What follows belongs to an exercise in optimizing a design on an open flow for small area, a short achievable clock period and few clock cycles; a production flow would make more cautious choices. RTL that was checked went through simulation tests only; none was proved equivalent to the original. The series may have gaps, and a smaller design here may also do less where the tests do not look. Only the layout flow was run in runs 2 and 5 to 9; the RTL was not checked for function there. Power figures rest on the tool's default switching activity, not on a simulated workload.

run_1/met1.png
Bar = 100 um. Supply wires on this layer in grey.
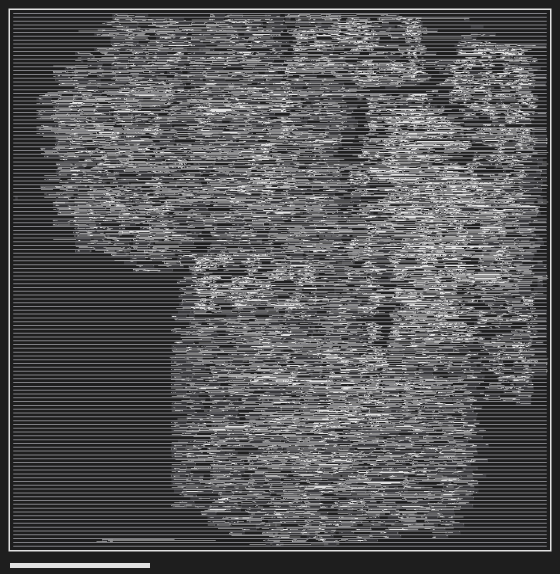
run_1/met2.png
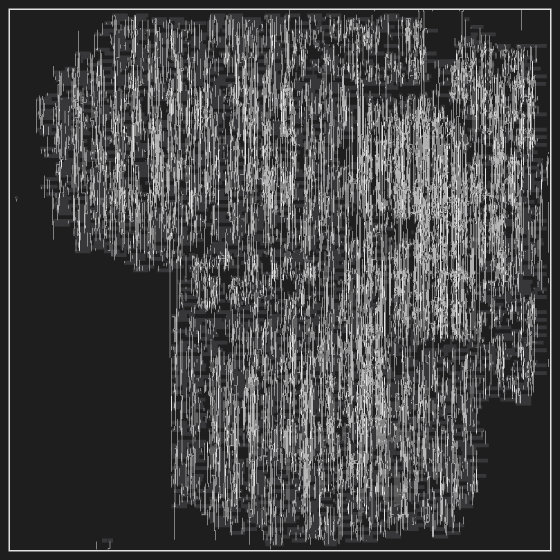
run_1/met3.png
Bar = 100 um.
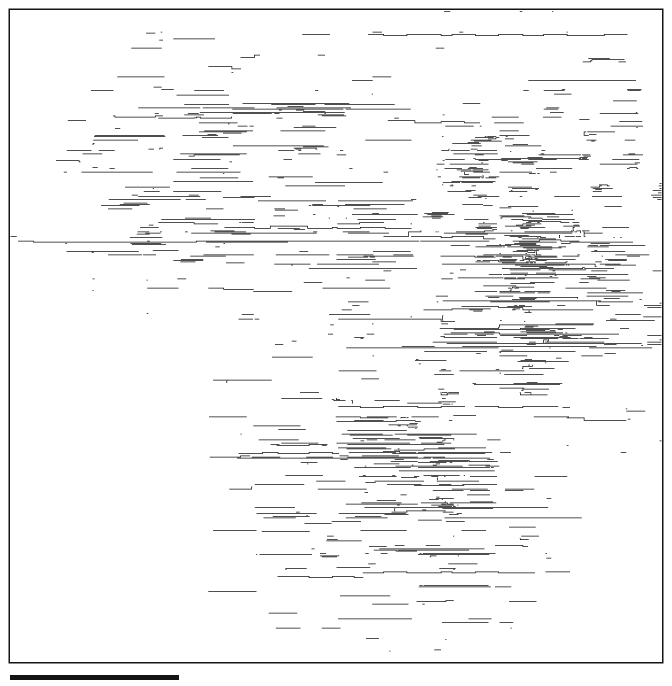
### design/flow/run.sh
#!/bin/bash
# synth_recipe.tcl (not shown) runs the flow's synth.tcl, then flattens the netlist and writes it again
# the make line also repeats each setting of config.mk as NAME=value (left out here)
make -C /OpenROAD-flow-scripts/flow DESIGN_CONFIG=/design/flow/config.mk WORK_HOME=/design/flow/orfs CLKGATE_MAP_FILE= SYNTH_SCRIPT=/design/flow/synth_recipe.tcl finish
### design/flow/config.mk
export PLATFORM = sky130hd
export DESIGN_NAME = maze_router
export DESIGN_NICKNAME = maze_router
export VERILOG_FILES = /design/flow/design.v
export SDC_FILE = /design/flow/constraint.sdc
export NUM_CORES = 4
export LEC_CHECK = 0
export CAP_MARGIN = 20
export CORE_MARGIN = 2
export CORE_UTILIZATION = 40
export PLACE_DENSITY = 0.6
export SLEW_MARGIN = 20
### design/flow/constraint.sdc
create_clock -name core_clock -period 6.5 [get_ports {clk}]
set_input_delay 1.3000 -clock core_clock [delete_from_list [all_inputs] [get_ports {clk}]]
set_output_delay 1.3000 -clock core_clock [all_outputs]
set_load 0.01 [all_outputs]
### design/flow/design.v
`timescale 1ns/10ps
module maze_router (
reset		,
start		,
clk         ,  
address     ,  
data_in        ,  
data_out,
cs          ,  
we          ,  
D); 
parameter DATA_WIDTH = 8 ;
parameter ADDR_WIDTH = 8 ;
localparam
INI=127, WAIT=126; 
input					reset		;
input 					start	;
input                  clk         ;
input [DATA_WIDTH-1:0]  data_in       ;
output                  cs          ;
output                  we          ;
output [DATA_WIDTH-1:0]  data_out       ;
output [ADDR_WIDTH-1:0] address     ;
output D;
reg cs,we;
reg [DATA_WIDTH-1:0]  data_out       ;
reg [ADDR_WIDTH-1:0] address     ;
reg D,flagr	;
reg [7:0] state;
reg [ADDR_WIDTH-1:0] sourceadd1,targadd1,sourceadd2,targadd2,servingadd,sourceadd,targadd;
reg [DATA_WIDTH-1:0] matrixa[63:0];
reg [DATA_WIDTH-1:0] matrixb[63:0];
reg nv;  
integer cnta,cntb,dst,dir;
reg [DATA_WIDTH-1:0]  temp;
always@(posedge clk)
begin
if(reset)
	begin
		state<=INI;
		D<=0;
		we<=0;
		cs<=1;
		address<=0;
	end
else
	begin
		case(state)
			INI: begin
					address<=0;
					D<=0;
					we<=0;
					cs<=0;
					state<=WAIT;
					cnta<=0;
					cntb<=0;
				  end
		   WAIT: begin
						if(start)
							begin
								state<=1;
							end
						D<=0;
						cs<=0;
					end
			1: begin		 
					we<=0;
					cs<=1;
					address<=128;
					state<=2;
				 end
			2: begin
					state<=3;
					cs<=0;
				end
			3: begin
					sourceadd1<=data_in;
					we<=1;
					cs<=1;
					data_out<=255;
					state<=4;
				end
			4: begin
					we<=0;
					cs<=1;
					address<=129;
					state<=5;
				end
			5: begin
					state<=6;
					cs<=0;
				end
			6: begin
					targadd1<=data_in;
					we<=1;
					cs<=1;
					data_out<=255;
					state<=7;
				end
			7: begin		 
					we<=0;
					cs<=1;
					address<=130;
					state<=8;
				 end
			8: begin
					state<=9;
					cs<=0;
				end
			9: begin
					sourceadd2<=data_in;
					we<=1;
					cs<=1;
					data_out<=255;
					state<=10;
				end
			10: begin
					we<=0;
					cs<=1;
					address<=131;
					state<=11;
				end
			11: begin
					state<=12;
					cs<=0;
				end
			12: begin
					targadd2<=data_in;
					we<=1;
					cs<=1;
					data_out<=255;
					state<=13;
				 end
			13: begin
					address<=sourceadd1;
					we<=1;
					cs<=1;
					data_out<=0;
					state<=14;
				 end
			14: begin
					address<=sourceadd2;
					we<=1;
					cs<=1;
					data_out<=255;
					state<=15;
				 end
			15: begin
					address<=targadd1;
					we<=1;
					cs<=1;
					data_out<=238;
					state<=16;
				 end
			16: begin
					address<=targadd2;
					we<=1;
					cs<=1;
					data_out<=255;
					sourceadd<=sourceadd1;
					targadd<=targadd1;
					flagr<=0;
					state<=17;
				 end
			17: begin
					servingadd<=sourceadd;
					address<=sourceadd;
					dst<=1;
					cnta<=0;
					state<=18;
					we<=0;
				 end
			18: begin
					if(servingadd[2:0]!=3'b000)
						begin
							address<=servingadd-1;
							we<=0;
							cs<=1;
							nv<=1;
						end
						else begin we<=0; nv<=0; end
					state<=19;
				 end
			19: begin
					state<=20;
					we<=0;
				 end
			20: begin
					if(nv && data_in==238)
						begin
							data_out<=dst;
							we<=1;
							cs<=1;
							matrixa[cnta[5:0]]<=address;
							cnta<=cnta+1;
						end
					else
						begin
							we<=0;
						end
					state<=21;
				 end
			21: begin
					if(servingadd[2:0]!=3'b111)
						begin
							address<=servingadd+1;
							we<=0;
							cs<=1;
							nv<=1;
						end
						else begin we<=0; nv<=0; end
					state<=22;
				 end
			22: begin
					state<=23;
				 end
			23: begin
					if(nv && data_in==238)
						begin
							data_out<=dst;
							we<=1;
							cs<=1;
							matrixa[cnta[5:0]]<=address;
							cnta<=cnta+1;
						end
					state<=24;
				 end
			24: begin
					if(servingadd[5:3]!=3'b000)
						begin
							address<=servingadd-8;
							we<=0;
							cs<=1;
							nv<=1;
						end
						else begin we<=0; nv<=0; end
					state<=25;
				 end
			25: begin
					state<=26;
				 end
			26: begin
					if(nv && data_in==238)
						begin
							data_out<=dst;
							we<=1;
							cs<=1;
							matrixa[cnta[5:0]]<=address;
							cnta<=cnta+1;
						end
					state<=27;
				 end
			27: begin
					if(servingadd[5:3]!=3'b111)
						begin
							address<=servingadd+8;
							we<=0;
							cs<=1;
							nv<=1;
						end
						else begin we<=0; nv<=0; end
					state<=28;
				 end
			28: begin
					state<=29;
				 end
			29: begin
					if(nv && data_in==238)
						begin
							data_out<=dst;
							we<=1;
							cs<=1;
							matrixa[cnta[5:0]]<=address;
							cnta<=cnta+1;
						end
					state<=30;
				 end
			30: begin
					if(servingadd[7:6]!=2'b00)
						begin
							address<=servingadd-64;
							we<=0;
							cs<=1;
							nv<=1;
						end
						else begin we<=0; nv<=0; end
					state<=31;
				 end
			31: begin
					state<=32;
				 end
			32: begin
					if(nv && data_in==238)
						begin
							data_out<=dst;
							we<=1;
							cs<=1;
							matrixa[cnta[5:0]]<=address;
							cnta<=cnta+1;
						end
					state<=33;
				 end
			33: begin
					if(servingadd[7:6]!=2'b11)
						begin
							address<=servingadd+64;
							we<=0;
							cs<=1;
							nv<=1;
						end
						else begin we<=0; nv<=0; end
					state<=34;
				 end
			34: begin
					state<=35;
				 end
			35: begin
					if(nv && data_in==238)
						begin
							data_out<=dst;
							we<=1;
							cs<=1;
							matrixa[cnta[5:0]]<=address;
							cnta<=cnta+1;
						end
					state<=125;
				 end
			125: begin
						dst<=dst+1;
						cntb<=0;
						cnta<=cnta-1;
						state<=36;
				  end
			36: begin
					servingadd<=matrixa[cnta[5:0]];
					we<=0;
					dir<=1;
					if(matrixa[cnta[5:0]]==targadd) 
						begin
							state<=45;
							dst<=dst-1;
							D<=0;
						end
					else
						begin
							state<=37;
						end
				 end
			37: begin
					case(dir)
						1: begin if(servingadd[2:0]!=3'b000)
							begin
								address<=servingadd-1;
								we<=0;
								cs<=1;
								nv<=1;
							end
							else begin we<=0; nv<=0; end
							end
						2: begin if(servingadd[2:0]!=3'b111)
							begin
								address<=servingadd+1;
								we<=0;
								cs<=1;
								nv<=1;
							end
							else begin we<=0; nv<=0; end
							end
						3: begin if(servingadd[5:3]!=3'b000)
							begin
								address<=servingadd-8;
								we<=0;
								cs<=1;
								nv<=1;
							end
							else begin we<=0; nv<=0; end
							end
						4: begin if(servingadd[5:3]!=3'b111)
							begin
								address<=servingadd+8;
								we<=0;
								cs<=1;
								nv<=1;
							end
							else begin we<=0; nv<=0; end
							end
						5: begin if(servingadd[7:6]!=2'b00)
							begin
								address<=servingadd-64;
								we<=0;
								cs<=1;
								nv<=1;
							end
							else begin we<=0; nv<=0; end
							end
						6: begin if(servingadd[7:6]!=2'b11)
							begin
								address<=servingadd+64;
								we<=0;
								cs<=1;
								nv<=1;
							end
							else begin we<=0; nv<=0; end
							cnta<=cnta-1;
							end
					endcase
					state<=38;
				 end
			38: begin
					state<=39;
					dir<=dir+1;
				 end
			39: begin
					if(nv && data_in==238)
						begin
							data_out<=dst;
							we<=1;
							cs<=1;
							matrixb[cntb[5:0]]<=address;
							cntb<=cntb+1;
						end
					if(cnta==-1)
						begin
							state<=40;
							D<=0;
							cnta<=0;
						end
					else if(dir==7)
						begin
							state<=36;
						end
					else
						begin
							state<=37;
						end
				 end
			40: begin
					state<=41;
					dst<=dst+1;
					cntb<=cntb-1;
					cnta<=0;
				 end
			41: begin
					servingadd<=matrixb[cntb[5:0]];
					we<=0;
					dir<=1;
					address<=matrixb[cntb[5:0]];
					if(matrixb[cntb[5:0]]==targadd) 
						begin
							state<=45;
							dst<=dst-1;
							D<=0;
						end
					else
						begin
							state<=42;
						end
				 end
			42: begin
					we<=0;
					cs<=1;
					case(dir)
						1: begin if(servingadd[2:0]!=3'b000)
							begin
								address<=servingadd-1;
								we<=0;
								cs<=1;
								nv<=1;
							end
							else begin we<=0; nv<=0; end
							end
						2: begin if(servingadd[2:0]!=3'b111)
							begin
								address<=servingadd+1;
								we<=0;
								cs<=1;
								nv<=1;
							end
							else begin we<=0; nv<=0; end
							end
						3: begin if(servingadd[5:3]!=3'b000)
							begin
								address<=servingadd-8;
								we<=0;
								cs<=1;
								nv<=1;
							end
							else begin we<=0; nv<=0; end
							end
						4: begin if(servingadd[5:3]!=3'b111)
							begin
								address<=servingadd+8;
								we<=0;
								cs<=1;
								nv<=1;
							end
							else begin we<=0; nv<=0; end
							end
						5: begin if(servingadd[7:6]!=2'b00)
							begin
								address<=servingadd-64;
								we<=0;
								cs<=1;
								nv<=1;
							end
							else begin we<=0; nv<=0; end
							end
						6: begin if(servingadd[7:6]!=2'b11)
							begin
								address<=servingadd+64;
								we<=0;
								cs<=1;
								nv<=1;
							end
							else begin we<=0; nv<=0; end
							cntb<=cntb-1;
							end
					endcase
					state<=43;
				 end
			43: begin
					state<=44;
					dir<=dir+1;
				 end
			44: begin
					if(nv && data_in==238)
						begin
							data_out<=dst;
							we<=1;
							cs<=1;
							matrixa[cnta[5:0]]<=address;
							cnta<=cnta+1;
						end
					if(cntb==-1)
						begin
							state<=125;
							cntb<=0;
							D<=0;
						end
					else if(dir==7)
						begin
							state<=41;
						end
					else
						begin
							state<=42;
						end
				 end
			45: begin
					servingadd<=targadd; 
					dir<=1;
					address<=dst;
					state<=46;
				 end
			46: begin
					we<=0;
					cs<=1;
					case(dir)
						1: begin if(servingadd[2:0]!=3'b000)
							begin
								address<=servingadd-1;
								nv<=1;
							end
							else nv<=0;
							end
						2: begin if(servingadd[2:0]!=3'b111)
							begin
								address<=servingadd+1;
								nv<=1;
							end
							else nv<=0;
							end
						3: begin if(servingadd[5:3]!=3'b000)
							begin
								address<=servingadd-8;
								nv<=1;
							end
							else nv<=0;
							end
						4: begin if(servingadd[5:3]!=3'b111)
							begin
								address<=servingadd+8;
								nv<=1;
							end
							else nv<=0;
							end
						5: begin if(servingadd[7:6]!=2'b00)
							begin
								address<=servingadd-64;
								nv<=1;
							end
							else nv<=0;
							end
						6: begin if(servingadd[7:6]!=2'b11)
							begin
								address<=servingadd+64;
								nv<=1;
							end
							else nv<=0;
							end
						default: nv<=0;
					endcase
					state<=47;
				end
			47: begin
					if(dst==1)
						begin
							state<=49;
							D<=0;
						end
					else
						begin
							state<=48;
						end
				 end
			48: begin
					if(nv && data_in==dst-1)
						begin
							servingadd<=address;
							we<=1;
							cs<=1;
							data_out<=0;
							if(flagr==1)
								begin
									data_out<=254;	 
								end
							dst<=dst-1;
							dir<=1;
						end
					else
						begin
							we<=0;
							dir<=dir+1;
						end
					state<=46;
					end
				49: begin
						address<=targadd;
						we<=1;
						cs<=1;
						data_out<=0;
						state<=50;
					end
				50:begin
						address<=0;
						we<=0;
						cs<=1;
						state<=51;
					end
				51:begin
						state<=52;
						we<=0;
					end
				52:begin
						if(flagr && data_in==254)
						begin
							data_out<=17;
							we<=1;
							cs<=1;
						end
						else if(data_in!=0 && data_in!=255)
						begin
							data_out<=238;
							we<=1;
							cs<=1;
						end
						state<=53;
					end
				53:begin
						address<=address+1;
						we<=0;
						cs<=1;
						if(address==255)
							begin
								state<=54;
								address<=flagr;
								D<=0;
							end
						else
							begin
								state<=51;
								D<=0;
							end
					end
				54: begin
						if(flagr)
							begin
								state<=56;
								D<=0;
							end
						else
							begin
								address<=sourceadd2;
								sourceadd<=sourceadd2;
								targadd<=targadd2;
								flagr<=1;
								data_out<=254; 
								we<=1;
								cs<=1;
								state<=55;
							end
					 end
				55: begin
						address<=targadd2;
						we<=1;
						cs<=1;
						data_out<=238;
						state<=17;
					end
				56: begin
						address<=targadd2;
						we<=1;
						cs<=1;
						data_out<=17;
						state<=57;
						D<=0;
					end
				57:
					begin
						cs<=0;
						D<=1;
					end
			endcase
		end	   
end	
endmodule  
==> impl_metrics.json, run 1 <==
{
  "outcome": "timing/DRC/antenna clean",
  "leakagePower_nw": 20.87,
  "tightest_slew_ns": 1.116,
  "drt_pass1_iterations": 8,
  "placementRows": 140,
  "cts_root_buf": "clkbuf_16",
  "portBuffers": 29,
  "ctsHoldBuffers": 0,
  "synth_area_per_cell_um2": 14.13,
  "critPathLaunchType": "flip-flop",
  "gp_congestion": 0.9709,
  "cts-buffers-inserted": 137,
  "synth_top_family_by_area": "multiplexers",
  "overflow": 0,
  "die_y_um": 386.1,
  "seqPwrFrac_pct": 40.1,
  "period_share_pct": 81.62,
  "grt_usage_pct": 21.85,
  "postSynthCellCount": 4131,
  "yosysWarnings": 1,
  "comb_power_share_pct": 31.2,
  "avgRoutedWirePerCell_um": 26.62,
  "area_growth_pct": 11.85,
  "yosys-top-cells-area": "edfxtp_1 63%, mux4_2 9.6%, nor2_1 2.7%, nand2_1 2.1%, ha_1 1.7%",
  "netSwitchingPower_mw": 9.009,
  "finalNonFillerCells": 6168,
  "synth_compound_area_share_pct": 8.053,
  "worst-r2r-cell-count": 17,
  "clk_path_buf_depth": 3,
  "fin_setup_tns_ns": 0,
  "syn-num-nets": 4222,
  "max_freq_mhz": 188.5,
  "setup_viol": 0,
  "maxCapViolations": 0,
  "cp_max_fo": 17,
  "rsz0062_at_grt": "false",
  "synthDistinctLibCells": 91,
  "num_antenna_cells": 0,
  "r2r-end": "cnta[31]",
  "synth_most_common_cell": "edfxtp_1",
  "antenna_left": 0,
  "ys.flop_type": "edfxtp_1",
  "antenna_found_initial": 1,
  "startpoint": "state[1]",
  "yosys-top-cells-count": "1218 x edfxtp_1, 421 x nor2_1, 326 x nand2_1",
  "num_vias": 37227,
  "finalWirelength_mm": 164.2,
  "grt_max_degree": 97,
  "path_clk_slew_ns": 0.06,
  "synthMuxAreaShare_pct": 11.56,
  "grt_pass1_wl_mm": 242.8,
  "synthAdderAreaFrac_pct": 1.740,
  "synth_area_leader_cell": "edfxtp_1",
  "drive_above_1_share_pct": 14.87,
  "ys_ff_latch": 1248,
  "yosysSeqAreaShare_pct": 63.67,
  "cp.required_ns": 7.11,
  "r2r-start": "state[1]",
  "netlist_area_mm2": 0.05838,
  "cp.arrival_ns": 5.92,
  "ys_async_sr_fraction_pct": 0,
  "cts_resized": 0,
  "cts_tree": "built",
  "synth_edf_count": 1218,
  "power_density_mw_per_mm2": 399.1,
  "crit_type": "flip-flop to flip-flop",
  "clkPwrFrac_pct": 28.7,
  "cellInternalPower_mw": 17.05,
  "die_x_um": 386.1,
  "hold_path.class": "flip-flop to flip-flop",
  "fin_util_pct": 44.97,
  "yosysTopAreaCellShare_pct": 62.64,
  "vias_per_cell": 6.036,
  "core-area_mm2": 0.1452,
  "skew_ns": 0.03422,
  "hold_viol_final": 0,
  "switching_share_pct": 34.57,
  "drv_slew": 0,
  "end_kind": "flip-flop",
  "yosys.area_share.xor_xnor_pct": 2.220,
  "dp_slack_ns": 1.156,
  "slew_headroom_pct": 24.99,
  "grt_pass1_vias": 35899,
  "whs_path_depth": 2,
  "hpwl_mm": 107.8,
  "clk_latency_ns": 0.78,
  "post-route-drc-count": 0,
  "io_pins": 30,
  "dieArea_mm2": 0.1490,
  "drt_iter0_drc": 4515,
  "dp_cells": 5920,
  "min_to": "D",
  "worst_slack_ns": 1.194,
  "start_util_pct": 40.21,
  "fin_nets": 4234,
  "worstHoldStart": "D",
  "cts_setup_buffers": 0,
  "vdd_drop_max_uv": 342.4,
  "min_period_ns": 5.306,
  "clock_sinks": 1248,
  "h-tree-depth": 4,
  "synth-simple-area-share_pct": 10.58,
  "r2r_slack_ns": 1.19,
  "fillers": 12696
}
Testbench counts for the RTL of run 1, summed over its fixed seeds: cycles 434,723.
About met1.png:
4121 nets have wire on it. The layer carries 69.7 mm of wire.

About met2.png:
The layer holds 46% of the routed length. The longest straight run is 100 um. The layer carries 75.7 mm of wire. The wires run mostly vertical. 3615 nets have wire on it.

About met3.png:
The layer holds 8.5% of the routed length. The longest straight run is 132 um. The wires run mostly horizontal.

run 1: per-stage QoR:
stage / hold WS [ns] / power [mW] / cell area (um2)
floorplan: 0.5096 / 15.80 / 58380
global placement: 0.5339 / 18.63 / 60930
detailed placement: 0.5475 / 18.65 / 60950
CTS: 0.5656 / 26.13 / 65270
global route: 0.5723 / 27.09 / 65300
finish: 0.5652 / 26.06 / 65300
run 1: worst max-delay path, stage by stage (launching register included):
cell       delay, ns
dfxtp_1         0.68
nand2b_1        0.32
a2bb2oi_1       0.19
o22ai_1         0.11
a22oi_2         0.70
buf_6           0.24
buf_4           0.17
ha_1            0.28
and2_1          0.19
nor2b_1         0.17
a221oi_1        0.37
nor3b_1         0.12
a2111oi_0       0.65
nor2_1          0.18
nand3_1         0.15
o21ai_0         0.12
or4_1           0.41
o211ai_1        0.10
run 1: worst max-delay path by stage:
stage	end	slack, ns	cells past startpoint
final	cnta[31]	1.19	17
after global routing	cnta[31]	0.75	17
after CTS	cnta[31]	1.28	17
after detailed placement	servingadd[5]	1.16	9
after global placement	matrixa[9][2]	0.94	8
after floorplan	cntb[30]	0.33	17
run 1: flip-flops by register name, summed over array words and instances (netlist names), 7 cells and up, named ones only:
| signal | cells |
|---|---|
| address | 8 |
| state | 7 |
| matrixb | 512 |
| targadd1 | 8 |
| sourceadd | 8 |
| dst | 32 |
| servingadd | 8 |
| sourceadd1 | 8 |
| data_out | 8 |
| dir | 32 |
| cntb | 32 |
| targadd | 8 |
| targadd2 | 8 |
| cnta | 32 |
| matrixa | 512 |
| sourceadd2 | 8 |
run 1: cell families (layout without fill, tap and decap cells):
| family | count (synthesis) | after routing |
|---|---|---|
| buf+inv | 305 | 425 |
| flops | 1248 | 1248 |
| fa+ha+maj | 80 | 80 |
| compound gates | 706 | 706 |
| mux | 352 | 352 |
| xor+xnor | 148 | 148 |
| simple gates | 1292 | 1292 |
run 1: power groups by stage:
stage               logic, mW  registers (mW)  clock network [mW]
CTS                      8.07            10.5                7.61
finish                   8.13            10.5                7.48
global route             8.65            10.5                7.93
floorplan                5.64            10.2                   0
global placement         8.01            10.6                   0
detailed placement       8.03            10.6                   0
run 1: cells in the final DEF (no fill, tap or decap), types with 19 or more instances in the layout:
cell type | synthesis | final
nor2_1 | 421 | 419
a22oi_1 | 57 | 56
nor3_1 | 77 | 72
and3_1 | 34 | 34
o22ai_1 | 44 | 43
a211oi_1 | 28 | 28
nor2b_1 | 51 | 51
clkdlybuf4s50_1 | 0 | 28
o21ai_0 | 117 | 117
ha_1 | 78 | 78
xnor2_1 | 82 | 82
edfxtp_1 | 1218 | 1218
xor2_1 | 66 | 66
or3_1 | 19 | 19
nor4_1 | 43 | 42
nand3_1 | 100 | 99
or4_1 | 20 | 20
a21oi_1 | 166 | 164
a21o_1 | 37 | 37
nand4_1 | 48 | 48
mux4_2 | 250 | 250
clkbuf_16 | 0 | 139
inv_1 | 48 | 48
nand2_1 | 326 | 326
a31oi_1 | 52 | 52
clkbuf_1 | 166 | 29
clkinv_1 | 1 | 27
mux2i_1 | 79 | 79
nand2b_1 | 38 | 38
buf_4 | 10 | 89
run 1: layout make-up:
type	count	area [um2]	area share (%)
Inverter	50	187.7	0.2874
Clock buffer	178	3725	5.704
Sequential cell	1248	37230	57.01
Timing Repair Buffer	128	1144	1.751
Clock inverter	69	596.8	0.9139
Multi-Input combinational cell	2578	20020	30.66
Tap cell	1917	2399	3.673
run 1: layer usage:
| layer | GRT usage (%) | vias up | wire length (um) |
|---|---|---|---|
| met5 | 0 | - | 13 |
| met4 | 6.478 | 2 | 4826 |
| met3 | 4.502 | 309 | 13940 |
| met2 | 33.90 | 1717 | 75670 |
| met1 | 31.04 | 18893 | 69730 |
| li1 | - | 16306 | - |
==> run 2: a larger rewrite; changed files in full <==
==> design/flow/design.v <==
`timescale 1ns/10ps
module maze_router (
reset		,
start		,
clk         ,
address     ,
data_in     ,
data_out    ,
cs          ,
we          ,
D);
input        reset;
input        start;
input        clk;
input  [7:0] data_in;
output       cs;
output       we;
output [7:0] data_out;
output [7:0] address;
output       D;
reg       cs, we, D;
reg [7:0] data_out, address;
localparam [1:0] ST_FREE = 2'b00, ST_BLK = 2'b01, ST_R0 = 2'b10;
localparam [3:0] S_IDLE  = 4'd0,
                 S_SCAN  = 4'd1,    
                 S_DRAIN = 4'd2,    
                 S_BFS   = 4'd3,    
                 S_TRACE = 4'd4,    
                 S_CLR   = 4'd5,    
                 S_SRC2  = 4'd6,    
                 S_FIN   = 4'd7,    
                 S_DONE  = 4'd8,
                 S_GO2   = 4'd9;
reg [3:0] state;
reg       net2;
reg [7:0] s1a, t1a, s2a, t2a;       
reg [7:0] cur;                       
reg [2:0] dir;
reg [7:0] wv;                        
reg [3:0] sw;                        
reg       drain;
reg       pS1, pT2;
reg [7:0] a1;
reg       v1;
reg [255:0] st1, st0;
reg  [7:0] dx, dy;                   
reg  [3:0] dz;                       
reg        g1, g0;
reg        bfs_en, clr;
genvar n;
generate
for (n = 0; n < 256; n = n + 1) begin : g_cell
	wire nbr = ((n % 8) != 0 ? st1[(n % 8) != 0 ? n - 1 : n] : 1'b0)
	         | ((n % 8) != 7 ? st1[(n % 8) != 7 ? n + 1 : n] : 1'b0)
	         | (((n / 8) % 8) != 0 ? st1[((n / 8) % 8) != 0 ? n - 8 : n] : 1'b0)
	         | (((n / 8) % 8) != 7 ? st1[((n / 8) % 8) != 7 ? n + 8 : n] : 1'b0)
	         | ((n / 64) != 0 ? st1[(n / 64) != 0 ? n - 64 : n] : 1'b0)
	         | ((n / 64) != 3 ? st1[(n / 64) != 3 ? n + 64 : n] : 1'b0);
	wire sel = dx[n % 8] & dy[(n / 8) % 8] & dz[n / 64];
	wire en  = sel | (clr & st1[n]) | (bfs_en & nbr & ~st1[n] & ~st0[n]);
	always @(posedge clk)
		if (en) begin
			st1[n] <= g1;
			st0[n] <= g0;
		end
end
endgenerate
function [5:0] validdirs;
	input [7:0] c;
	validdirs = {c[7:6] != 2'd3, c[7:6] != 2'd0,
	             c[5:3] != 3'd7, c[5:3] != 3'd0,
	             c[2:0] != 3'd7, c[2:0] != 3'd0};
endfunction
function [2:0] nextdir;
	input [5:0] v;
	input [2:0] d;
	reg [5:0] m;
	begin
		case (d)
			3'd7: m = v;
			3'd0: m = v & 6'b111110;
			3'd1: m = v & 6'b111100;
			3'd2: m = v & 6'b111000;
			3'd3: m = v & 6'b110000;
			3'd4: m = v & 6'b100000;
			default: m = 6'b000000;
		endcase
		nextdir = m[0] ? 3'd0 : m[1] ? 3'd1 : m[2] ? 3'd2 :
		          m[3] ? 3'd3 : m[4] ? 3'd4 : m[5] ? 3'd5 : 3'd6;
	end
endfunction
function [7:0] nb;
	input [7:0] c;
	input [2:0] d;
	case (d)
		3'd0: nb = {c[7:3], c[2:0] - 3'd1};
		3'd1: nb = {c[7:3], c[2:0] + 3'd1};
		3'd2: nb = {c[7:6], c[5:3] - 3'd1, c[2:0]};
		3'd3: nb = {c[7:6], c[5:3] + 3'd1, c[2:0]};
		3'd4: nb = {c[7:6] - 2'd1, c[5:0]};
		default: nb = {c[7:6] + 2'd1, c[5:0]};
	endcase
endfunction
wire [7:0] naddr = (state == S_TRACE) ? nb(cur, dir) : cur;
wire       ls1   = st1[naddr];
wire       ls0   = st0[naddr];
wire       found = ls1 && (ls0 == wv[1]);
wire [2:0] ndir  = nextdir(validdirs(cur), dir);
wire [2:0] fdir  = nextdir(validdirs(naddr), 3'd7);
reg [7:0] swa, swd;
always @* begin
	case (sw[2:0])
		3'd0: begin swa = 8'd128; swd = 8'hFF; end
		3'd1: begin swa = 8'd129; swd = 8'hFF; end
		3'd2: begin swa = 8'd130; swd = 8'hFF; end
		3'd3: begin swa = 8'd131; swd = 8'hFF; end
		3'd4: begin swa = s1a;    swd = 8'h00; end
		3'd5: begin swa = t1a;    swd = 8'h00; end
		3'd6: begin swa = s2a;    swd = 8'h11; end
		default: begin swa = t2a; swd = 8'h11; end
	endcase
end
wire path_wr = (state == S_TRACE) && found;
wire sw_go   = drain && !sw[3] && !path_wr;
reg       nw_en;
reg [7:0] nw_addr;
reg [1:0] nw_val;
reg       n_bfs, n_clr;
always @(posedge clk) begin
	a1 <= address;
	v1 <= (state == S_SCAN);
	nw_en   = 1'b0;
	nw_addr = cur;
	nw_val  = ST_BLK;
	n_bfs   = 1'b0;
	n_clr   = 1'b0;
	if (reset) begin
		state <= S_IDLE;
		D     <= 1'b0;
		cs    <= 1'b0;
		we    <= 1'b0;
		drain <= 1'b0;
		v1    <= 1'b0;
	end else begin
		cs <= 1'b0;
		we <= 1'b0;
		if (v1) begin
			nw_en   = 1'b1;
			nw_addr = a1;
			if (a1[7:2] == 6'b100000)           nw_val = ST_BLK;
			else if (a1 == s1a)                 nw_val = ST_R0;
			else if (a1 == t1a)                 nw_val = ST_FREE;
			else if (a1 == s2a || a1 == t2a)    nw_val = ST_BLK;
			else if (data_in == 8'hEE)          nw_val = ST_FREE;
			else                                nw_val = ST_BLK;
			if (a1 == 8'd128) s1a <= data_in;
			if (a1 == 8'd129) t1a <= data_in;
			if (a1 == 8'd130) s2a <= data_in;
			if (a1 == 8'd131) t2a <= data_in;
		end
		if (sw_go) begin
			cs       <= 1'b1;
			we       <= 1'b1;
			address  <= swa;
			data_out <= swd;
			sw       <= sw + 4'd1;
		end
		case (state)
			S_IDLE: begin
				net2  <= 1'b0;
				drain <= 1'b0;
				sw    <= 4'd0;
				if (start) begin
					state   <= S_SCAN;
					cs      <= 1'b1;
					address <= 8'd128;
				end
			end
			S_SCAN: begin
				cs      <= 1'b1;
				address <= address + 8'd1;
				if (address == 8'd127) begin
					cs    <= 1'b0;
					state <= S_DRAIN;
				end
			end
			S_DRAIN: begin
				drain <= 1'b1;
				if (!v1) begin
					state <= S_BFS;
					n_bfs = 1'b1;
					wv    <= 8'd1;
					cur   <= t1a;
				end
			end
			S_BFS: begin
				wv <= wv + 8'd1;
				if (ls1) begin
					wv  <= wv - 8'd2;      
					dir <= fdir;
					if (!net2) begin
						nw_en   = 1'b1;
						nw_addr = t1a;
						nw_val  = ST_BLK;
						pS1 <= 1'b1;
						pT2 <= 1'b1;
					end
					if (wv == 8'd2) state <= net2 ? S_FIN : S_CLR;
					else            state <= S_TRACE;
				end else if (wv == 8'd255) begin
					state <= S_FIN;
				end else begin
					n_bfs = 1'b1;
				end
			end
			S_TRACE: begin
				if (found) begin
					cs       <= 1'b1;
					we       <= 1'b1;
					address  <= naddr;
					data_out <= net2 ? 8'h11 : 8'h00;
					nw_en    = 1'b1;
					nw_addr  = naddr;
					nw_val   = ST_BLK;
					cur      <= naddr;
					dir      <= fdir;
					wv       <= wv - 8'd1;
					if (wv == 8'd1) state <= net2 ? S_FIN : S_CLR;
				end else begin
					if (pS1) begin
						nw_en   = 1'b1;
						nw_addr = s1a;
						nw_val  = ST_BLK;
						pS1 <= 1'b0;
					end else if (pT2) begin
						nw_en   = 1'b1;
						nw_addr = t2a;
						nw_val  = ST_FREE;
						pT2 <= 1'b0;
					end
					dir <= ndir;
					if (ndir == 3'd6) state <= S_FIN;
				end
			end
			S_CLR: begin
				if (pS1) begin
					nw_en   = 1'b1;
					nw_addr = s1a;
					nw_val  = ST_BLK;
					pS1 <= 1'b0;
				end else if (pT2) begin
					nw_en   = 1'b1;
					nw_addr = t2a;
					nw_val  = ST_FREE;
					pT2 <= 1'b0;
				end else begin
					n_clr = 1'b1;
					state <= S_SRC2;
				end
			end
			S_SRC2: begin
				nw_en   = 1'b1;
				nw_addr = s2a;
				nw_val  = ST_R0;
				net2  <= 1'b1;
				cur   <= t2a;
				wv    <= 8'd1;
				state <= S_GO2;
			end
			S_GO2: begin
				n_bfs = 1'b1;
				state <= S_BFS;
			end
			S_FIN: begin
				if (sw[3]) begin
					D     <= 1'b1;
					state <= S_DONE;
				end
			end
			S_DONE: begin
				D <= 1'b1;
			end
			default: state <= S_IDLE;
		endcase
	end
	bfs_en <= n_bfs;
	clr    <= n_clr;
	dx     <= 8'd1 << nw_addr[2:0];
	dy     <= 8'd1 << nw_addr[5:3];
	dz     <= nw_en ? (4'd1 << nw_addr[7:6]) : 4'd0;
	if (n_bfs)      {g1, g0} <= {1'b1, n_clr ? 1'b0 : (state == S_BFS ? wv[1] ^ wv[0] : 1'b0)};
	else if (n_clr) {g1, g0} <= ST_FREE;
	else            {g1, g0} <= nw_val;
end
endmodule
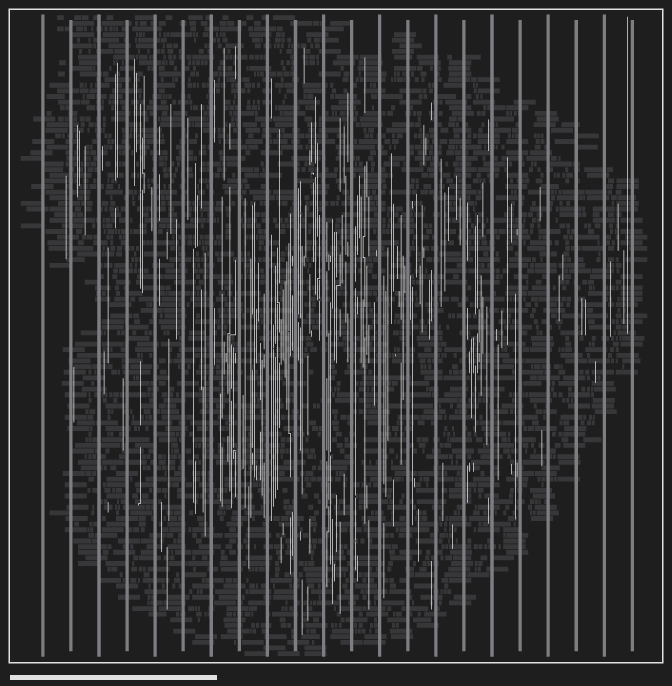
run_2/met4.png
Bar = 100 um. Supply wires on this layer in grey.
The layer holds 5.5% of the routed length. The layer carries 9210 um of wire. The wires run mostly vertical.
vias post-DR: 36596
final wirelength: 168.5 mm

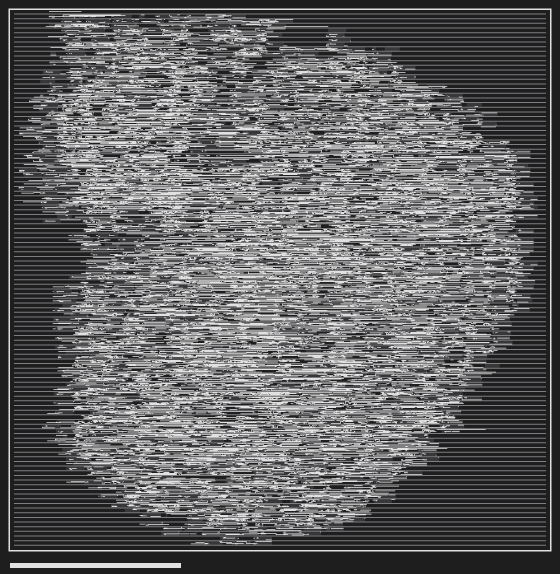
run_2/met1.png
Bar = 100 um. Supply wires on this layer in grey.
Global Route met1 Usage: 45.67%

==> impl_metrics.json, run 2 <==
{
  "drt_iter0_drc": 6646,
  "die_x_um": 315.2,
  "final_cell_mix": "586 x edfxtp_1, 303 x nand2_1, 296 x nor4_1, 229 x nor2_1, 205 x o21ai_0",
  "hold_viol_final": 0,
  "hold_path.class": "flip-flop to flip-flop",
  "synthDistinctLibCells": 93,
  "placed_cell_area_mm2": 0.04009,
  "critPathLaunchType": "flip-flop",
  "clk_path_buf_depth": 3,
  "final_common_cell": "edfxtp_1",
  "leakagePower_nw": 13.62,
  "dieArea_mm2": 0.09933,
  "comb_power_share_pct": 35.1,
  "gp_congestion": 1.055,
  "yosysTopAreaCellShare_pct": 45.44,
  "cp.arrival_ns": 6.93,
  "ys_ff_latch": 627,
  "power_density_mw_per_mm2": 371.7,
  "synth_most_common_cell": "edfxtp_1",
  "yosys-top-cells-area": "edfxtp_1 45%, nor4_1 4.8%, mux2i_1 4.5%, clkbuf_1 3.3%, nand2_1 3.0%",
  "placementRows": 114,
  "synthMuxAreaShare_pct": 7.783,
  "drt_pass1_iterations": 9,
  "switching_share_pct": 40.20,
  "setup_viol": 0,
  "portBuffers": 29,
  "tightest_slew_ns": 1.217,
  "die_y_um": 315.2,
  "min_period_ns": 6.407,
  "yosys-top-cells-count": "586 x edfxtp_1, 336 x clkbuf_1, 305 x nand2_1",
  "synth-simple-area-share_pct": 16.46,
  "outcome": "timing/DRC/antenna clean",
  "yosysSeqAreaShare_pct": 47.56,
  "worst-r2r-cell-count": 15,
  "vdd_drop_max_uv": 250.9,
  "whs_path_depth": 2,
  "maxCapViolations": 0,
  "r2r-start": "cur[0]",
  "cts-buffers-inserted": 75,
  "drv_slew": 0,
  "hpwl_mm": 110.3,
  "synth_compound_area_share_pct": 21.59,
  "core-area_mm2": 0.09628,
  "ys.flop_type": "edfxtp_1",
  "grt_pass1_wl_mm": 243.3,
  "path_clk_slew_ns": 0.06,
  "area_growth_pct": 9.905,
  "slew_headroom_pct": 18.84,
  "synth_area_per_cell_um2": 10.10,
  "syn-num-nets": 3860,
  "fin_nets": 3656,
  "avgRoutedWirePerCell_um": 33.94,
  "grt_usage_pct": 32.91,
  "synth_top_family_by_area": "compound AO/OA/AOI/OAI gates",
  "fin_util_pct": 44.21,
  "grt_max_degree": 172,
  "postSynthCellCount": 3834,
  "total_power_mw": 15.82,
  "post-route-drc-count": 0,
  "netSwitchingPower_mw": 6.360,
  "cp.required_ns": 7.02,
  "start_util_pct": 40.22,
  "r2r_slack_ns": 0.09
}
run 2: cell count changes after synthesis, moves of 89 or more:
cell      delta
nor2_1     -190
clkbuf_1   +170
edfxtp_1   -632
nor4_1     +254
a32oi_1     +97
o21ai_0     +89
mux4_2     -217
mux2i_1     +95
run 2: layer usage:
| layer | GRT usage, % | vias up | part of all wire (%) |
|---|---|---|---|
| met3 | 9.518 | 557 | 14 |
| met4 | 15.37 | 2 | 5.5 |
| met5 | 0 | - | 0.0077 |
| li1 | - | 15015 | - |
| met2 | 47.10 | 3007 | 42 |
| met1 | 45.67 | 18015 | 39 |
run 2: cell type report:
class | count | area, um2
Antenna cell | 3 | 7.507
Tap cell | 1276 | 1597
Inverter | 27 | 108.9
Sequential cell | 627 | 18440
Clock inverter | 43 | 478.0
Clock buffer | 89 | 1982
Multi-Input combinational cell | 2735 | 18550
Timing Repair Buffer | 164 | 1404
Fill cell | 9007 | 53720
run 2: metrics by stage:
stage	cells	setup WS (ns)	hold WS (ns)
2_1_floorplan	3834	0.2106	0.4761
3_3_place_gp	4829	0.4437	0.5085
3_5_place_dp	4829	0.5162	0.5092
4_1_cts	4961	0.4704	0.5259
5_1_grt	4961	0.1101	0.5548
6_report	4964	0.09307	0.5222
run 2: kinds of logic after synthesis:
family / after synthesis
and+or+nand+nor: 1274
AOI/OAI and AO/OA: 1138
DFF: 627
buffers and inverters: 472
muxes: 254
xor gates and xnor gates: 54
adders and majority gates: 15
run 2: worst max-delay path by stage:
| stage | depth (start not counted) | slack, ns | start | endpoint |
|---|---|---|---|---|
| 2_1_floorplan | 20 | 0.21 | cur[0] | cur[0] |
| 3_3_place_gp | 14 | 0.44 | cur[0] | address[1] |
| 3_5_place_dp | 15 | 0.52 | cur[0] | dy[3] |
| 4_1_cts | 15 | 0.47 | cur[0] | dy[3] |
| 5_1_grt | 15 | 0.11 | cur[0] | dy[1] |
| 6_report | 15 | 0.09 | cur[0] | dy[3] |
run 2: power by group through the flow:
| stage | registers, mW | clock network (mW) | logic [mW] |
|---|---|---|---|
| detailed placement | 5.95 | 0 | 5.26 |
| finish | 5.91 | 4.35 | 5.56 |
| CTS | 5.87 | 4.38 | 5.28 |
| floorplan | 5.68 | 0 | 3.31 |
| global placement | 5.95 | 0 | 5.24 |
| global route | 5.93 | 4.54 | 5.74 |
run 2: worst max-delay path: stages, from the launching register on:
cell and delay, ns:
edfxtp_1 0.40, clkinv_1 0.13, fa_4 1.02, or3_1 0.29, a2bb2oi_2 0.68, buf_4 0.30
a221oi_1 0.08, o41a_1 0.43, o22ai_1 0.72, a22o_1 0.30, a211oi_1 0.12, or4_4 0.68
mux2i_1 0.17, a2111oi_0 0.65, buf_4 0.24, nor4_1 0.05
==> run 3: a larger rewrite; changed files in full <==
==> design/flow/design.v <==
`timescale 1ns/10ps
module maze_router (
reset		,
start		,
clk         ,
address     ,
data_in     ,
data_out    ,
cs          ,
we          ,
D);
input        reset;
input        start;
input        clk;
input  [7:0] data_in;
output       cs;
output       we;
output [7:0] data_out;
output [7:0] address;
output       D;
reg       cs, we, D;
reg [7:0] address;
reg       do_a, do_b;                
assign data_out = {do_a, do_a, do_a, do_b, do_a, do_a, do_a, do_b};
localparam [1:0] ST_FREE = 2'b00, ST_BLK = 2'b01, ST_R0 = 2'b10;
localparam [3:0] S_IDLE  = 4'd0,
                 S_SCAN  = 4'd1,    
                 S_DRAIN = 4'd2,    
                 S_BFS   = 4'd3,    
                 S_TRACE = 4'd4,    
                 S_CLR   = 4'd5,    
                 S_SRC2  = 4'd6,    
                 S_GO2   = 4'd7,    
                 S_FIN   = 4'd8,    
                 S_DONE  = 4'd9;
reg [3:0] state;
reg       net2;
reg [7:0] s1a, t1a, s2a, t2a;       
reg [7:0] wv;                        
reg [3:0] sw;                        
reg       drain;
reg       pS1, pT2;                  
reg [7:0] cur;                       
reg [5:0] cmask;                     
reg [2:0] dir;                       
reg [7:0] naddr;                     
reg [7:0] laddr;                     
reg [2:0] ldir;
reg       lval;                      
reg       ls1, ls0;                  
reg [7:0] a1;
reg       v1;
reg [255:0] st1, st0;
reg  [7:0] dx, dy;                   
reg  [3:0] dz;                       
reg        g1, g0;
reg        bfs_en, clr;
genvar n;
generate
for (n = 0; n < 256; n = n + 1) begin : g_cell
	wire nbr = ((n % 8) != 0 ? st1[(n % 8) != 0 ? n - 1 : n] : 1'b0)
	         | ((n % 8) != 7 ? st1[(n % 8) != 7 ? n + 1 : n] : 1'b0)
	         | (((n / 8) % 8) != 0 ? st1[((n / 8) % 8) != 0 ? n - 8 : n] : 1'b0)
	         | (((n / 8) % 8) != 7 ? st1[((n / 8) % 8) != 7 ? n + 8 : n] : 1'b0)
	         | ((n / 64) != 0 ? st1[(n / 64) != 0 ? n - 64 : n] : 1'b0)
	         | ((n / 64) != 3 ? st1[(n / 64) != 3 ? n + 64 : n] : 1'b0);
	wire sel = dx[n % 8] & dy[(n / 8) % 8] & dz[n / 64];
	wire en  = sel | (clr & st1[n]) | (bfs_en & nbr & ~st1[n] & ~st0[n]);
	always @(posedge clk)
		if (en) begin
			st1[n] <= g1;
			st0[n] <= g0;
		end
end
endgenerate
function [5:0] validdirs;
	input [7:0] c;
	validdirs = {c[7:6] != 2'd3, c[7:6] != 2'd0,
	             c[5:3] != 3'd7, c[5:3] != 3'd0,
	             c[2:0] != 3'd7, c[2:0] != 3'd0};
endfunction
function [2:0] firstdir;
	input [5:0] m;
	firstdir = m[0] ? 3'd0 : m[1] ? 3'd1 : m[2] ? 3'd2 :
	           m[3] ? 3'd3 : m[4] ? 3'd4 : m[5] ? 3'd5 : 3'd6;
endfunction
function [5:0] after;
	input [2:0] d;
	case (d)
		3'd0: after = 6'b111110;
		3'd1: after = 6'b111100;
		3'd2: after = 6'b111000;
		3'd3: after = 6'b110000;
		3'd4: after = 6'b100000;
		default: after = 6'b000000;
	endcase
endfunction
function [7:0] nb;
	input [7:0] c;
	input [2:0] d;
	case (d)
		3'd0: nb = {c[7:3], c[2:0] - 3'd1};
		3'd1: nb = {c[7:3], c[2:0] + 3'd1};
		3'd2: nb = {c[7:6], c[5:3] - 3'd1, c[2:0]};
		3'd3: nb = {c[7:6], c[5:3] + 3'd1, c[2:0]};
		3'd4: nb = {c[7:6] - 2'd1, c[5:0]};
		default: nb = {c[7:6] + 2'd1, c[5:0]};
	endcase
endfunction
function [5:0] backdir;
	input [2:0] d;
	case (d)
		3'd0: backdir = 6'b000010;
		3'd1: backdir = 6'b000001;
		3'd2: backdir = 6'b001000;
		3'd3: backdir = 6'b000100;
		3'd4: backdir = 6'b100000;
		default: backdir = 6'b010000;
	endcase
endfunction
wire       found  = (state == S_TRACE) && lval && ls1 && (ls0 == wv[1]);
wire [5:0] fmask  = validdirs(laddr) & ~backdir(ldir);
wire [2:0] fdir   = firstdir(fmask);
wire [7:0] fnaddr = nb(laddr, fdir);
wire [5:0] nmask  = cmask & after(dir);
wire [2:0] ndir   = firstdir(nmask);
wire [7:0] nnaddr = nb(cur, ndir);
wire [2:0] tdir   = firstdir(validdirs(cur));
reg [7:0] swa;
always @* begin
	case (sw[2:0])
		3'd0: swa = 8'd128;
		3'd1: swa = 8'd129;
		3'd2: swa = 8'd130;
		3'd3: swa = 8'd131;
		3'd4: swa = s1a;
		3'd5: swa = t1a;
		3'd6: swa = s2a;
		default: swa = t2a;
	endcase
end
wire sw_go = drain && !sw[3] && !found;
reg       nw_en;
reg [7:0] nw_addr;
reg [1:0] nw_val;
reg       n_bfs, n_clr;
always @(posedge clk) begin
	a1 <= address;
	v1 <= (state == S_SCAN);
	ls1   <= st1[naddr];
	ls0   <= st0[naddr];
	laddr <= naddr;
	ldir  <= dir;
	lval  <= 1'b0;
	nw_en   = 1'b0;
	nw_addr = laddr;
	nw_val  = ST_BLK;
	n_bfs   = 1'b0;
	n_clr   = 1'b0;
	if (reset) begin
		state <= S_IDLE;
		D     <= 1'b0;
		cs    <= 1'b0;
		we    <= 1'b0;
		drain <= 1'b0;
		v1    <= 1'b0;
	end else begin
		cs <= 1'b0;
		we <= 1'b0;
		if (v1) begin
			nw_en   = 1'b1;
			nw_addr = a1;
			if (a1[7:2] == 6'b100000)           nw_val = ST_BLK;
			else if (a1 == s1a)                 nw_val = ST_R0;
			else if (a1 == t1a)                 nw_val = ST_FREE;
			else if (a1 == s2a || a1 == t2a)    nw_val = ST_BLK;
			else if (data_in == 8'hEE)          nw_val = ST_FREE;
			else                                nw_val = ST_BLK;
			if (a1 == 8'd128) s1a <= data_in;
			if (a1 == 8'd129) t1a <= data_in;
			if (a1 == 8'd130) s2a <= data_in;
			if (a1 == 8'd131) t2a <= data_in;
		end
		if (sw_go) begin
			cs      <= 1'b1;
			we      <= 1'b1;
			address <= swa;
			do_a    <= (sw[2] == 1'b0);
			do_b    <= (sw[2] == 1'b0) || (sw[1] == 1'b1);
			sw      <= sw + 4'd1;
		end
		case (state)
			S_IDLE: begin
				net2  <= 1'b0;
				drain <= 1'b0;
				sw    <= 4'd0;
				if (start) begin
					state   <= S_SCAN;
					cs      <= 1'b1;
					address <= 8'd128;
				end
			end
			S_SCAN: begin
				cs      <= 1'b1;
				address <= address + 8'd1;
				if (address == 8'd127) begin
					cs    <= 1'b0;
					state <= S_DRAIN;
				end
			end
			S_DRAIN: begin
				drain <= 1'b1;
				cur   <= t1a;
				naddr <= t1a;
				if (!v1) begin
					state <= S_BFS;
					n_bfs = 1'b1;
					wv    <= 8'd1;
				end
			end
			S_BFS: begin
				wv    <= wv + 8'd1;
				naddr <= nb(cur, tdir);
				dir   <= tdir;
				cmask <= validdirs(cur);
				if (ls1 && wv != 8'd1) begin
					wv <= wv - 8'd3;      
					if (!net2) begin
						nw_en   = 1'b1;
						nw_addr = t1a;
						nw_val  = ST_BLK;
						pS1 <= 1'b1;
						pT2 <= 1'b1;
					end
					if (wv == 8'd3) state <= net2 ? S_FIN : S_CLR;
					else            state <= S_TRACE;
				end else if (wv == 8'd255) begin
					state <= S_FIN;
				end else begin
					n_bfs = 1'b1;
					naddr <= cur;
				end
			end
			S_TRACE: begin
				if (found) begin
					cs      <= 1'b1;
					we      <= 1'b1;
					address <= laddr;
					do_a    <= 1'b0;
					do_b    <= net2;
					nw_en   = 1'b1;
					nw_addr = laddr;
					nw_val  = ST_BLK;
					cur     <= laddr;
					cmask   <= fmask;
					naddr   <= fnaddr;
					dir     <= fdir;
					lval    <= 1'b0;
					wv      <= wv - 8'd1;
					if (wv == 8'd1) state <= net2 ? S_FIN : S_CLR;
				end else begin
					if (pS1) begin
						nw_en   = 1'b1;
						nw_addr = s1a;
						nw_val  = ST_BLK;
						pS1 <= 1'b0;
					end else if (pT2) begin
						nw_en   = 1'b1;
						nw_addr = t2a;
						nw_val  = ST_FREE;
						pT2 <= 1'b0;
					end
					lval  <= (dir != 3'd6);
					naddr <= nnaddr;
					dir   <= ndir;
				end
			end
			S_CLR: begin
				if (pS1) begin
					nw_en   = 1'b1;
					nw_addr = s1a;
					nw_val  = ST_BLK;
					pS1 <= 1'b0;
				end else if (pT2) begin
					nw_en   = 1'b1;
					nw_addr = t2a;
					nw_val  = ST_FREE;
					pT2 <= 1'b0;
				end else begin
					n_clr = 1'b1;
					state <= S_SRC2;
				end
			end
			S_SRC2: begin
				nw_en   = 1'b1;
				nw_addr = s2a;
				nw_val  = ST_R0;
				net2  <= 1'b1;
				cur   <= t2a;
				naddr <= t2a;
				wv    <= 8'd1;
				state <= S_GO2;
			end
			S_GO2: begin
				n_bfs = 1'b1;
				state <= S_BFS;
			end
			S_FIN: begin
				if (sw[3]) begin
					D     <= 1'b1;
					state <= S_DONE;
				end
			end
			S_DONE: begin
				D <= 1'b1;
			end
			default: state <= S_IDLE;
		endcase
	end
	bfs_en <= n_bfs;
	clr    <= n_clr;
	dx     <= 8'd1 << nw_addr[2:0];
	dy     <= 8'd1 << nw_addr[5:3];
	dz     <= nw_en ? (4'd1 << nw_addr[7:6]) : 4'd0;
	if (n_bfs)      {g1, g0} <= {1'b1, state == S_BFS ? wv[1] ^ wv[0] : 1'b0};
	else if (n_clr) {g1, g0} <= ST_FREE;
	else            {g1, g0} <= nw_val;
end
endmodule
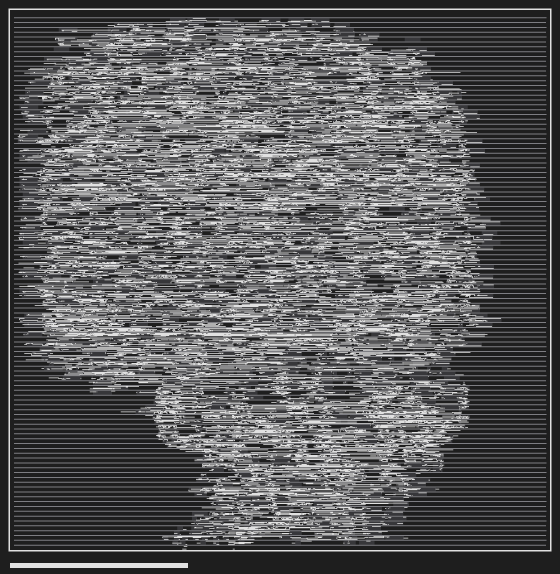
run_3/met1.png
Bar = 100 um. Supply wires on this layer in grey.
Global Route met1 Usage: 38.85%
final wirelength: 126.8 mm

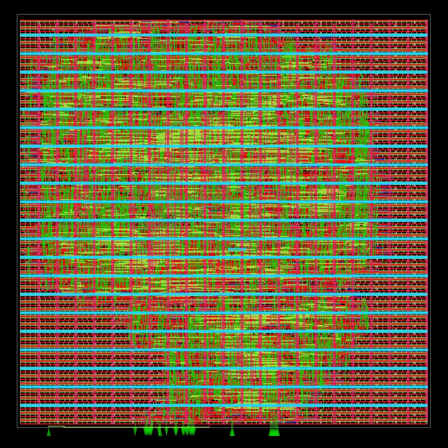
run_3/final_all.png
Finished Layout Cells: 4255
fin util: 44.06%
Die Y: 303.6 um
design area: 0.03905 mm2
Site Rows: 109

==> impl_metrics.json, run 3 <==
{
  "grt_pass1_vias": 28250,
  "h-tree-depth": 3,
  "core-area_mm2": 0.08865,
  "grt_usage_pct": 27.05,
  "whs_ns": 0.4261,
  "grt_max_degree": 233,
  "cts_tree": "built",
  "r2r-end": "ls0",
  "cpMostUsedCell": "nand2_1",
  "check.faults": "max-slew violations",
  "synth_top_family_by_area": "compound AO/OA/AOI/OAI gates",
  "maxCapViolations": 0,
  "end_kind": "flip-flop",
  "crit_type": "input pin to flip-flop",
  "drt_pass1_iterations": 5,
  "syn-num-nets": 3228,
  "cts_resized": 0,
  "gp_congestion": 0.9259,
  "skew_ns": 0.04245,
  "setup_viol": 0,
  "ys_async_sr_fraction_pct": 0,
  "cp.required_ns": 6.99,
  "cts_setup_buffers": 0,
  "worst-r2r-cell-count": 8,
  "drive_above_1_share_pct": 10.78,
  "final_cell_mix": "593 x edfxtp_1, 262 x nor4_1, 252 x nor2_1, 211 x nand2_1, 165 x a21oi_1",
  "cp_cell_sequence": "clkdlybuf4s50_1 -> buf_4 -> clkinv_1 -> nand2_1 -> nand2_1 -> o21ai_1 -> nor2_1",
  "critPathLaunchType": "input pin",
  "path_depth": 7,
  "clk_path_buf_depth": 3,
  "ys.flop_type": "edfxtp_1",
  "final_common_cell": "edfxtp_1",
  "start_util_pct": 40.49,
  "vdd_drop_max_uv": 222.4,
  "cp.arrival_ns": 3.94,
  "hpwl_mm": 78.50,
  "yosys-top-cells-area": "edfxtp_1 50%, mux4_2 5.0%, nor4_1 4.6%, mux2i_1 3.2%, dfxtp_1 3.1%",
  "leakagePower_nw": 12.25,
  "hold_viol_final": 0,
  "cts_root_buf": "clkbuf_16",
  "synth_compound_area_share_pct": 16.83,
  "power_density_mw_per_mm2": 311.1,
  "vias_per_cell": 6.970,
  "synth_most_common_cell": "edfxtp_1",
  "total_power_mw": 12.15,
  "fin_nets": 3069,
  "cp_max_fo": 30,
  "drt_iter0_drc": 4033,
  "synthMuxAreaShare_pct": 9.073,
  "die_x_um": 303.6,
  "ctsHoldBuffers": 0,
  "worstSetupEndpoint": "dx[4]",
  "num_vias": 29657,
  "avgRoutedWirePerCell_um": 29.80,
  "max_stage_delay_ns": 0.70,
  "cts-buffers-inserted": 72,
  "period_share_pct": 53.11,
  "yosys-top-cells-count": "593 x edfxtp_1, 262 x nor4_1, 252 x nor2_1",
  "synthDistinctLibCells": 88,
  "rsz0062_at_grt": "false",
  "yosysSeqAreaShare_pct": 52.68,
  "synth_area_per_cell_um2": 11.23,
  "overflow": 0,
  "io_pins": 30,
  "area_growth_pct": 8.802,
  "drv_slew": 47,
  "cp_slowest_cell": "nand2_1",
  "slew_headroom_pct": -1.559,
  "synthAdderAreaFrac_pct": 0.8087,
  "synth-simple-area-share_pct": 15.30,
  "antenna_left": 0,
  "yosys.area_share.xor_xnor_pct": 1.269,
  "post-route-drc-count": 0,
  "clock_sinks": 648,
  "netlist_area_mm2": 0.03589,
  "dieArea_mm2": 0.09215,
  "synth_area_leader_cell": "edfxtp_1",
  "synth_edf_count": 593,
  "yosysWarnings": 1,
  "portBuffers": 29,
  "ys_ff_latch": 648,
  "yosysTopAreaCellShare_pct": 49.61,
  "startpoint": "reset",
  "antenna_found_initial": 1,
  "grt_pass1_wl_mm": 188.2,
  "hold_path.class": "flip-flop to flip-flop",
  "fin_setup_tns_ns": 0,
  "outcome": "finished with violations",
  "r2r-start": "naddr[0]",
  "r2r_slack_ns": 3.06,
  "tightest_slew_ns": 1.523,
  "postSynthCellCount": 3195,
  "dp_cells": 4125,
  "min_period_ns": 3.452,
  "clk_latency_ns": 0.64,
  "path_clk_slew_ns": 0.06,
  "critPathBufInv": 3,
  "crit_family": "buffers and inverters",
  "max_freq_mhz": 289.7
}
Testbench counts for the RTL of run 3, summed over its fixed seeds: cycles 25,591.
==> run 3: cell types whose count changed after synthesis, moves of 32 or more <==
cell,previous run,this run
nand3_1,185,146
o21ai_0,206,123
mux4_2,33,80
nor4_1,297,262
mux2i_1,174,115
o211ai_1,58,11
clkbuf_1,336,212
a211oi_1,50,11
and3_1,37,5
nand2_1,305,211
==> run 3: layer usage <==
layer  part of all wire (%)  GRT usage (%)
met5                 0.0087              0
met4                    4.5          11.64
met3                     11          6.818
met2                     43          38.65
met1                     41          38.85
==> run 3: cell families (layout without fill, tap and decap cells) <==
family	after synthesis	count (layout)
and+or+nand+nor	1097	1097
xor gates and xnor gates	52	52
AOI/OAI and AO/OA	814	814
muxes	222	222
buffers and inverters	340	234
adders and majority gates	22	22
DFF	648	648
other	0	1
==> run 3: worst min-delay path by stage <==
| stage | startpoint | end | slack [ns] | cells after the start |
|---|---|---|---|---|
| 3_3_place_gp | dir[0] | ldir[0] | 0.42 | 0 |
| 6_report | dir[0] | ldir[0] | 0.43 | 0 |
| 2_1_floorplan | naddr[3] | laddr[3] | 0.35 | 0 |
| 5_1_grt | dir[0] | ldir[0] | 0.46 | 0 |
| 4_1_cts | dir[0] | ldir[0] | 0.43 | 0 |
| 3_5_place_dp | dir[0] | ldir[0] | 0.42 | 0 |
==> run 3: final cells by class <==
class                           instances  area, um2
Fill cell                            8310      49590
Sequential cell                       648      18930
Timing Repair Buffer                   72      664.4
Inverter                               35      138.9
Clock buffer                           89       1969
Multi-Input combinational cell       2207      15540
Antenna cell                            1      2.502
Tap cell                             1165       1458
Clock inverter                         38      356.6
==> run 3: power breakdown <==
group	internal (mW)	switching (mW)
Sequential	5.06	0.502
Combinational	0.827	1.64
Clock	2.39	1.73
Total	8.28	3.87
==> run 3: metrics by stage <==
stage / cell area (um2) / util (%) / setup slack [ns]
floorplan: 35890 / - / 2.266
global placement: 36710 / 41.41 / 2.538
detailed placement: 36710 / 41.41 / 2.510
CTS: 39030 / 44.03 / 2.986
global route: 39050 / 44.05 / 2.847
finish: 39050 / 44.06 / 3.048
==> run 4, diff against run 3 <==
--- a/design/flow/config.mk
+++ b/design/flow/config.mk
@@ -5,8 +5,10 @@
 export SDC_FILE = /design/flow/constraint.sdc
 export NUM_CORES = 4
 export LEC_CHECK = 0
+export ABC_CLOCK_PERIOD_IN_PS = 2800
 export CAP_MARGIN = 20
 export CORE_MARGIN = 2
 export CORE_UTILIZATION = 40
 export PLACE_DENSITY = 0.6
+export SETUP_SLACK_MARGIN = 3.7
 export SLEW_MARGIN = 20
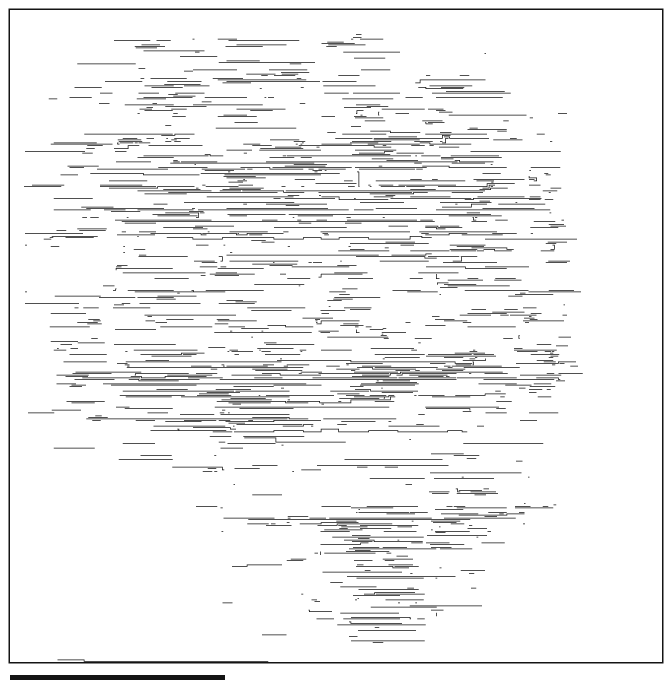
run_4/met3.png
Bar = 100 um.
The layer holds 12% of the routed length. The longest straight run is 145 um. The wires run mostly horizontal. 536 nets have wire on it.

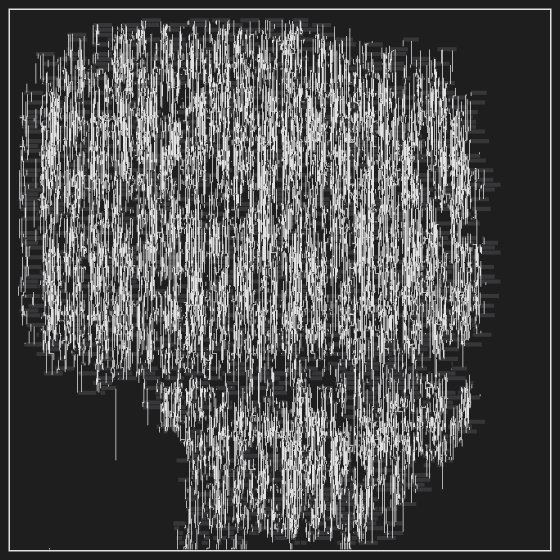
run_4/met2.png
2510 nets have wire on it. The layer carries 55.9 mm of wire.

==> impl_metrics.json, run 4 <==
{
  "outcome": "timing/DRC/antenna clean",
  "dieArea_mm2": 0.09215,
  "path_clk_slew_ns": 0.06,
  "max_freq_mhz": 354.2,
  "met1_usage_pct": 40.19,
  "final_cell_mix": "593 x edfxtp_1, 260 x nor4_1, 248 x nor2_1, 207 x nand2_1, 165 x a21oi_1",
  "crit_type": "flip-flop to output pin",
  "vias_per_cell": 6.972,
  "post-route-drc-count": 0,
  "hold_viol_final": 0,
  "num_vias": 29931,
  "cts-buffers-inserted": 73,
  "worst-r2r-cell-count": 8,
  "synth_area_per_cell_um2": 11.23,
  "busiest_layer": "met1",
  "grt.met3_usage_pct": 6.018,
  "die_y_um": 303.6,
  "crit_family": "flip-flops",
  "leakagePower_nw": 12.56,
  "fin_nets": 3104,
  "synthDistinctLibCells": 88,
  "clock_sinks": 648,
  "grt_usage_pct": 27.59,
  "hold_path.class": "flip-flop to flip-flop",
  "synth_edf_count": 593,
  "ff_latch_area_mm2": 0.01893,
  "fin_setup_tns_ns": 0,
  "cts_root_buf": "clkbuf_16",
  "overflow": 0,
  "synth_most_common_cell": "edfxtp_1",
  "multi_input_area_mm2": 0.01568,
  "skew_ns": 0.03297,
  "synth_area_leader_cell": "edfxtp_1",
  "yosysSeqAreaShare_pct": 52.68,
  "finalWirelength_mm": 128.5,
  "die_x_um": 303.6,
  "yosys-top-cells-area": "edfxtp_1 50%, mux4_2 5.0%, nor4_1 4.6%, mux2i_1 3.2%, dfxtp_1 3.1%",
  "drt_pass1_iterations": 6,
  "ys_ff_latch": 648,
  "maxCapViolations": 0,
  "start_util_pct": 40.49,
  "num_antenna_cells": 0,
  "drv_slew": 0,
  "whs_path_depth": 0,
  "antenna_left": 0,
  "cp_slowest_cell": "edfxtp_1",
  "cts_tree": "built",
  "io_pins": 30,
  "startpoint": "do_a",
  "portBuffers": 29,
  "yosysWarnings": 1,
  "drive_above_1_share_pct": 12.92,
  "period_share_pct": 43.43,
  "netlist_area_mm2": 0.03589,
  "cp_max_fo": 4,
  "ys_async_sr_fraction_pct": 0,
  "placementRows": 109,
  "worstSetupEndpoint": "data_out[6]",
  "clk_path_buf_depth": 3,
  "max_stage_delay_ns": 0.45,
  "final_common_cell": "edfxtp_1",
  "finalNonFillerCells": 4293,
  "ys.flop_type": "edfxtp_1",
  "yosys-top-cells-count": "593 x edfxtp_1, 262 x nor4_1, 252 x nor2_1",
  "avgRoutedWirePerCell_um": 29.93,
  "cp.required_ns": 5.20
}
## run 4: what timing repair did
| action | CTS | global route |
|---|---|---|
| setup buffers | 25 | 6 |
| endpoints found under the setup margin | 218 | 83 |
| resized for setup | 40 | 28 |
| cloned | 3 | 0 |
| endpoints found under the hold margin | 0 | 0 |
| pin swaps | 3 | 1 |
## run 4: worst register-to-register path, cell delays in order (launching register included)
cell       delay [ns]
edfxtp_1         0.38
buf_4            0.19
bufbuf_16        0.35
nor3b_4          0.61
a221oi_1         0.25
nand3_1          0.28
nand4_1          0.28
a221oi_2         0.30
a211o_1          0.14
## run 4: power by group
| group | internal [mW] | leakage [nW] | total, mW | switching (mW) |
|---|---|---|---|---|
| clock | 2.43 | 1.17 | 4.25 | 1.82 |
| combinational | 0.890 | 5.61 | 2.61 | 1.72 |
| sequential | 5.05 | 5.78 | 5.52 | 0.461 |
| total | 8.37 | 12.6 | 12.4 | 4.00 |
## run 4: cells by family (layout without fill, tap and decap cells)
group,Yosys count,count (layout),synth area share [%]
buffers and inverters,340,272,4.050
xor gates and xnor gates,52,52,1.269
adders and majority gates,22,22,0.8087
muxes,222,222,9.073
AOI/OAI and AO/OA,814,814,16.83
DFF,648,648,52.68
and+or+nand+nor,1097,1098,15.30
## run 4: worst min-delay path by stage
stage | to | slack, ns | startpoint
2_1_floorplan | laddr[3] | 0.35 | naddr[3]
3_3_place_gp | ldir[0] | 0.42 | dir[0]
3_5_place_dp | ldir[0] | 0.43 | dir[0]
4_1_cts | ldir[0] | 0.43 | dir[0]
5_1_grt | ldir[0] | 0.45 | dir[0]
6_report | ldir[0] | 0.43 | dir[0]
## run 4: layout make-up
cell class              count  area share, %
clock inverters            38         0.9470
well taps                1165          3.677
flip-flops and latches    648          47.77
repair buffers            105          2.557
inverters                  35         0.3630
multi-input cells        2208          39.57
clock buffers              94          5.123
## run 4: routing by layer
metal	share of wire, %	vias up
met2	44	2081
met5	0.061	-
met1	41	14905
li1	-	12659
met4	3.7	2
met3	12	284
==> run 5, diff against run 4 <==
--- a/design/flow/design.v
+++ b/design/flow/design.v
@@ -157,14 +157,11 @@
 	nw_val  = ST_BLK;
 	n_bfs   = 1'b0;
 	n_clr   = 1'b0;
-	if (reset) begin
-		state <= S_IDLE;
-		D     <= 1'b0;
-		cs    <= 1'b0;
-		we    <= 1'b0;
-		drain <= 1'b0;
-		v1    <= 1'b0;
-	end else begin
+	address <= swa;
+	do_a    <= (sw[2] == 1'b0);
+	do_b    <= (sw[2] == 1'b0) || (sw[1] == 1'b1);
+	D       <= 1'b0;
+	begin
 		cs <= 1'b0;
 		we <= 1'b0;
 		if (v1) begin
@@ -184,9 +181,6 @@
 		if (sw_go) begin
 			cs      <= 1'b1;
 			we      <= 1'b1;
-			address <= swa;
-			do_a    <= (sw[2] == 1'b0);
-			do_b    <= (sw[2] == 1'b0) || (sw[1] == 1'b1);
 			sw      <= sw + 4'd1;
 		end
 		case (state)
@@ -325,5 +319,15 @@
 	if (n_bfs)      {g1, g0} <= {1'b1, state == S_BFS ? wv[1] ^ wv[0] : 1'b0};
 	else if (n_clr) {g1, g0} <= ST_FREE;
 	else            {g1, g0} <= nw_val;
+	if (reset) begin
+		state  <= S_IDLE;
+		D      <= 1'b0;
+		cs     <= 1'b0;
+		we     <= 1'b0;
+		drain  <= 1'b0;
+		v1     <= 1'b0;
+		bfs_en <= 1'b0;
+		clr    <= 1'b0;
+	end
 end
 endmodule
--- a/design/flow/config.mk
+++ b/design/flow/config.mk
@@ -5,10 +5,11 @@
 export SDC_FILE = /design/flow/constraint.sdc
 export NUM_CORES = 4
 export LEC_CHECK = 0
-export ABC_CLOCK_PERIOD_IN_PS = 2800
 export CAP_MARGIN = 20
 export CORE_MARGIN = 2
 export CORE_UTILIZATION = 40
+export CTS_BUF_LIST = sky130_fd_sc_hd__clkbuf_8
+export CTS_CLUSTER_SIZE = 30
 export PLACE_DENSITY = 0.6
 export SETUP_SLACK_MARGIN = 3.7
 export SLEW_MARGIN = 20
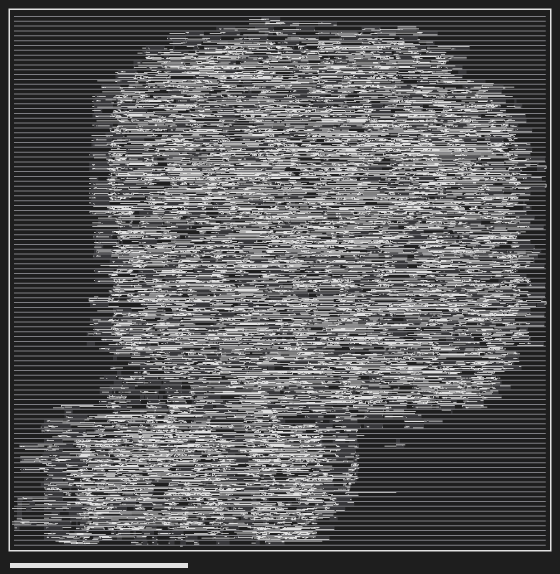
run_5/met1.png
Bar = 100 um. Supply wires on this layer in grey.
2974 nets have wire on it. The wires run mostly horizontal. The layer carries 53.2 mm of wire. The layer holds 41% of the routed length. The longest straight run is 82.3 um.
Global Route met1 Usage: 40.41%
final wirelength: 130.6 mm
vias post-DR: 30393

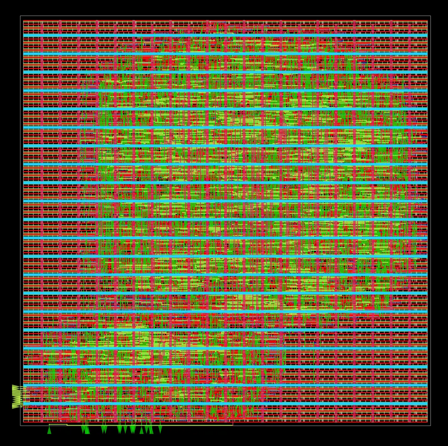
run_5/final_all.png
I/O pins: 30
full die area: 0.09167 mm2
design area: 0.03930 mm2
Die Y: 302.8 um
Finished Layout Cells: 4365

==> impl_metrics.json, run 5 <==
{
  "postSynthCellCount": 3208,
  "cp_slowest_cell": "dfxtp_1",
  "skew_ns": 0.05385,
  "setup_viol": 0,
  "dp_cells": 4123,
  "gp_congestion": 0.9366,
  "ff_latch_area_mm2": 0.01881,
  "maxCapViolations": 0,
  "portBuffers": 29,
  "final_common_cell": "edfxtp_1",
  "min_period_ns": 2.782,
  "ys.flop_type": "edfxtp_1",
  "slew_headroom_pct": 14.38,
  "critPathLaunchType": "flip-flop",
  "synth_area_leader_cell": "edfxtp_1",
  "ys_async_sr_fraction_pct": 0,
  "cts-buffers-inserted": 112,
  "max_stage_delay_ns": 0.68,
  "drv_slew": 0,
  "vias_per_cell": 6.963,
  "critPathBufInv": 1,
  "h-tree-depth": 3,
  "cts_tree": "built",
  "avgRoutedWirePerCell_um": 29.93,
  "area_growth_pct": 10.07,
  "final_cell_mix": "579 x edfxtp_1, 301 x nor2_1, 233 x nor4_1, 200 x nand2_1, 146 x a21oi_1",
  "yosysTopAreaCellShare_pct": 48.69,
  "period_share_pct": 42.80,
  "rsz0062_at_grt": "true",
  "start_util_pct": 40.40,
  "synthDistinctLibCells": 87,
  "cp.required_ns": 7.00,
  "ys_ff_latch": 648,
  "post-route-drc-count": 0,
  "ctsHoldBuffers": 0,
  "synth_area_per_cell_um2": 11.13,
  "yosysWarnings": 1,
  "overflow": 0,
  "cp_cell_sequence": "nor3_1 -> nand2b_1 -> a21boi_4 -> inv_1 -> nor2_1 -> fa_1 -> a21oi_1 -> a222oi_1 -> o221ai_1",
  "antenna_left": 0,
  "yosysSeqAreaShare_pct": 52.56,
  "hold_viol_final": 0,
  "leakagePower_nw": 12.62,
  "crit_type": "flip-flop to flip-flop",
  "antenna_found_initial": 3,
  "grt_usage_pct": 27.84,
  "end_kind": "flip-flop",
  "syn-num-nets": 3241,
  "placementRows": 109,
  "hold_path.class": "flip-flop to flip-flop",
  "netlist_area_mm2": 0.03571,
  "grt_max_degree": 210,
  "whs_ns": 0.3906,
  "drive_above_1_share_pct": 13.35,
  "cp.arrival_ns": 3.28,
  "dp_slack_ns": 2.895,
  "worst_slack_ns": 3.718,
  "yosys-top-cells-count": "579 x edfxtp_1, 301 x nor2_1, 238 x clkbuf_1",
  "grt_pass1_wl_mm": 193.7,
  "tightest_slew_ns": 1.284,
  "core-area_mm2": 0.08837,
  "crit_family": "compound AO/OA/AOI/OAI gates",
  "cts_root_buf": "clkbuf_8",
  "grt_pass1_vias": 28822,
  "outcome": "timing/DRC/antenna clean",
  "vdd_drop_max_uv": 357.1,
  "drt_iter0_drc": 4381,
  "fin_nets": 3137,
  "clock_sinks": 648,
  "fillers": 8309,
  "drt_pass1_iterations": 8,
  "power_density_mw_per_mm2": 338.6,
  "path_clk_slew_ns": 0.06,
  "yosys-top-cells-area": "edfxtp_1 49%, mux4_2 5.1%, nor4_1 4.1%, dfxtp_1 3.9%, mux2i_1 3.7%",
  "cp_max_fo": 10,
  "fin_setup_tns_ns": 0,
  "max_freq_mhz": 359.4,
  "die_x_um": 302.8,
  "synth_edf_count": 579,
  "hpwl_mm": 81.44,
  "synth_most_common_cell": "edfxtp_1",
  "multi_input_area_mm2": 0.01566,
  "clk_latency_ns": 0.78,
  "clk_path_buf_depth": 3
}
-- run 5: changes by cell type after synthesis, sizes merged, moves of 14 or more --
cell / before / now
nor3: 90 / 104
a221oi: 27 / 4
clkbuf: 216 / 238
edfxtp: 593 / 579
nand3: 146 / 129
buf: 89 / 75
dfxtp: 55 / 69
a21oi: 165 / 147
a32oi: 99 / 118
mux2i: 115 / 131
nor4: 263 / 236
nor2: 253 / 302
mux2: 27 / 6
-- run 5: per-layer routing --
metal	GRT usage [%]	share of wire, %
met5	0	0
met4	11.29	4.3
met3	6.108	12
met2	40.28	43
met1	40.41	41
-- run 5: through the flow --
step                area (um2)  utilization [%]  power (mW)
floorplan                35710                -       7.905
global placement         36500            41.30       9.292
detailed placement       36500            41.30       9.286
CTS                      38980            44.11       13.12
global route             39300            44.47       13.72
finish                   39300            44.47       13.31
-- run 5: kinds of logic after synthesis --
| logic type | synth area share (%) |
|---|---|
| buffers and inverters | 4.184 |
| AO/OA/AOI/OAI | 16.69 |
| adder cells (fa/ha/maj) | 0.8130 |
| XOR/XNOR | 1.346 |
| flip-flops | 52.56 |
| multiplexers | 8.970 |
| AND/OR/NAND/NOR | 15.44 |
-- run 5: final timing paths --
path,cells after the start,slack [ns],end,start
worst max-delay path,9,3.72,naddr[4],laddr[2]
worst max register to register,9,3.72,naddr[4],laddr[2]
worst min-delay path,0,0.39,a1[3],address[3]
worst min register to register,0,0.39,a1[3],address[3]
-- run 5: layout make-up --
type                    count  share of cell area [%]
inverters                  36                  0.3629
clock buffers             120                   4.202
diodes                      1                0.006367
multi-input cells        2209                   39.85
repair buffers             97                   2.528
flip-flops and latches    648                   47.87
clock inverters            89                   1.471
well taps                1165                   3.709
-- run 5: report_power, final --
| group | internal, mW | switching (mW) |
|---|---|---|
| combinational | 1.20 | 2.49 |
| sequential | 5.19 | 0.640 |
| clock | 1.98 | 1.81 |
| total | 8.37 | 4.94 |
-- run 5: repair_timing --
action	in CTS	in global routing
buffers inserted	9	18
gates cloned	4	1
resized for setup	53	42
endpoints found under the setup margin	81	43
pin swaps	3	6
==> run 6, diff against run 5 <==
==> design/flow/flow/run.sh (new file) <==
#!/bin/bash
# Standard layout, except that the port buffers are buf_4 cells instead of
# the library's smallest (delay) buffer.
set -euo pipefail
export BUFFER_PORTS_ARGS="-buffer_cell sky130_fd_sc_hd__buf_4"
bash standard.sh > standard_flow.log 2>&1
==> design/flow/standard.sh (new file) <==
#!/bin/bash
# synth_recipe.tcl (not shown) runs the flow's synth.tcl, then flattens the netlist and writes it again
# the make line also repeats each setting of config.mk as NAME=value (left out here)
make -C /OpenROAD-flow-scripts/flow DESIGN_CONFIG=/design/flow/config.mk WORK_HOME=/design/flow/orfs CLKGATE_MAP_FILE= SYNTH_SCRIPT=/design/flow/synth_recipe.tcl "${@:-finish}"
--- a/design/flow/config.mk
+++ b/design/flow/config.mk
@@ -8,8 +8,6 @@
 export CAP_MARGIN = 20
 export CORE_MARGIN = 2
 export CORE_UTILIZATION = 40
-export CTS_BUF_LIST = sky130_fd_sc_hd__clkbuf_8
-export CTS_CLUSTER_SIZE = 30
 export PLACE_DENSITY = 0.6
-export SETUP_SLACK_MARGIN = 3.7
+export SETUP_SLACK_MARGIN = 3.8
 export SLEW_MARGIN = 20
removed: design/flow/run.sh
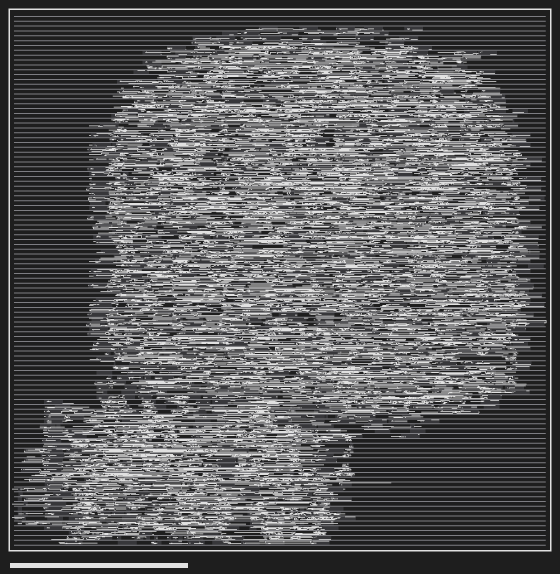
run_6/met1.png
Bar = 100 um. Supply wires on this layer in grey.
The layer carries 53.9 mm of wire. The layer holds 40% of the routed length.

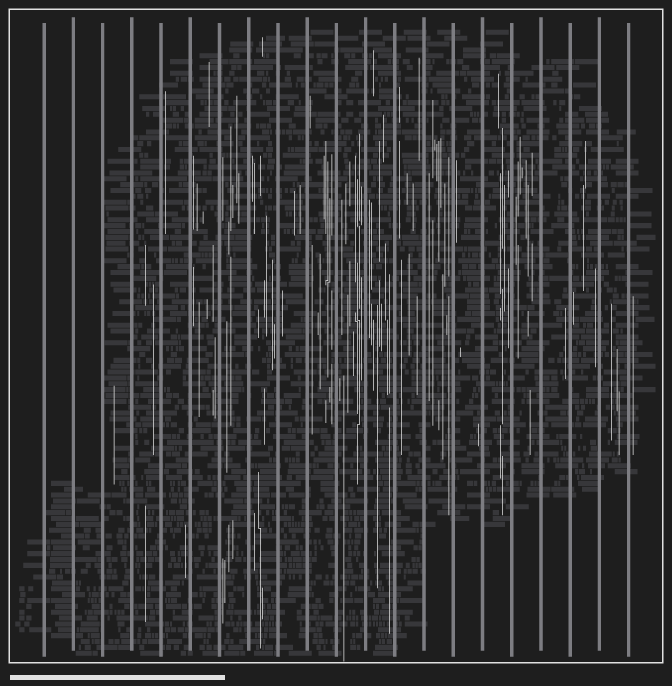
run_6/met4.png
Bar = 100 um. Supply wires on this layer in grey.
final wirelength: 133.2 mm
vias post-DR: 30453

==> impl_metrics.json, run 6 <==
{
  "vdd_drop_max_uv": 316.8,
  "portBuffers": 29,
  "yosysWarnings": 1,
  "ys.flop_type": "edfxtp_1",
  "ys_async_sr_fraction_pct": 0,
  "clk_path_buf_depth": 3,
  "critPathBufInv": 2,
  "cpMostUsedCell": "buf_4",
  "cts_root_buf": "clkbuf_16",
  "synth_most_common_cell": "edfxtp_1",
  "setup_viol": 0,
  "h-tree-depth": 3,
  "netlist_area_mm2": 0.03571,
  "synth_area_per_cell_um2": 11.13,
  "outcome": "timing/DRC/antenna clean",
  "cts_tree": "built",
  "final_cell_mix": "579 x edfxtp_1, 298 x nor2_1, 229 x nor4_1, 200 x nand2_1, 146 x a21oi_1",
  "grt_pass1_vias": 28593,
  "hold_viol_final": 0,
  "start_util_pct": 40.40,
  "dieArea_mm2": 0.09167,
  "slew_headroom_pct": 17.83,
  "drv_slew": 0,
  "synthMuxAreaShare_pct": 8.970,
  "period_share_pct": 41.56,
  "hpwl_mm": 80.07,
  "clock_sinks": 648,
  "yosysSeqAreaShare_pct": 52.56,
  "skew_ns": 0.02654,
  "synth_edf_count": 579,
  "synth_top_family_by_area": "compound AO/OA/AOI/OAI gates",
  "critPathLaunchType": "flip-flop",
  "die_x_um": 302.8,
  "leakagePower_nw": 12.64,
  "placementRows": 109,
  "power_density_mw_per_mm2": 351.0,
  "cp_slowest_cell": "nor2_1",
  "drive_above_1_share_pct": 13.38,
  "synth_area_leader_cell": "edfxtp_1",
  "tightest_slew_ns": 1.233,
  "synthDistinctLibCells": 87,
  "r2r_slack_ns": 3.80,
  "post-route-drc-count": 0,
  "synth-simple-area-share_pct": 15.44,
  "grt_pass1_wl_mm": 194.6,
  "yosys-top-cells-area": "edfxtp_1 49%, mux4_2 5.1%, nor4_1 4.1%, dfxtp_1 3.9%, mux2i_1 3.7%",
  "gp_congestion": 0.9067,
  "avgRoutedWirePerCell_um": 30.99,
  "io_pins": 30,
  "die_y_um": 302.8,
  "hold_path.class": "flip-flop to flip-flop",
  "core-area_mm2": 0.08837,
  "grt_usage_pct": 28.02,
  "fillers": 8143,
  "fin_setup_tns_ns": 0,
  "final_common_cell": "edfxtp_1",
  "drt_pass1_iterations": 8,
  "ys_ff_latch": 648,
  "fin_nets": 3112,
  "synthAdderAreaFrac_pct": 0.8130,
  "min_period_ns": 2.702,
  "path_clk_slew_ns": 0.06,
  "rsz0062_at_grt": "true",
  "cp_cell_sequence": "buf_4 -> buf_4 -> nor2_1 -> a22oi_1 -> a31oi_1 -> a21o_1 -> o32ai_1 -> a211oi_1",
  "drt_iter0_drc": 4780,
  "clk_latency_ns": 0.63,
  "vias_per_cell": 7.084,
  "grt_max_degree": 214,
  "yosysTopAreaCellShare_pct": 48.69,
  "synth_compound_area_share_pct": 16.69,
  "yosys-top-cells-count": "579 x edfxtp_1, 301 x nor2_1, 238 x clkbuf_1",
  "syn-num-nets": 3241,
  "placed_cell_area_mm2": 0.03639,
  "max_stage_delay_ns": 0.65,
  "crit_family": "compound AO/OA/AOI/OAI gates",
  "maxCapViolations": 0,
  "ctsHoldBuffers": 0,
  "cts-buffers-inserted": 73,
  "cp_max_fo": 6,
  "crit_type": "flip-flop to flip-flop",
  "max_freq_mhz": 370.1,
  "overflow": 0,
  "postSynthCellCount": 3208,
  "antenna_found_initial": 1,
  "postLayoutCellArea_mm2": 0.03964,
  "cp.required_ns": 7.04,
  "area_growth_pct": 11.02,
  "antenna_left": 0,
  "cp.arrival_ns": 3.25,
  "yosys.area_share.xor_xnor_pct": 1.346,
  "end_kind": "flip-flop"
}
-- run 6: changes by cell type in the layout (fill, tap and decap cells not counted), sizes merged --
| cell | change |
|---|---|
| buf | +39 |
| inv | -28 |
| clkbuf | -25 |
| clkinv | -23 |
| dlygate4sd2 | -19 |
| clkdlybuf4s50 | -10 |
| clkinvlp | -2 |
| bufbuf | -1 |
| bufinv | +1 |
| diode | +1 |
| or3b | +1 |
-- run 6: worst paths after layout --
| kind | depth (start not counted) | end | startpoint |
|---|---|---|---|
| worst max-delay path | 8 | ls0 | naddr[2] |
| worst min-delay path | 0 | a1[3] | address[3] |
| worst max register to register | 8 | ls0 | naddr[2] |
| worst min register to register | 0 | a1[3] | address[3] |
-- run 6: power breakdown --
group | switching (mW) | leakage, nW | internal (mW) | total [mW]
Combinational | 2.53 | 5.68 | 1.24 | 3.77
Sequential | 0.703 | 5.78 | 5.19 | 5.89
Clock | 1.75 | 1.17 | 2.50 | 4.25
Total | 4.99 | 12.6 | 8.92 | 13.9
-- run 6: per-stage QoR --
stage	util, %	hold WS (ns)	std cells	power [mW]	setup WS (ns)
2_1_floorplan	-	0.3462	3208	7.905	3.848
3_3_place_gp	41.18	0.3957	4119	9.254	2.960
3_5_place_dp	41.18	0.3954	4119	9.263	2.832
4_1_cts	44.34	0.4039	4271	13.64	3.802
5_1_grt	44.85	0.4205	4297	14.26	3.698
6_report	44.86	0.4013	4299	13.91	3.798
-- run 6: kinds of logic (layout without fill, tap and decap cells) --
family,Yosys count,count (layout)
DFF,648,648
adders and majority gates,22,22
xor gates and xnor gates,54,54
muxes,218,218
buffers and inverters,353,274
and+or+nand+nor,1109,1112
AOI/OAI and AO/OA,804,804
other,0,2
-- run 6: area by class of cell --
type	instances	area, um2	area share, %
timing repair buffer	110	1097	2.768
clock inverter	37	400.4	1.010
multi-input combinational	2210	15720	39.65
clock buffer	91	1998	5.041
sequential	648	18820	47.47
inverter	36	146.4	0.3693
tap	1165	1458	3.677
antenna	2	5.005	0.01263
-- run 6: timing repair --
item,in CTS,in global routing
pin swaps,4,10
buffers inserted,18,21
hold endpoints to repair,0,0
gates cloned,6,5
endpoints found under the setup margin,342,56
gates resized for setup,31,46
-- run 6: worst register-to-register path, stage by stage (launching register included) --
cell	delay, ns
edfxtp_1	0.51
buf_4	0.20
buf_4	0.17
nor2_1	0.66
a22oi_1	0.31
a31oi_1	0.37
a21o_1	0.14
o32ai_1	0.10
a211oi_1	0.17
-- run 6: per-layer routing --
| layer | GRT usage (%) | wire [um] | vias to the layer above |
|---|---|---|---|
| met3 | 5.471 | 16110 | 315 |
| li1 | - | - | 12642 |
| met2 | 41.23 | 57870 | 2355 |
| met4 | 11.05 | 5392 | 0 |
| met5 | 0 | 0 | - |
| met1 | 40.66 | 53860 | 15141 |
==> run 7, diff against run 6 <==
--- a/design/flow/design.v
+++ b/design/flow/design.v
@@ -50,7 +50,7 @@
 reg       ls1, ls0;                  
 reg [7:0] a1;
 reg       v1;
-reg [255:0] st1, st0;
+wire [255:0] st1, st0;
 reg  [7:0] dx, dy;                   
 reg  [3:0] dz;                       
 reg        g1, g0;
@@ -64,13 +64,21 @@
 	         | (((n / 8) % 8) != 7 ? st1[((n / 8) % 8) != 7 ? n + 8 : n] : 1'b0)
 	         | ((n / 64) != 0 ? st1[(n / 64) != 0 ? n - 64 : n] : 1'b0)
 	         | ((n / 64) != 3 ? st1[(n / 64) != 3 ? n + 64 : n] : 1'b0);
-	wire sel = dx[n % 8] & dy[(n / 8) % 8] & dz[n / 64];
-	wire en  = sel | (clr & st1[n]) | (bfs_en & nbr & ~st1[n] & ~st0[n]);
-	always @(posedge clk)
-		if (en) begin
-			st1[n] <= g1;
-			st0[n] <= g0;
-		end
+	if (n >= 128 && n < 132) begin : g_pin
+		assign st1[n] = 1'b0;
+		assign st0[n] = 1'b1;
+	end else begin : g_map
+		reg  q1, q0;
+		wire sel = dx[n % 8] & dy[(n / 8) % 8] & dz[n / 64];
+		wire en  = sel | (clr & q1) | (bfs_en & nbr & ~q1 & ~q0);
+		always @(posedge clk)
+			if (en) begin
+				q1 <= g1;
+				q0 <= g0;
+			end
+		assign st1[n] = q1;
+		assign st0[n] = q0;
+	end
 end
 endgenerate
 function [5:0] validdirs;
@@ -98,14 +106,24 @@
 function [7:0] nb;
 	input [7:0] c;
 	input [2:0] d;
-	case (d)
-		3'd0: nb = {c[7:3], c[2:0] - 3'd1};
-		3'd1: nb = {c[7:3], c[2:0] + 3'd1};
-		3'd2: nb = {c[7:6], c[5:3] - 3'd1, c[2:0]};
-		3'd3: nb = {c[7:6], c[5:3] + 3'd1, c[2:0]};
-		3'd4: nb = {c[7:6] - 2'd1, c[5:0]};
-		default: nb = {c[7:6] + 2'd1, c[5:0]};
-	endcase
+	reg [2:0] xm, xp, ym, yp;
+	reg [1:0] zm, zp;
+	begin
+		xm = {c[2] ^ ~(c[1] | c[0]), c[1] ~^ c[0], ~c[0]};
+		xp = {c[2] ^ (c[1] & c[0]), c[1] ^ c[0], ~c[0]};
+		ym = {c[5] ^ ~(c[4] | c[3]), c[4] ~^ c[3], ~c[3]};
+		yp = {c[5] ^ (c[4] & c[3]), c[4] ^ c[3], ~c[3]};
+		zm = {c[7] ~^ c[6], ~c[6]};
+		zp = {c[7] ^ c[6], ~c[6]};
+		case (d)
+			3'd0: nb = {c[7:3], xm};
+			3'd1: nb = {c[7:3], xp};
+			3'd2: nb = {c[7:6], ym, c[2:0]};
+			3'd3: nb = {c[7:6], yp, c[2:0]};
+			3'd4: nb = {zm, c[5:0]};
+			default: nb = {zp, c[5:0]};
+		endcase
+	end
 endfunction
 function [5:0] backdir;
 	input [2:0] d;
--- a/design/flow/config.mk
+++ b/design/flow/config.mk
@@ -9,5 +9,5 @@
 export CORE_MARGIN = 2
 export CORE_UTILIZATION = 40
 export PLACE_DENSITY = 0.6
-export SETUP_SLACK_MARGIN = 3.8
+export SETUP_SLACK_MARGIN = 3.85
 export SLEW_MARGIN = 20
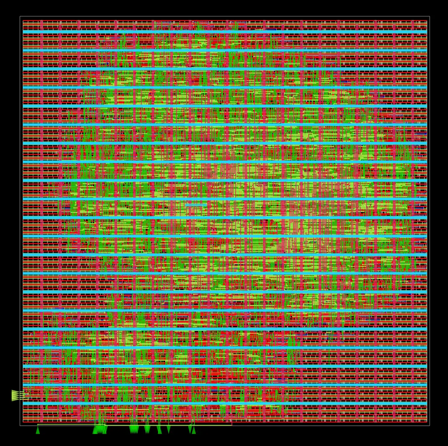
run_7/final_all.png
Die X: 299.7 um
final wirelength: 134.9 mm
fin util: 45.05%

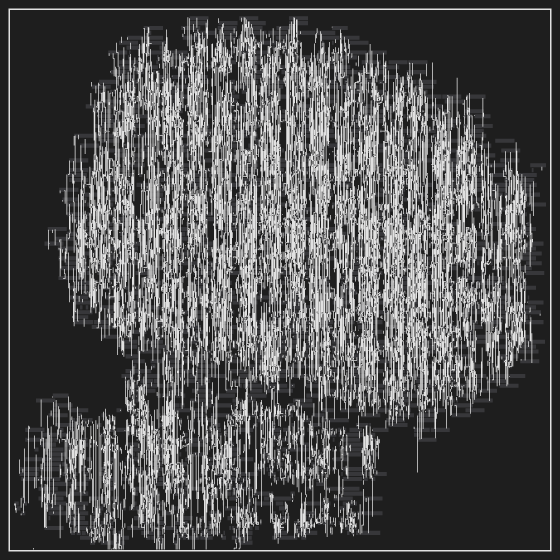
run_7/met2.png
The layer holds 43% of the routed length. The wires run mostly vertical. 2524 nets have wire on it.

==> impl_metrics.json, run 7 <==
{
  "start_util_pct": 40.31,
  "netSwitchingPower_mw": 5.215,
  "yosysSeqAreaShare_pct": 52.99,
  "ys_ff_latch": 640,
  "fin_nets": 3034,
  "area_growth_pct": 11.77,
  "overflow": 0,
  "hold_path.class": "flip-flop to flip-flop",
  "synth_area_per_cell_um2": 11.29,
  "yosys-top-cells-count": "571 x edfxtp_1, 263 x nor4_1, 237 x nor2_1",
  "avgRoutedWirePerCell_um": 32.04,
  "netlist_area_mm2": 0.03497,
  "core-area_mm2": 0.08675,
  "max_freq_mhz": 351.9,
  "synthDistinctLibCells": 89,
  "maxCapViolations": 0,
  "drt_iter0_drc": 5321,
  "drv_slew": 0,
  "grt_max_degree": 212,
  "setup_viol": 0,
  "period_share_pct": 43.72,
  "ys_async_sr_fraction_pct": 0,
  "synth_area_leader_cell": "edfxtp_1",
  "min_period_ns": 2.842,
  "final_common_cell": "edfxtp_1",
  "dieArea_mm2": 0.08980,
  "ys.flop_type": "edfxtp_1",
  "tightest_slew_ns": 1.110,
  "end_kind": "flip-flop",
  "comb_power_share_pct": 28.1,
  "gp_congestion": 0.9517,
  "hpwl_mm": 84.11,
  "drt_pass1_iterations": 8,
  "crit_type": "flip-flop to flip-flop",
  "portBuffers": 29,
  "fillers": 7968,
  "synth_edf_count": 571,
  "antenna_found_initial": 2,
  "cts-buffers-inserted": 75,
  "yosysTopAreaCellShare_pct": 49.04,
  "drive_above_1_share_pct": 13.89,
  "syn-num-nets": 3135,
  "fin_setup_tns_ns": 0,
  "rsz0062_at_grt": "true",
  "vdd_drop_max_uv": 336.9,
  "grt_pass1_wl_mm": 198.1,
  "path_clk_slew_ns": 0.06,
  "num_vias": 30250,
  "clk_latency_ns": 0.64,
  "antenna_left": 0,
  "cp_max_fo": 5,
  "critPathLaunchType": "flip-flop",
  "yosys-top-cells-area": "edfxtp_1 49%, mux4_2 5.2%, nor4_1 4.7%, dfxtp_1 4.0%, mux2i_1 3.2%",
  "grt_pass1_vias": 28659,
  "leakagePower_nw": 12.51,
  "switching_share_pct": 36.53,
  "total_power_mw": 14.28,
  "clock_sinks": 640,
  "postSynthCellCount": 3098,
  "clk_path_buf_depth": 3,
  "cts_root_buf": "clkbuf_16",
  "cellInternalPower_mw": 9.063,
  "ctsHoldBuffers": 0,
  "h-tree-depth": 3,
  "cts_tree": "built",
  "outcome": "timing/DRC/antenna clean",
  "vias_per_cell": 7.187,
  "seqPwrFrac_pct": 42.4,
  "power_density_mw_per_mm2": 365.3,
  "cp.required_ns": 7.00,
  "grt_usage_pct": 29.09,
  "clkPwrFrac_pct": 29.5,
  "yosysWarnings": 1,
  "synth_most_common_cell": "edfxtp_1",
  "io_pins": 30,
  "final_cell_mix": "571 x edfxtp_1, 261 x nor4_1, 233 x nor2_1, 190 x nand2_1, 177 x a21oi_1",
  "placementRows": 108,
  "skew_ns": 0.02330,
  "cp.arrival_ns": 3.34,
  "hold_viol_final": 0,
  "post-route-drc-count": 0,
  "slew_headroom_pct": 25.98
}
run 7: cell count changes in the layout (fill, tap and decap cells not counted), sizes merged, moves of 21 or more:
cell and delta:
a211o -21, a221oi +25, a21oi +30, nor4 +27
a32oi -25, nor2 -63, nor3 -22, o22ai -22
run 7: repair_timing:
action / CTS / global route
endpoints found under the setup margin: 88 / 100
pin swaps: 2 / 6
gates cloned: 6 / 2
resized for setup: 56 / 55
setup buffers: 10 / 24
run 7: path summary, 6_finish.rpt:
kind / start / endpoint / slack [ns] / cells after the start
worst max-delay path: naddr[0] / ls0 / 3.66 / 10
worst min register to register: address[1] / a1[1] / 0.40 / 0
worst max register to register: naddr[0] / ls0 / 3.66 / 10
worst min-delay path: address[1] / a1[1] / 0.40 / 0
run 7: logic make-up (layout without fill, tap and decap cells):
| group | after synthesis | in the layout | share of synthesized area (%) |
|---|---|---|---|
| AND/OR/NAND/NOR | 1037 | 1037 | 14.98 |
| buffers and inverters | 336 | 291 | 4.215 |
| adder cells (fa/ha/maj) | 26 | 26 | 0.9304 |
| multiplexers | 202 | 202 | 8.677 |
| flip-flops | 640 | 640 | 52.99 |
| AO/OA/AOI/OAI | 807 | 807 | 16.94 |
| XOR/XNOR | 50 | 50 | 1.274 |
| other | 0 | 1 | 0 |
run 7: metal layers:
metal  vias to the layer above  share of wire (%)  global-route usage [%]
li1                      12348                  -                       -
met1                     14825                 39                   40.97
met2                      2562                 43                   42.06
met3                       513                 13                   7.342
met4                         2                5.3                   13.45
met5                         -             0.0096                       0
run 7: power groups by stage:
stage	clock (mW)	combinational [mW]	sequential (mW)
global route	4.41	4.13	6.08
detailed placement	0	3.47	6.10
floorplan	0	2.29	5.80
CTS	4.25	3.68	6.01
global placement	0	3.42	6.10
finish	4.21	4.02	6.05
run 7: per-stage QoR:
| step | util [%] | hold WS, ns | instances | instance area [um2] | setup slack (ns) |
|---|---|---|---|---|---|
| floorplan | - | 0.3680 | 3098 | 34970 | 3.797 |
| global placement | 41.15 | 0.3590 | 4030 | 35700 | 2.485 |
| detailed placement | 41.22 | 0.3679 | 4032 | 35760 | 2.746 |
| CTS | 44.52 | 0.4014 | 4181 | 38620 | 3.840 |
| global route | 45.05 | 0.4289 | 4208 | 39080 | 3.726 |
| finish | 45.05 | 0.4009 | 4209 | 39080 | 3.658 |
run 7: cell type report:
class | count | area, um2 | area share [%]
sequential | 640 | 18560 | 47.49
multi-input combinational | 2122 | 15240 | 39.00
clock buffer | 103 | 2082 | 5.327
tap | 1155 | 1445 | 3.698
timing repair buffer | 113 | 1237 | 3.166
clock inverter | 30 | 309.0 | 0.7908
inverter | 44 | 195.2 | 0.4994
timing repair inverter | 1 | 7.507 | 0.01921
antenna | 1 | 2.502 | 0.006403
run 7: critical path: stages (launching register included):
cell      delay, ns
edfxtp_1       0.42
buf_6          0.15
buf_8          0.14
buf_16         0.15
buf_12         0.13
buf_12         0.12
mux4_2         0.48
o21ai_0        0.49
a211oi_1       0.22
o32ai_1        0.24
o22ai_1        0.14
==> run 8, diff against run 7 <==
--- a/design/flow/config.mk
+++ b/design/flow/config.mk
@@ -8,6 +8,8 @@
 export CAP_MARGIN = 20
 export CORE_MARGIN = 2
 export CORE_UTILIZATION = 40
+export CTS_BUF_LIST = sky130_fd_sc_hd__clkbuf_8
+export CTS_CLUSTER_SIZE = 30
 export PLACE_DENSITY = 0.6
 export SETUP_SLACK_MARGIN = 3.85
 export SLEW_MARGIN = 20
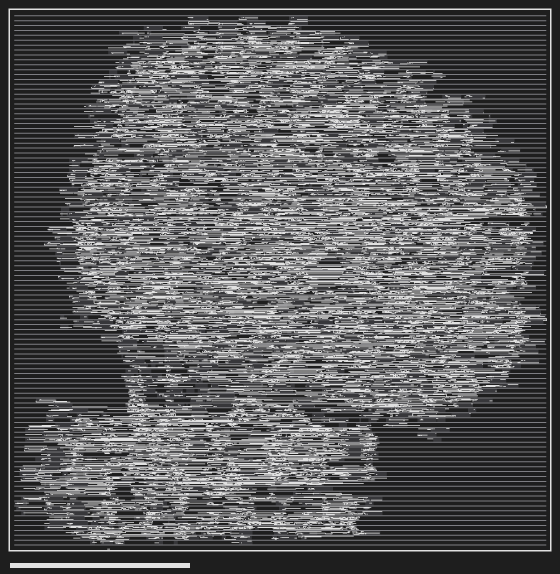
run_8/met1.png
Bar = 100 um. Supply wires on this layer in grey.
The longest straight run is 66.2 um. The wires run mostly horizontal. The layer holds 39% of the routed length. 2927 nets have wire on it. The layer carries 52.3 mm of wire.
final wirelength: 134.9 mm
Global Route met1 Usage: 40.76%

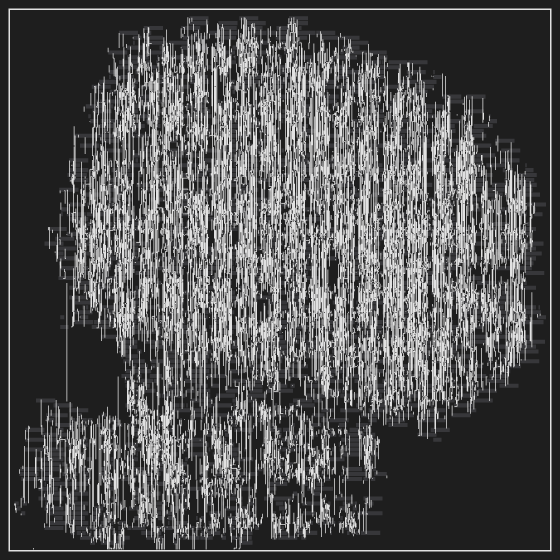
run_8/met2.png
The wires run mostly vertical. The layer carries 57.6 mm of wire. The longest straight run is 87.9 um. 2520 nets have wire on it. The layer holds 43% of the routed length.

==> impl_metrics.json, run 8 <==
{
  "busiest_layer": "met2",
  "start_util_pct": 40.31,
  "ys.flop_type": "edfxtp_1",
  "tightest_slew_ns": 1.112,
  "die_y_um": 299.7,
  "portBuffers": 29,
  "critPathLaunchType": "flip-flop",
  "clkPwrFrac_pct": 27.0,
  "gp_congestion": 0.9517,
  "r2r-start": "naddr[3]",
  "avgRoutedWirePerCell_um": 31.57,
  "grt_use_met2_pct": 42.12,
  "drt_pass1_iterations": 9,
  "cellInternalPower_mw": 8.432,
  "seqPwrFrac_pct": 44.3,
  "fin_setup_tns_ns": 0,
  "crit_family": "compound AO/OA/AOI/OAI gates",
  "clk_path_buf_depth": 3,
  "synthDistinctLibCells": 89,
  "placementRows": 108,
  "outcome": "timing/DRC/antenna clean",
  "end_kind": "flip-flop",
  "syn-num-nets": 3135,
  "cp_cell_sequence": "buf_4 -> clkinvlp_4 -> a221oi_1 -> o21ai_0 -> a221oi_2 -> nor3_1 -> o22ai_1",
  "path_clk_slew_ns": 0.06,
  "yosysTopAreaCellShare_pct": 49.04,
  "max_freq_mhz": 369.9,
  "critPathBufInv": 2,
  "worstHoldStart": "address[1]",
  "cp.arrival_ns": 3.41,
  "ys_async_sr_fraction_pct": 0,
  "cts-buffers-inserted": 113,
  "hold_viol_final": 0,
  "grt_max_degree": 212,
  "period_share_pct": 41.59,
  "netlist_area_mm2": 0.03497,
  "grt.met3_usage_pct": 7.335,
  "yosysSeqAreaShare_pct": 52.99,
  "h-tree-depth": 3,
  "ctsHoldBuffers": 0,
  "final_common_cell": "edfxtp_1",
  "core-area_mm2": 0.08675,
  "power_density_mw_per_mm2": 353.8,
  "slew_headroom_pct": 25.89,
  "grt_pass1_vias": 28948,
  "skew_ns": 0.06315,
  "netSwitchingPower_mw": 5.239,
  "antenna_found_initial": 2,
  "fin_nets": 3057,
  "cp_slowest_cell": "a221oi_1",
  "max_stage_delay_ns": 0.61,
  "cts_root_buf": "clkbuf_8",
  "post-route-drc-count": 0,
  "hold_path.class": "flip-flop to flip-flop",
  "vias_per_cell": 7.100,
  "final_cell_mix": "571 x edfxtp_1, 263 x nor4_1, 233 x nor2_1, 189 x nand2_1, 177 x a21oi_1",
  "drive_above_1_share_pct": 14.57,
  "ys_ff_latch": 640,
  "synth_most_common_cell": "edfxtp_1",
  "overflow": 0,
  "yosys-top-cells-count": "571 x edfxtp_1, 263 x nor4_1, 237 x nor2_1",
  "synth_area_per_cell_um2": 11.29,
  "vdd_drop_max_uv": 411.0,
  "die_x_um": 299.7,
  "whs_ns": 0.3864,
  "switching_share_pct": 38.32,
  "startpoint": "naddr[3]",
  "drv_slew": 0,
  "num_vias": 30339,
  "clock_sinks": 640,
  "leakagePower_nw": 12.45,
  "dieArea_mm2": 0.08980,
  "grt_usage_pct": 29.05,
  "io_pins": 30,
  "synth_area_leader_cell": "edfxtp_1",
  "yosysWarnings": 1,
  "cp_max_fo": 12,
  "min_period_ns": 2.703,
  "grt_pass1_wl_mm": 197.9,
  "cp.required_ns": 7.21,
  "cts_tree": "built",
  "yosys-top-cells-area": "edfxtp_1 49%, mux4_2 5.2%, nor4_1 4.7%, dfxtp_1 4.0%, mux2i_1 3.2%",
  "hpwl_mm": 84.11,
  "crit_type": "flip-flop to flip-flop",
  "comb_power_share_pct": 28.8,
  "synth_edf_count": 571,
  "setup_viol": 0,
  "clk_latency_ns": 0.79,
  "rsz0062_at_grt": "true",
  "area_growth_pct": 10.51,
  "antenna_left": 0,
  "postSynthCellCount": 3098,
  "drt_iter0_drc": 5344,
  "maxCapViolations": 0
}
[run 8: final timing paths]
check / endpoint / slack, ns / depth (start not counted)
worst min-delay path: a1[1] / 0.39 / 0
worst min register to register: a1[1] / 0.39 / 0
worst max-delay path: ls0 / 3.80 / 7
worst max register to register: ls0 / 3.80 / 7
[run 8: layer usage]
metal,wire length [um],vias to the layer above
li1,-,12437
met3,18220,453
met4,6787,2
met5,13,-
met2,57590,2615
met1,52310,14832
[run 8: layout make-up]
class                           count  area [um2]
Antenna cell                        1       2.502
Clock buffer                      117        1610
Clock inverter                     95       540.5
Fill cell                        8051       48110
Inverter                           44       195.2
Multi-Input combinational cell   2122       15200
Sequential cell                   640       18580
Tap cell                         1155        1445
Timing Repair Buffer               98        1059
Timing Repair inverter              1       7.507
[run 8: worst register-to-register path: cells and delay by family, from the launching register on]
family | cells | cell delay, ns
AOI/OAI and AO/OA | 4 | 1.58
buffers and inverters | 2 | 0.60
and+or+nand+nor | 1 | 0.09
DFF | 1 | 0.35
[run 8: metrics by stage]
| stage | cells | setup slack (ns) | power [mW] | instance area, um2 | util (%) |
|---|---|---|---|---|---|
| after floorplan | 3098 | 3.797 | 8.093 | 34970 | - |
| after global placement | 4030 | 2.485 | 9.521 | 35700 | 41.15 |
| after detailed placement | 4032 | 2.746 | 9.573 | 35760 | 41.22 |
| after CTS | 4261 | 3.774 | 13.40 | 38350 | 44.21 |
| after global routing | 4273 | 3.813 | 14.04 | 38640 | 44.54 |
| final | 4273 | 3.797 | 13.67 | 38640 | 44.54 |
[run 8: power by group through the flow]
stage / clock [mW] / sequential [mW] / combinational, mW
floorplan: 0 / 5.80 / 2.29
global placement: 0 / 6.10 / 3.42
detailed placement: 0 / 6.10 / 3.47
CTS: 3.73 / 6.02 / 3.66
global route: 3.91 / 6.08 / 4.05
finish: 3.69 / 6.05 / 3.93
[run 8: timing repair]
item	CTS	global route
pin swaps	2	5
gates resized for setup	64	44
setup endpoints to repair	102	111
gates cloned	4	4
buffers inserted	13	6
[run 8: cells by family after synthesis]
kind of cell	after synthesis	share of synthesized area (%)
and+or+nand+nor	1037	14.98
AOI/OAI and AO/OA	807	16.94
DFF	640	52.99
buffers and inverters	336	4.215
muxes	202	8.677
xor gates and xnor gates	50	1.274
adders and majority gates	26	0.9304
==> run 9, diff against run 8 <==
--- a/design/flow/design.v
+++ b/design/flow/design.v
@@ -40,6 +40,7 @@
 reg [3:0] sw;                        
 reg       drain;
 reg       pS1, pT2;                  
+reg       pm;                        
 reg [7:0] cur;                       
 reg [5:0] cmask;                     
 reg [2:0] dir;                       
@@ -165,6 +166,7 @@
 always @(posedge clk) begin
 	a1 <= address;
 	v1 <= (state == S_SCAN);
+	pm    <= 1'b0;
 	ls1   <= st1[naddr];
 	ls0   <= st0[naddr];
 	laddr <= naddr;
@@ -254,15 +256,28 @@
 				end
 			end
 			S_TRACE: begin
+				if (pm) begin
+					nw_en   = 1'b1;
+					nw_addr = cur;
+					nw_val  = ST_BLK;
+				end else if (pS1) begin
+					nw_en   = 1'b1;
+					nw_addr = s1a;
+					nw_val  = ST_BLK;
+					pS1 <= 1'b0;
+				end else if (pT2) begin
+					nw_en   = 1'b1;
+					nw_addr = t2a;
+					nw_val  = ST_FREE;
+					pT2 <= 1'b0;
+				end
 				if (found) begin
 					cs      <= 1'b1;
 					we      <= 1'b1;
 					address <= laddr;
 					do_a    <= 1'b0;
 					do_b    <= net2;
-					nw_en   = 1'b1;
-					nw_addr = laddr;
-					nw_val  = ST_BLK;
+					pm      <= 1'b1;
 					cur     <= laddr;
 					cmask   <= fmask;
 					naddr   <= fnaddr;
@@ -271,24 +286,17 @@
 					wv      <= wv - 8'd1;
 					if (wv == 8'd1) state <= net2 ? S_FIN : S_CLR;
 				end else begin
-					if (pS1) begin
-						nw_en   = 1'b1;
-						nw_addr = s1a;
-						nw_val  = ST_BLK;
-						pS1 <= 1'b0;
-					end else if (pT2) begin
-						nw_en   = 1'b1;
-						nw_addr = t2a;
-						nw_val  = ST_FREE;
-						pT2 <= 1'b0;
-					end
 					lval  <= (dir != 3'd6);
 					naddr <= nnaddr;
 					dir   <= ndir;
 				end
 			end
 			S_CLR: begin
-				if (pS1) begin
+				if (pm) begin
+					nw_en   = 1'b1;
+					nw_addr = cur;
+					nw_val  = ST_BLK;
+				end else if (pS1) begin
 					nw_en   = 1'b1;
 					nw_addr = s1a;
 					nw_val  = ST_BLK;
--- a/design/flow/config.mk
+++ b/design/flow/config.mk
@@ -11,5 +11,5 @@
 export CTS_BUF_LIST = sky130_fd_sc_hd__clkbuf_8
 export CTS_CLUSTER_SIZE = 30
 export PLACE_DENSITY = 0.6
-export SETUP_SLACK_MARGIN = 3.85
+export SETUP_SLACK_MARGIN = 3.95
 export SLEW_MARGIN = 20
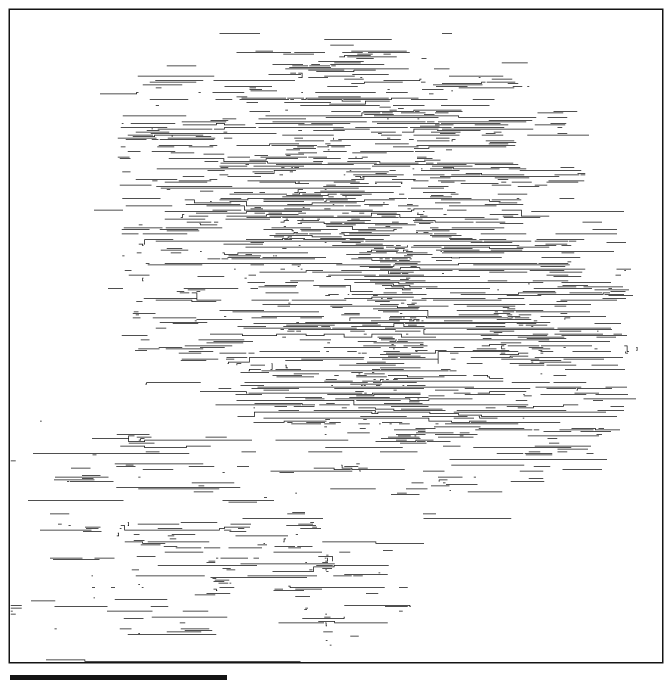
run_9/met3.png
Bar = 100 um.
final wirelength: 134.9 mm
met3 Use GR: 8.074%
vias post-DR: 30189

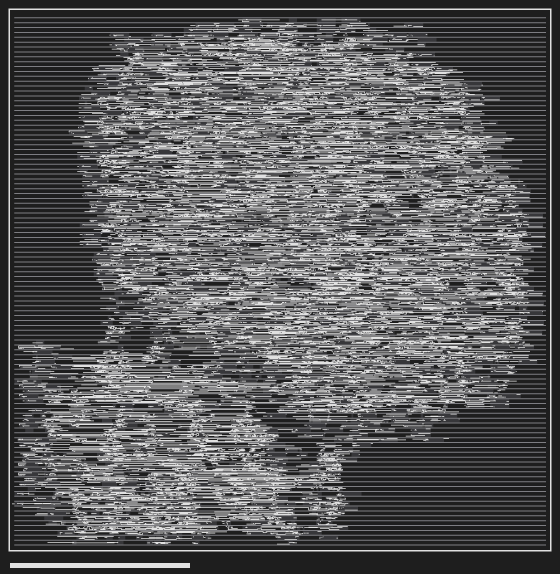
run_9/met1.png
Bar = 100 um. Supply wires on this layer in grey.
The wires run mostly horizontal. The layer carries 52.5 mm of wire. The layer holds 39% of the routed length. The longest straight run is 75.0 um. 2876 nets have wire on it.

==> impl_metrics.json, run 9 <==
{
  "outcome": "timing/DRC/antenna clean",
  "cp_cell_sequence": "buf_6 -> nor2b_4 -> buf_4 -> nand2_1 -> o2111ai_2 -> o211ai_1 -> o2bb2ai_2 -> a311oi_4",
  "startpoint": "naddr[2]",
  "r2r-start": "naddr[2]",
  "syn-num-nets": 3113,
  "yosys.area_share.xor_xnor_pct": 1.268,
  "end_kind": "flip-flop",
  "vias_per_cell": 7.098,
  "antenna_left": 0,
  "synthMuxAreaShare_pct": 8.749,
  "maxCapViolations": 0,
  "start_util_pct": 40.49,
  "min_period_ns": 2.756,
  "postSynthCellCount": 3076,
  "fin_nets": 3042,
  "gp_congestion": 1.002,
  "cp_max_fo": 29,
  "path_clk_slew_ns": 0.07,
  "avgRoutedWirePerCell_um": 31.71,
  "cp_slowest_cell": "a311oi_4",
  "grt_pass1_vias": 29148,
  "die_x_um": 300.8,
  "total_power_mw": 13.72,
  "cts_tree": "built",
  "dieArea_mm2": 0.09048,
  "crit_type": "flip-flop to flip-flop",
  "overflow": 0,
  "ff_latch_area_mm2": 0.01861,
  "path_depth": 8,
  "antenna_found_initial": 3,
  "synth_area_leader_cell": "edfxtp_1",
  "yosysTopAreaCellShare_pct": 48.66,
  "final_cell_mix": "571 x edfxtp_1, 255 x nor4_1, 221 x nor2_1, 199 x nand2_1, 159 x a21oi_1",
  "skew_ns": 0.1015,
  "drt_pass1_iterations": 6,
  "tightest_slew_ns": 1.140,
  "yosys-top-cells-area": "edfxtp_1 49%, mux4_2 5.9%, nor4_1 4.5%, dfxtp_1 4.0%, a32oi_1 2.6%",
  "clk_path_buf_depth": 3,
  "hold_path.class": "flip-flop to flip-flop",
  "power_density_mw_per_mm2": 348.4,
  "r2r-end": "ls1",
  "dp_slack_ns": 2.924,
  "multi_input_area_mm2": 0.01546,
  "placementRows": 108,
  "ys.flop_type": "edfxtp_1",
  "setup_viol": 0,
  "grt_max_degree": 143,
  "io_pins": 30,
  "cts_root_buf": "clkbuf_8",
  "r2r_slack_ns": 3.74,
  "period_share_pct": 42.41,
  "cts-buffers-inserted": 110,
  "critPathLaunchType": "flip-flop",
  "critPathBufInv": 2,
  "fin_setup_tns_ns": 0,
  "leakagePower_nw": 12.59,
  "fillers": 8032,
  "max_freq_mhz": 362.8,
  "die_y_um": 300.8
}
==> run 9: changes by cell type after synthesis, sizes merged, moves of 12 or more <==
cell    delta
a211o     +13
a211oi    +13
a32oi     +13
mux4      +13
o21ai     -29
nor2      -12
mux2i     -21
a21oi     -13
a22oi     -15
==> run 9: worst min path at each step <==
| stage | endpoint | start | slack [ns] | depth (start not counted) |
|---|---|---|---|---|
| after floorplan | laddr[2] | naddr[2] | 0.34 | 0 |
| after global placement | a1[1] | address[1] | 0.40 | 0 |
| after detailed placement | a1[1] | address[1] | 0.39 | 0 |
| after CTS | ldir[0] | dir[0] | 0.45 | 0 |
| after global routing | ldir[0] | dir[0] | 0.47 | 0 |
| final | ldir[0] | dir[0] | 0.46 | 0 |
==> run 9: area by class of cell <==
| type | instances | area share, % |
|---|---|---|
| sequential | 641 | 47.26 |
| multi-input combinational | 2092 | 39.26 |
| clock buffer | 124 | 4.334 |
| tap | 1155 | 3.670 |
| timing repair buffer | 121 | 3.289 |
| clock inverter | 80 | 1.754 |
| inverter | 39 | 0.4258 |
| antenna | 1 | 0.006355 |
==> run 9: cell families (layout without fill, tap and decap cells) <==
logic type,after synthesis,after routing
xor+xnor,51,51
buf+inv,343,364
compound gates,779,779
mux,191,191
simple gates,1045,1045
flops,641,641
other cells,0,1
fa+ha+maj,26,26
==> run 9: per-layer routing <==
metal | up-vias | GRT usage, % | part of all wire (%)
li1 | 12398 | - | -
met5 | - | 0 | 0.014
met3 | 375 | 8.074 | 14
met1 | 14909 | 40.95 | 39
met4 | 4 | 11.02 | 3.7
met2 | 2503 | 42.25 | 44
==> run 9: per-stage QoR <==
stage               instance area, um2  util [%]  instances
finish                           39380     45.25       4253
global route                     39380     45.25       4253
CTS                              38890     44.69       4228
detailed placement               35800     41.14       3995
global placement                 35790     41.12       3995
floorplan                        35240         -       3076
==> run 9: where the power goes <==
group | internal, mW | switching (mW) | total [mW]
clock network | 2.24 | 1.83 | 4.07
logic | 1.28 | 2.57 | 3.84
registers | 5.19 | 0.626 | 5.81
==> run 9: what timing repair did <==
action / CTS / global route
resized for setup: 88 / 65
setup endpoints to repair: 285 / 226
pin swaps: 6 / 15
buffers inserted: 22 / 24
gates cloned: 7 / 0
hold buffers: 0 / 0
==> run 9: worst register-to-register path: cells and delay by family (launching register included) <==
| family | cells | cell delay, ns |
|---|---|---|
| flip-flops | 1 | 0.34 |
| AND/OR/NAND/NOR | 2 | 0.59 |
| buffers and inverters | 2 | 0.56 |
| AO/OA/AOI/OAI | 4 | 1.08 |
==> run 10, diff against run 9 <==
--- a/design/flow/design.v
+++ b/design/flow/design.v
@@ -48,7 +48,9 @@
 reg [7:0] laddr;                     
 reg [2:0] ldir;
 reg       lval;                      
-reg       ls1, ls0;                  
+reg [3:0] lq1, lq0;                  
+wire      ls1 = lq1[laddr[7:6]];     
+wire      ls0 = lq0[laddr[7:6]];
 reg [7:0] a1;
 reg       v1;
 wire [255:0] st1, st0;
@@ -167,8 +169,8 @@
 	a1 <= address;
 	v1 <= (state == S_SCAN);
 	pm    <= 1'b0;
-	ls1   <= st1[naddr];
-	ls0   <= st0[naddr];
+	lq1   <= {st1[{2'd3, naddr[5:0]}], st1[{2'd2, naddr[5:0]}], st1[{2'd1, naddr[5:0]}], st1[{2'd0, naddr[5:0]}]};
+	lq0   <= {st0[{2'd3, naddr[5:0]}], st0[{2'd2, naddr[5:0]}], st0[{2'd1, naddr[5:0]}], st0[{2'd0, naddr[5:0]}]};
 	laddr <= naddr;
 	ldir  <= dir;
 	lval  <= 1'b0;
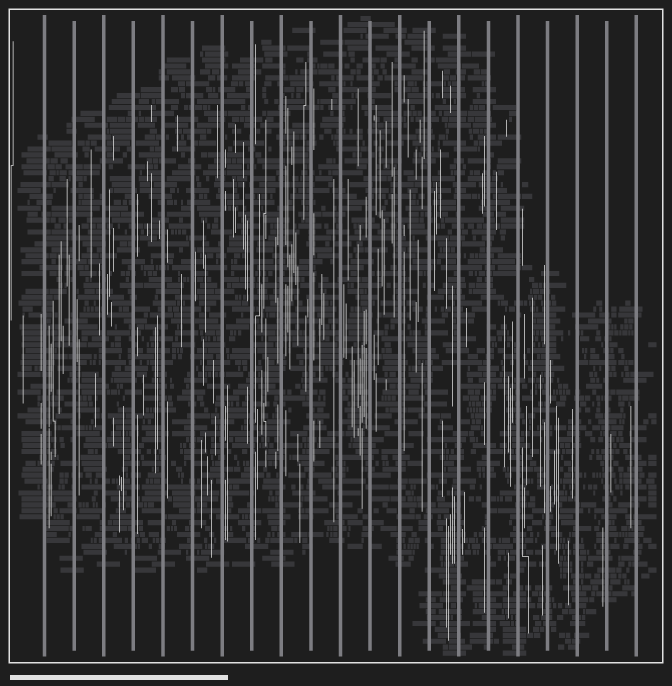
run_10/met4.png
Bar = 100 um. Supply wires on this layer in grey.
The longest straight run is 157 um. The wires run mostly vertical. 117 nets have wire on it.

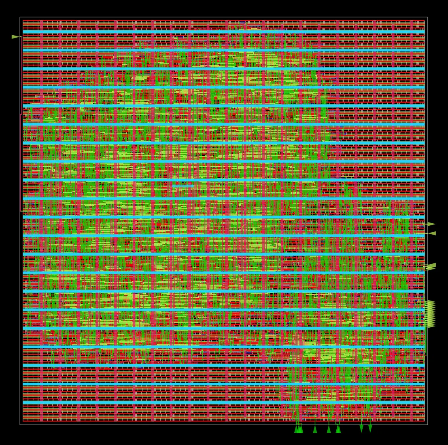
run_10/final_all.png
Die Y: 299.0 um
Site Rows: 108

==> impl_metrics.json, run 10 <==
{
  "outcome": "timing/DRC/antenna clean",
  "tightest_slew_ns": 1.079,
  "finalWirelength_mm": 128.2,
  "synth_edf_count": 571,
  "antenna_found_initial": 3,
  "worstSetupEndpoint": "lq0[2]",
  "drive_above_1_share_pct": 18.99,
  "min_period_ns": 2.619,
  "cp_slowest_cell": "mux4_2",
  "critPathLaunchType": "flip-flop",
  "synth_top_family_by_area": "compound AO/OA/AOI/OAI gates",
  "cts-buffers-inserted": 114,
  "synthDistinctLibCells": 83,
  "setup_viol": 0,
  "cp_cell_sequence": "buf_6 -> buf_12 -> buf_12 -> buf_12 -> buf_16 -> mux4_2 -> mux4_2 -> mux4_2",
  "hold_path.class": "flip-flop to flip-flop",
  "vias_per_cell": 7.037,
  "r2r-end": "lq0[2]",
  "yosys-top-cells-area": "edfxtp_1 49%, mux4_2 11%, dfxtp_1 4.4%, nor4_1 3.8%, a32oi_1 2.7%",
  "clk_latency_ns": 0.81,
  "postSynthCellCount": 2915,
  "clk_path_buf_depth": 3,
  "skew_ns": 0.07079,
  "yosys.area_share.xor_xnor_pct": 1.308,
  "cp.arrival_ns": 3.26,
  "drt_pass1_iterations": 8,
  "area_growth_pct": 12.41,
  "num_vias": 29120,
  "crit_type": "flip-flop to flip-flop",
  "drt_iter0_drc": 4315,
  "rsz0062_at_grt": "true",
  "yosys-top-cells-count": "571 x edfxtp_1, 234 x nor2_1, 224 x clkbuf_1",
  "slew_headroom_pct": 28.07,
  "fillers": 7952,
  "netlist_area_mm2": 0.03482,
  "avgRoutedWirePerCell_um": 30.99,
  "synth_area_leader_cell": "edfxtp_1",
  "worst-r2r-cell-count": 8,
  "synth_compound_area_share_pct": 15.21,
  "leakagePower_nw": 12.47,
  "cts_root_buf": "clkbuf_8",
  "antenna_left": 0,
  "core-area_mm2": 0.08648,
  "fin_util_pct": 45.25,
  "max_freq_mhz": 381.8,
  "vdd_drop_max_uv": 249.7,
  "portBuffers": 29,
  "synth_area_per_cell_um2": 11.94,
  "grt_usage_pct": 27.95,
  "ys_async_sr_fraction_pct": 0,
  "clock_sinks": 647,
  "synthAdderAreaFrac_pct": 0.9344,
  "gp_congestion": 0.9288,
  "post-route-drc-count": 0,
  "whs_ns": 0.3300,
  "yosysTopAreaCellShare_pct": 49.25,
  "die_x_um": 299.0,
  "final_common_cell": "edfxtp_1",
  "fin_setup_tns_ns": 0,
  "grt_pass1_vias": 28172,
  "hpwl_mm": 77.63,
  "cp.required_ns": 7.14,
  "fin_nets": 2921,
  "cts_tree": "built",
  "path_clk_slew_ns": 0.06,
  "r2r-start": "naddr[0]",
  "drv_slew": 0,
  "hold_viol_final": 0,
  "ctsHoldBuffers": 0,
  "crit_family": "multiplexers",
  "syn-num-nets": 2952,
  "end_kind": "flip-flop",
  "yosysWarnings": 1,
  "io_pins": 30,
  "startpoint": "naddr[0]",
  "yosysSeqAreaShare_pct": 53.62,
  "final_cell_mix": "571 x edfxtp_1, 233 x nor2_1, 209 x nor4_1, 207 x nand2_1, 166 x mux4_2",
  "synth-simple-area-share_pct": 13.66,
  "grt_pass1_wl_mm": 190.2,
  "synth_most_common_cell": "edfxtp_1",
  "synthMuxAreaShare_pct": 11.67,
  "grt_max_degree": 191,
  "power_density_mw_per_mm2": 321.4,
  "ys.flop_type": "edfxtp_1",
  "dieArea_mm2": 0.08942,
  "maxCapViolations": 0,
  "path_depth": 8,
  "max_stage_delay_ns": 0.53,
  "ys_ff_latch": 647,
  "r2r_slack_ns": 3.88,
  "critPathBufInv": 5,
  "cp_max_fo": 6,
  "start_util_pct": 40.26,
  "period_share_pct": 40.30,
  "h-tree-depth": 3,
  "overflow": 0
}
Testbench counts for the RTL of run 10, summed over its fixed seeds: cycles 25,669.
run 10: logic make-up (layout without fill, tap and decap cells):
family | after synthesis | count (layout)
other | 0 | 3
buffers and inverters | 315 | 378
and+or+nand+nor | 970 | 972
DFF | 647 | 647
xor gates and xnor gates | 52 | 52
AOI/OAI and AO/OA | 708 | 708
adders and majority gates | 26 | 26
muxes | 197 | 197
run 10: per-layer routing:
layer	routed length, um	track usage, %	up-vias
met5	13	0	-
met4	6676	13.11	2
met3	14550	6.117	486
met2	58650	43.31	2320
met1	48340	37.57	14412
li1	-	-	11900
run 10: power breakdown:
part | internal, mW | switching, mW
combinational | 1.18 | 2.02
clock | 1.83 | 1.80
sequential | 5.17 | 0.586
total | 8.17 | 4.41
run 10: repair_timing:
| item | CTS | global route |
|---|---|---|
| gates resized for setup | 109 | 39 |
| pin swaps | 5 | 11 |
| buffers inserted | 36 | 17 |
| gates cloned | 11 | 2 |
| endpoints found under the setup margin | 319 | 99 |
run 10: how the worst min path moves through the flow:
stage | to | startpoint | cells after the start
global route | laddr[6] | naddr[6] | 0
floorplan | laddr[6] | naddr[6] | 0
finish | laddr[6] | naddr[6] | 0
detailed placement | laddr[6] | naddr[6] | 0
global placement | laddr[6] | naddr[6] | 0
CTS | laddr[6] | naddr[6] | 0
run 10: worst register-to-register path: cells and delay by family (launching register included):
kind	cells	cell delay, ns
buffers and inverters	5	0.69
flip-flops	1	0.34
multiplexers	3	1.49
run 10: layout make-up:
class	count	area, um2	area share [%]
flip-flops and latches	647	18740	47.89
multi-input cells	1955	15190	38.82
clock buffers	123	1693	4.326
well taps	1155	1445	3.693
repair buffers	126	1433	3.661
clock inverters	89	459.2	1.173
inverters	40	162.7	0.4156
diodes	3	7.507	0.01918
run 10: metrics by stage:
stage,power [mW],instances,instance area (um2),worst slack (ns)
after global placement,8.503,3856,35700,2.699
final,12.58,4138,39140,3.881
after floorplan,7.357,2915,34830,3.968
after global routing,12.95,4136,39130,3.829
after detailed placement,8.525,3856,35700,2.568
after CTS,12.40,4115,38760,3.861

==> layout pictures side by side <==
Full-chip view from the flow's report step.
Plate I
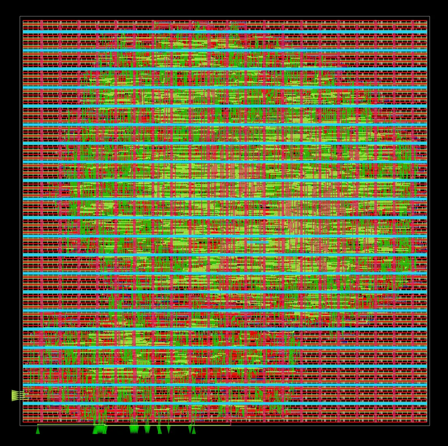
Plate II
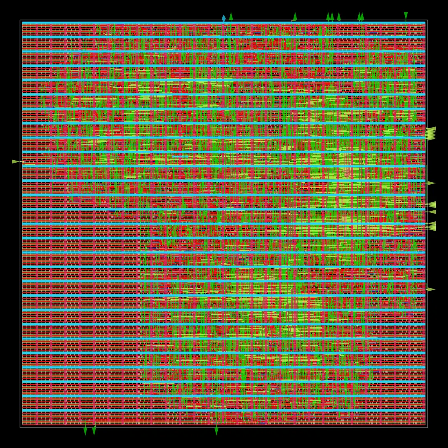
Plate III
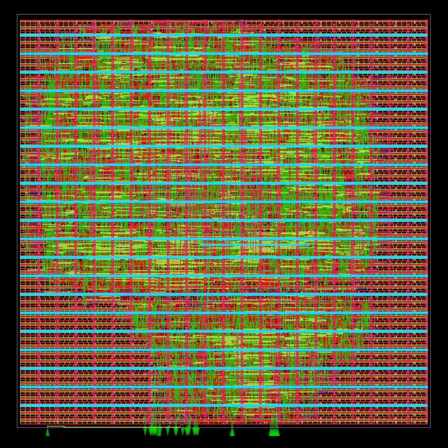
Plate IV
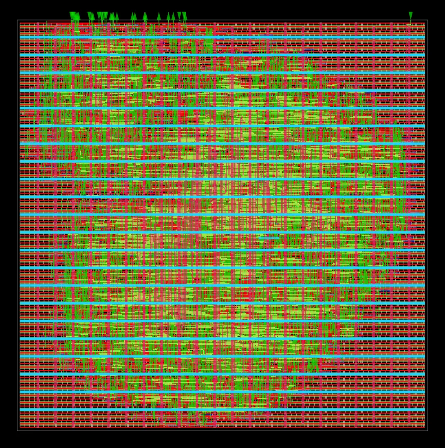
Plate IV comes from run 2.
Plate II comes from run 1.
Plate I comes from run 8.
Plate III comes from run 4.
The one with the most cells is Plate II.
The one with the largest die is Plate II.


==> gallery <==
Met4 routing.
Bar = 100 um. Supply wires on this layer in grey.
shot_01.png
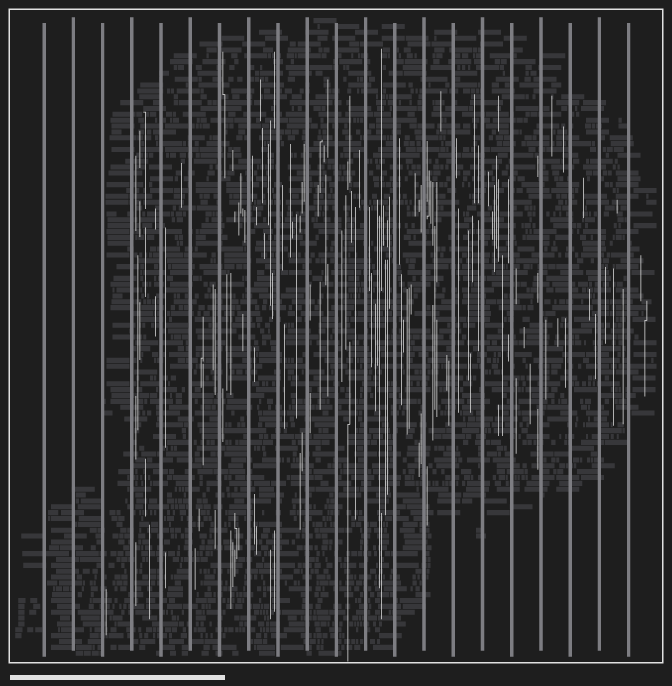
shot_02.png
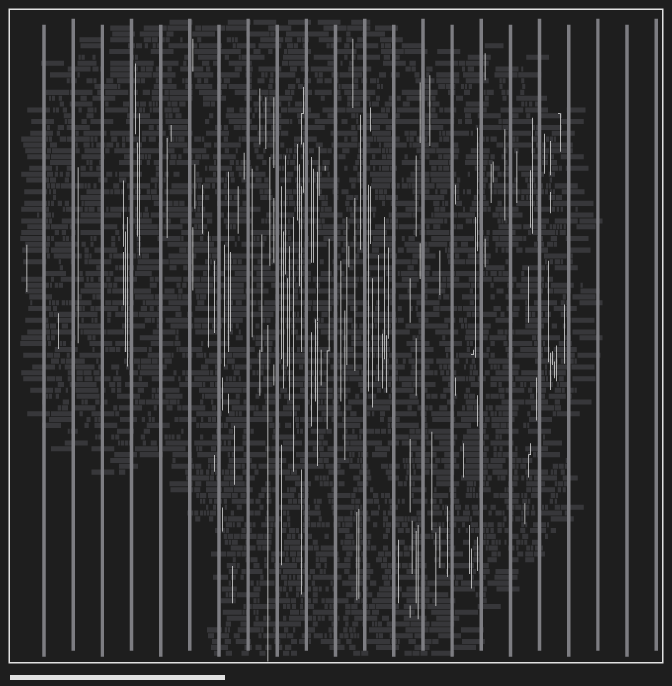
shot_03.png
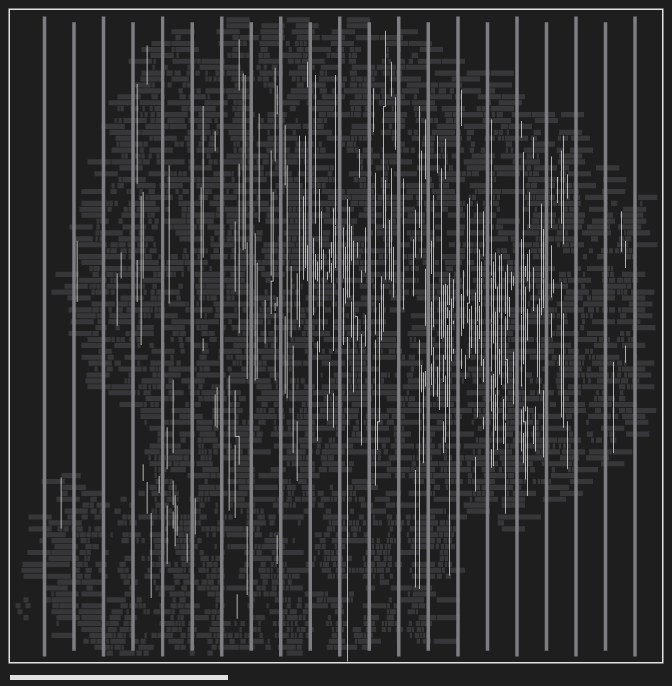
shot_04.png
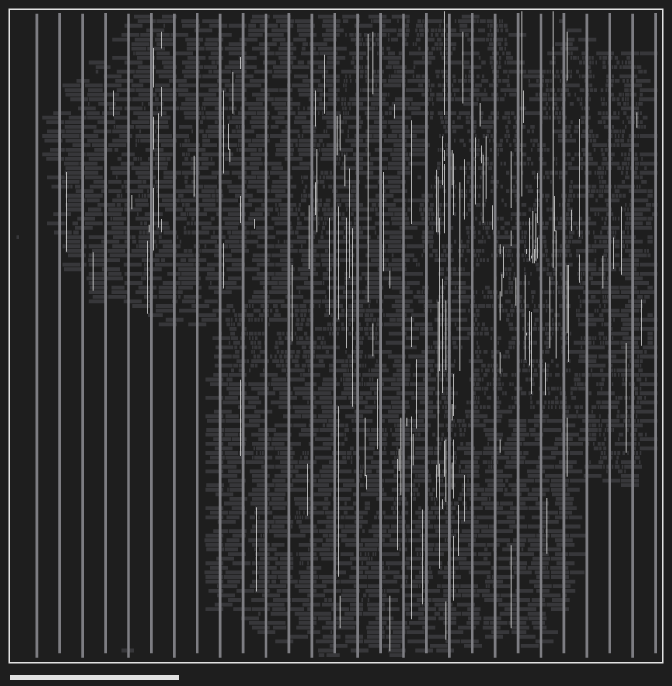
Of these, largest die: shot_04.png
| from | picture |
|---|---|
| run 1 | shot_04.png |
| run 4 | shot_02.png |
| run 5 | shot_01.png |
| run 7 | shot_03.png |

Key to shot_04.png:
100 nets have wire on it. The layer carries 4830 um of wire.

==> static timing again, ports no longer ideal <==
The flow's constraints put no driver on any port. The routed layouts listed below were extracted and timed again, unchanged, in two steps. Step 1 sets driving cells, clkbuf_16 on the clock port and buf_2 on the other inputs (assumed; they add their load-dependent delay and slew). Step 2 also shifts input and output timing later by t, the mid clock arrival at the registers, as if the neighbouring blocks saw the same clock. Three values: no drivers, after step 1, after step 2; two values: the first two.
run | t, ns | setup WS [ns]
run 1 | 0.841 | 1.194 / 1.194 / 1.138
run 2 | 0.724 | 0.093 / 0.093 / 0.093
run 3 | 0.680 | 3.048 / 3.058 / 2.404
run 4 | 0.701 | 3.677 / 3.611 / 3.162
run 5 | 0.819 | 3.718 / 3.708 / 3.265
run 6 | 0.686 | 3.798 / 3.798 / 3.677
run 7 | 0.695 | 3.658 / 3.658 / 3.477
run 8 | 0.825 | 3.797 / 3.797 / 3.598
run 9 | 0.836 | 3.744 / 3.744 / 3.669
run 10 | 0.834 | 3.881 / 3.871 / 3.881
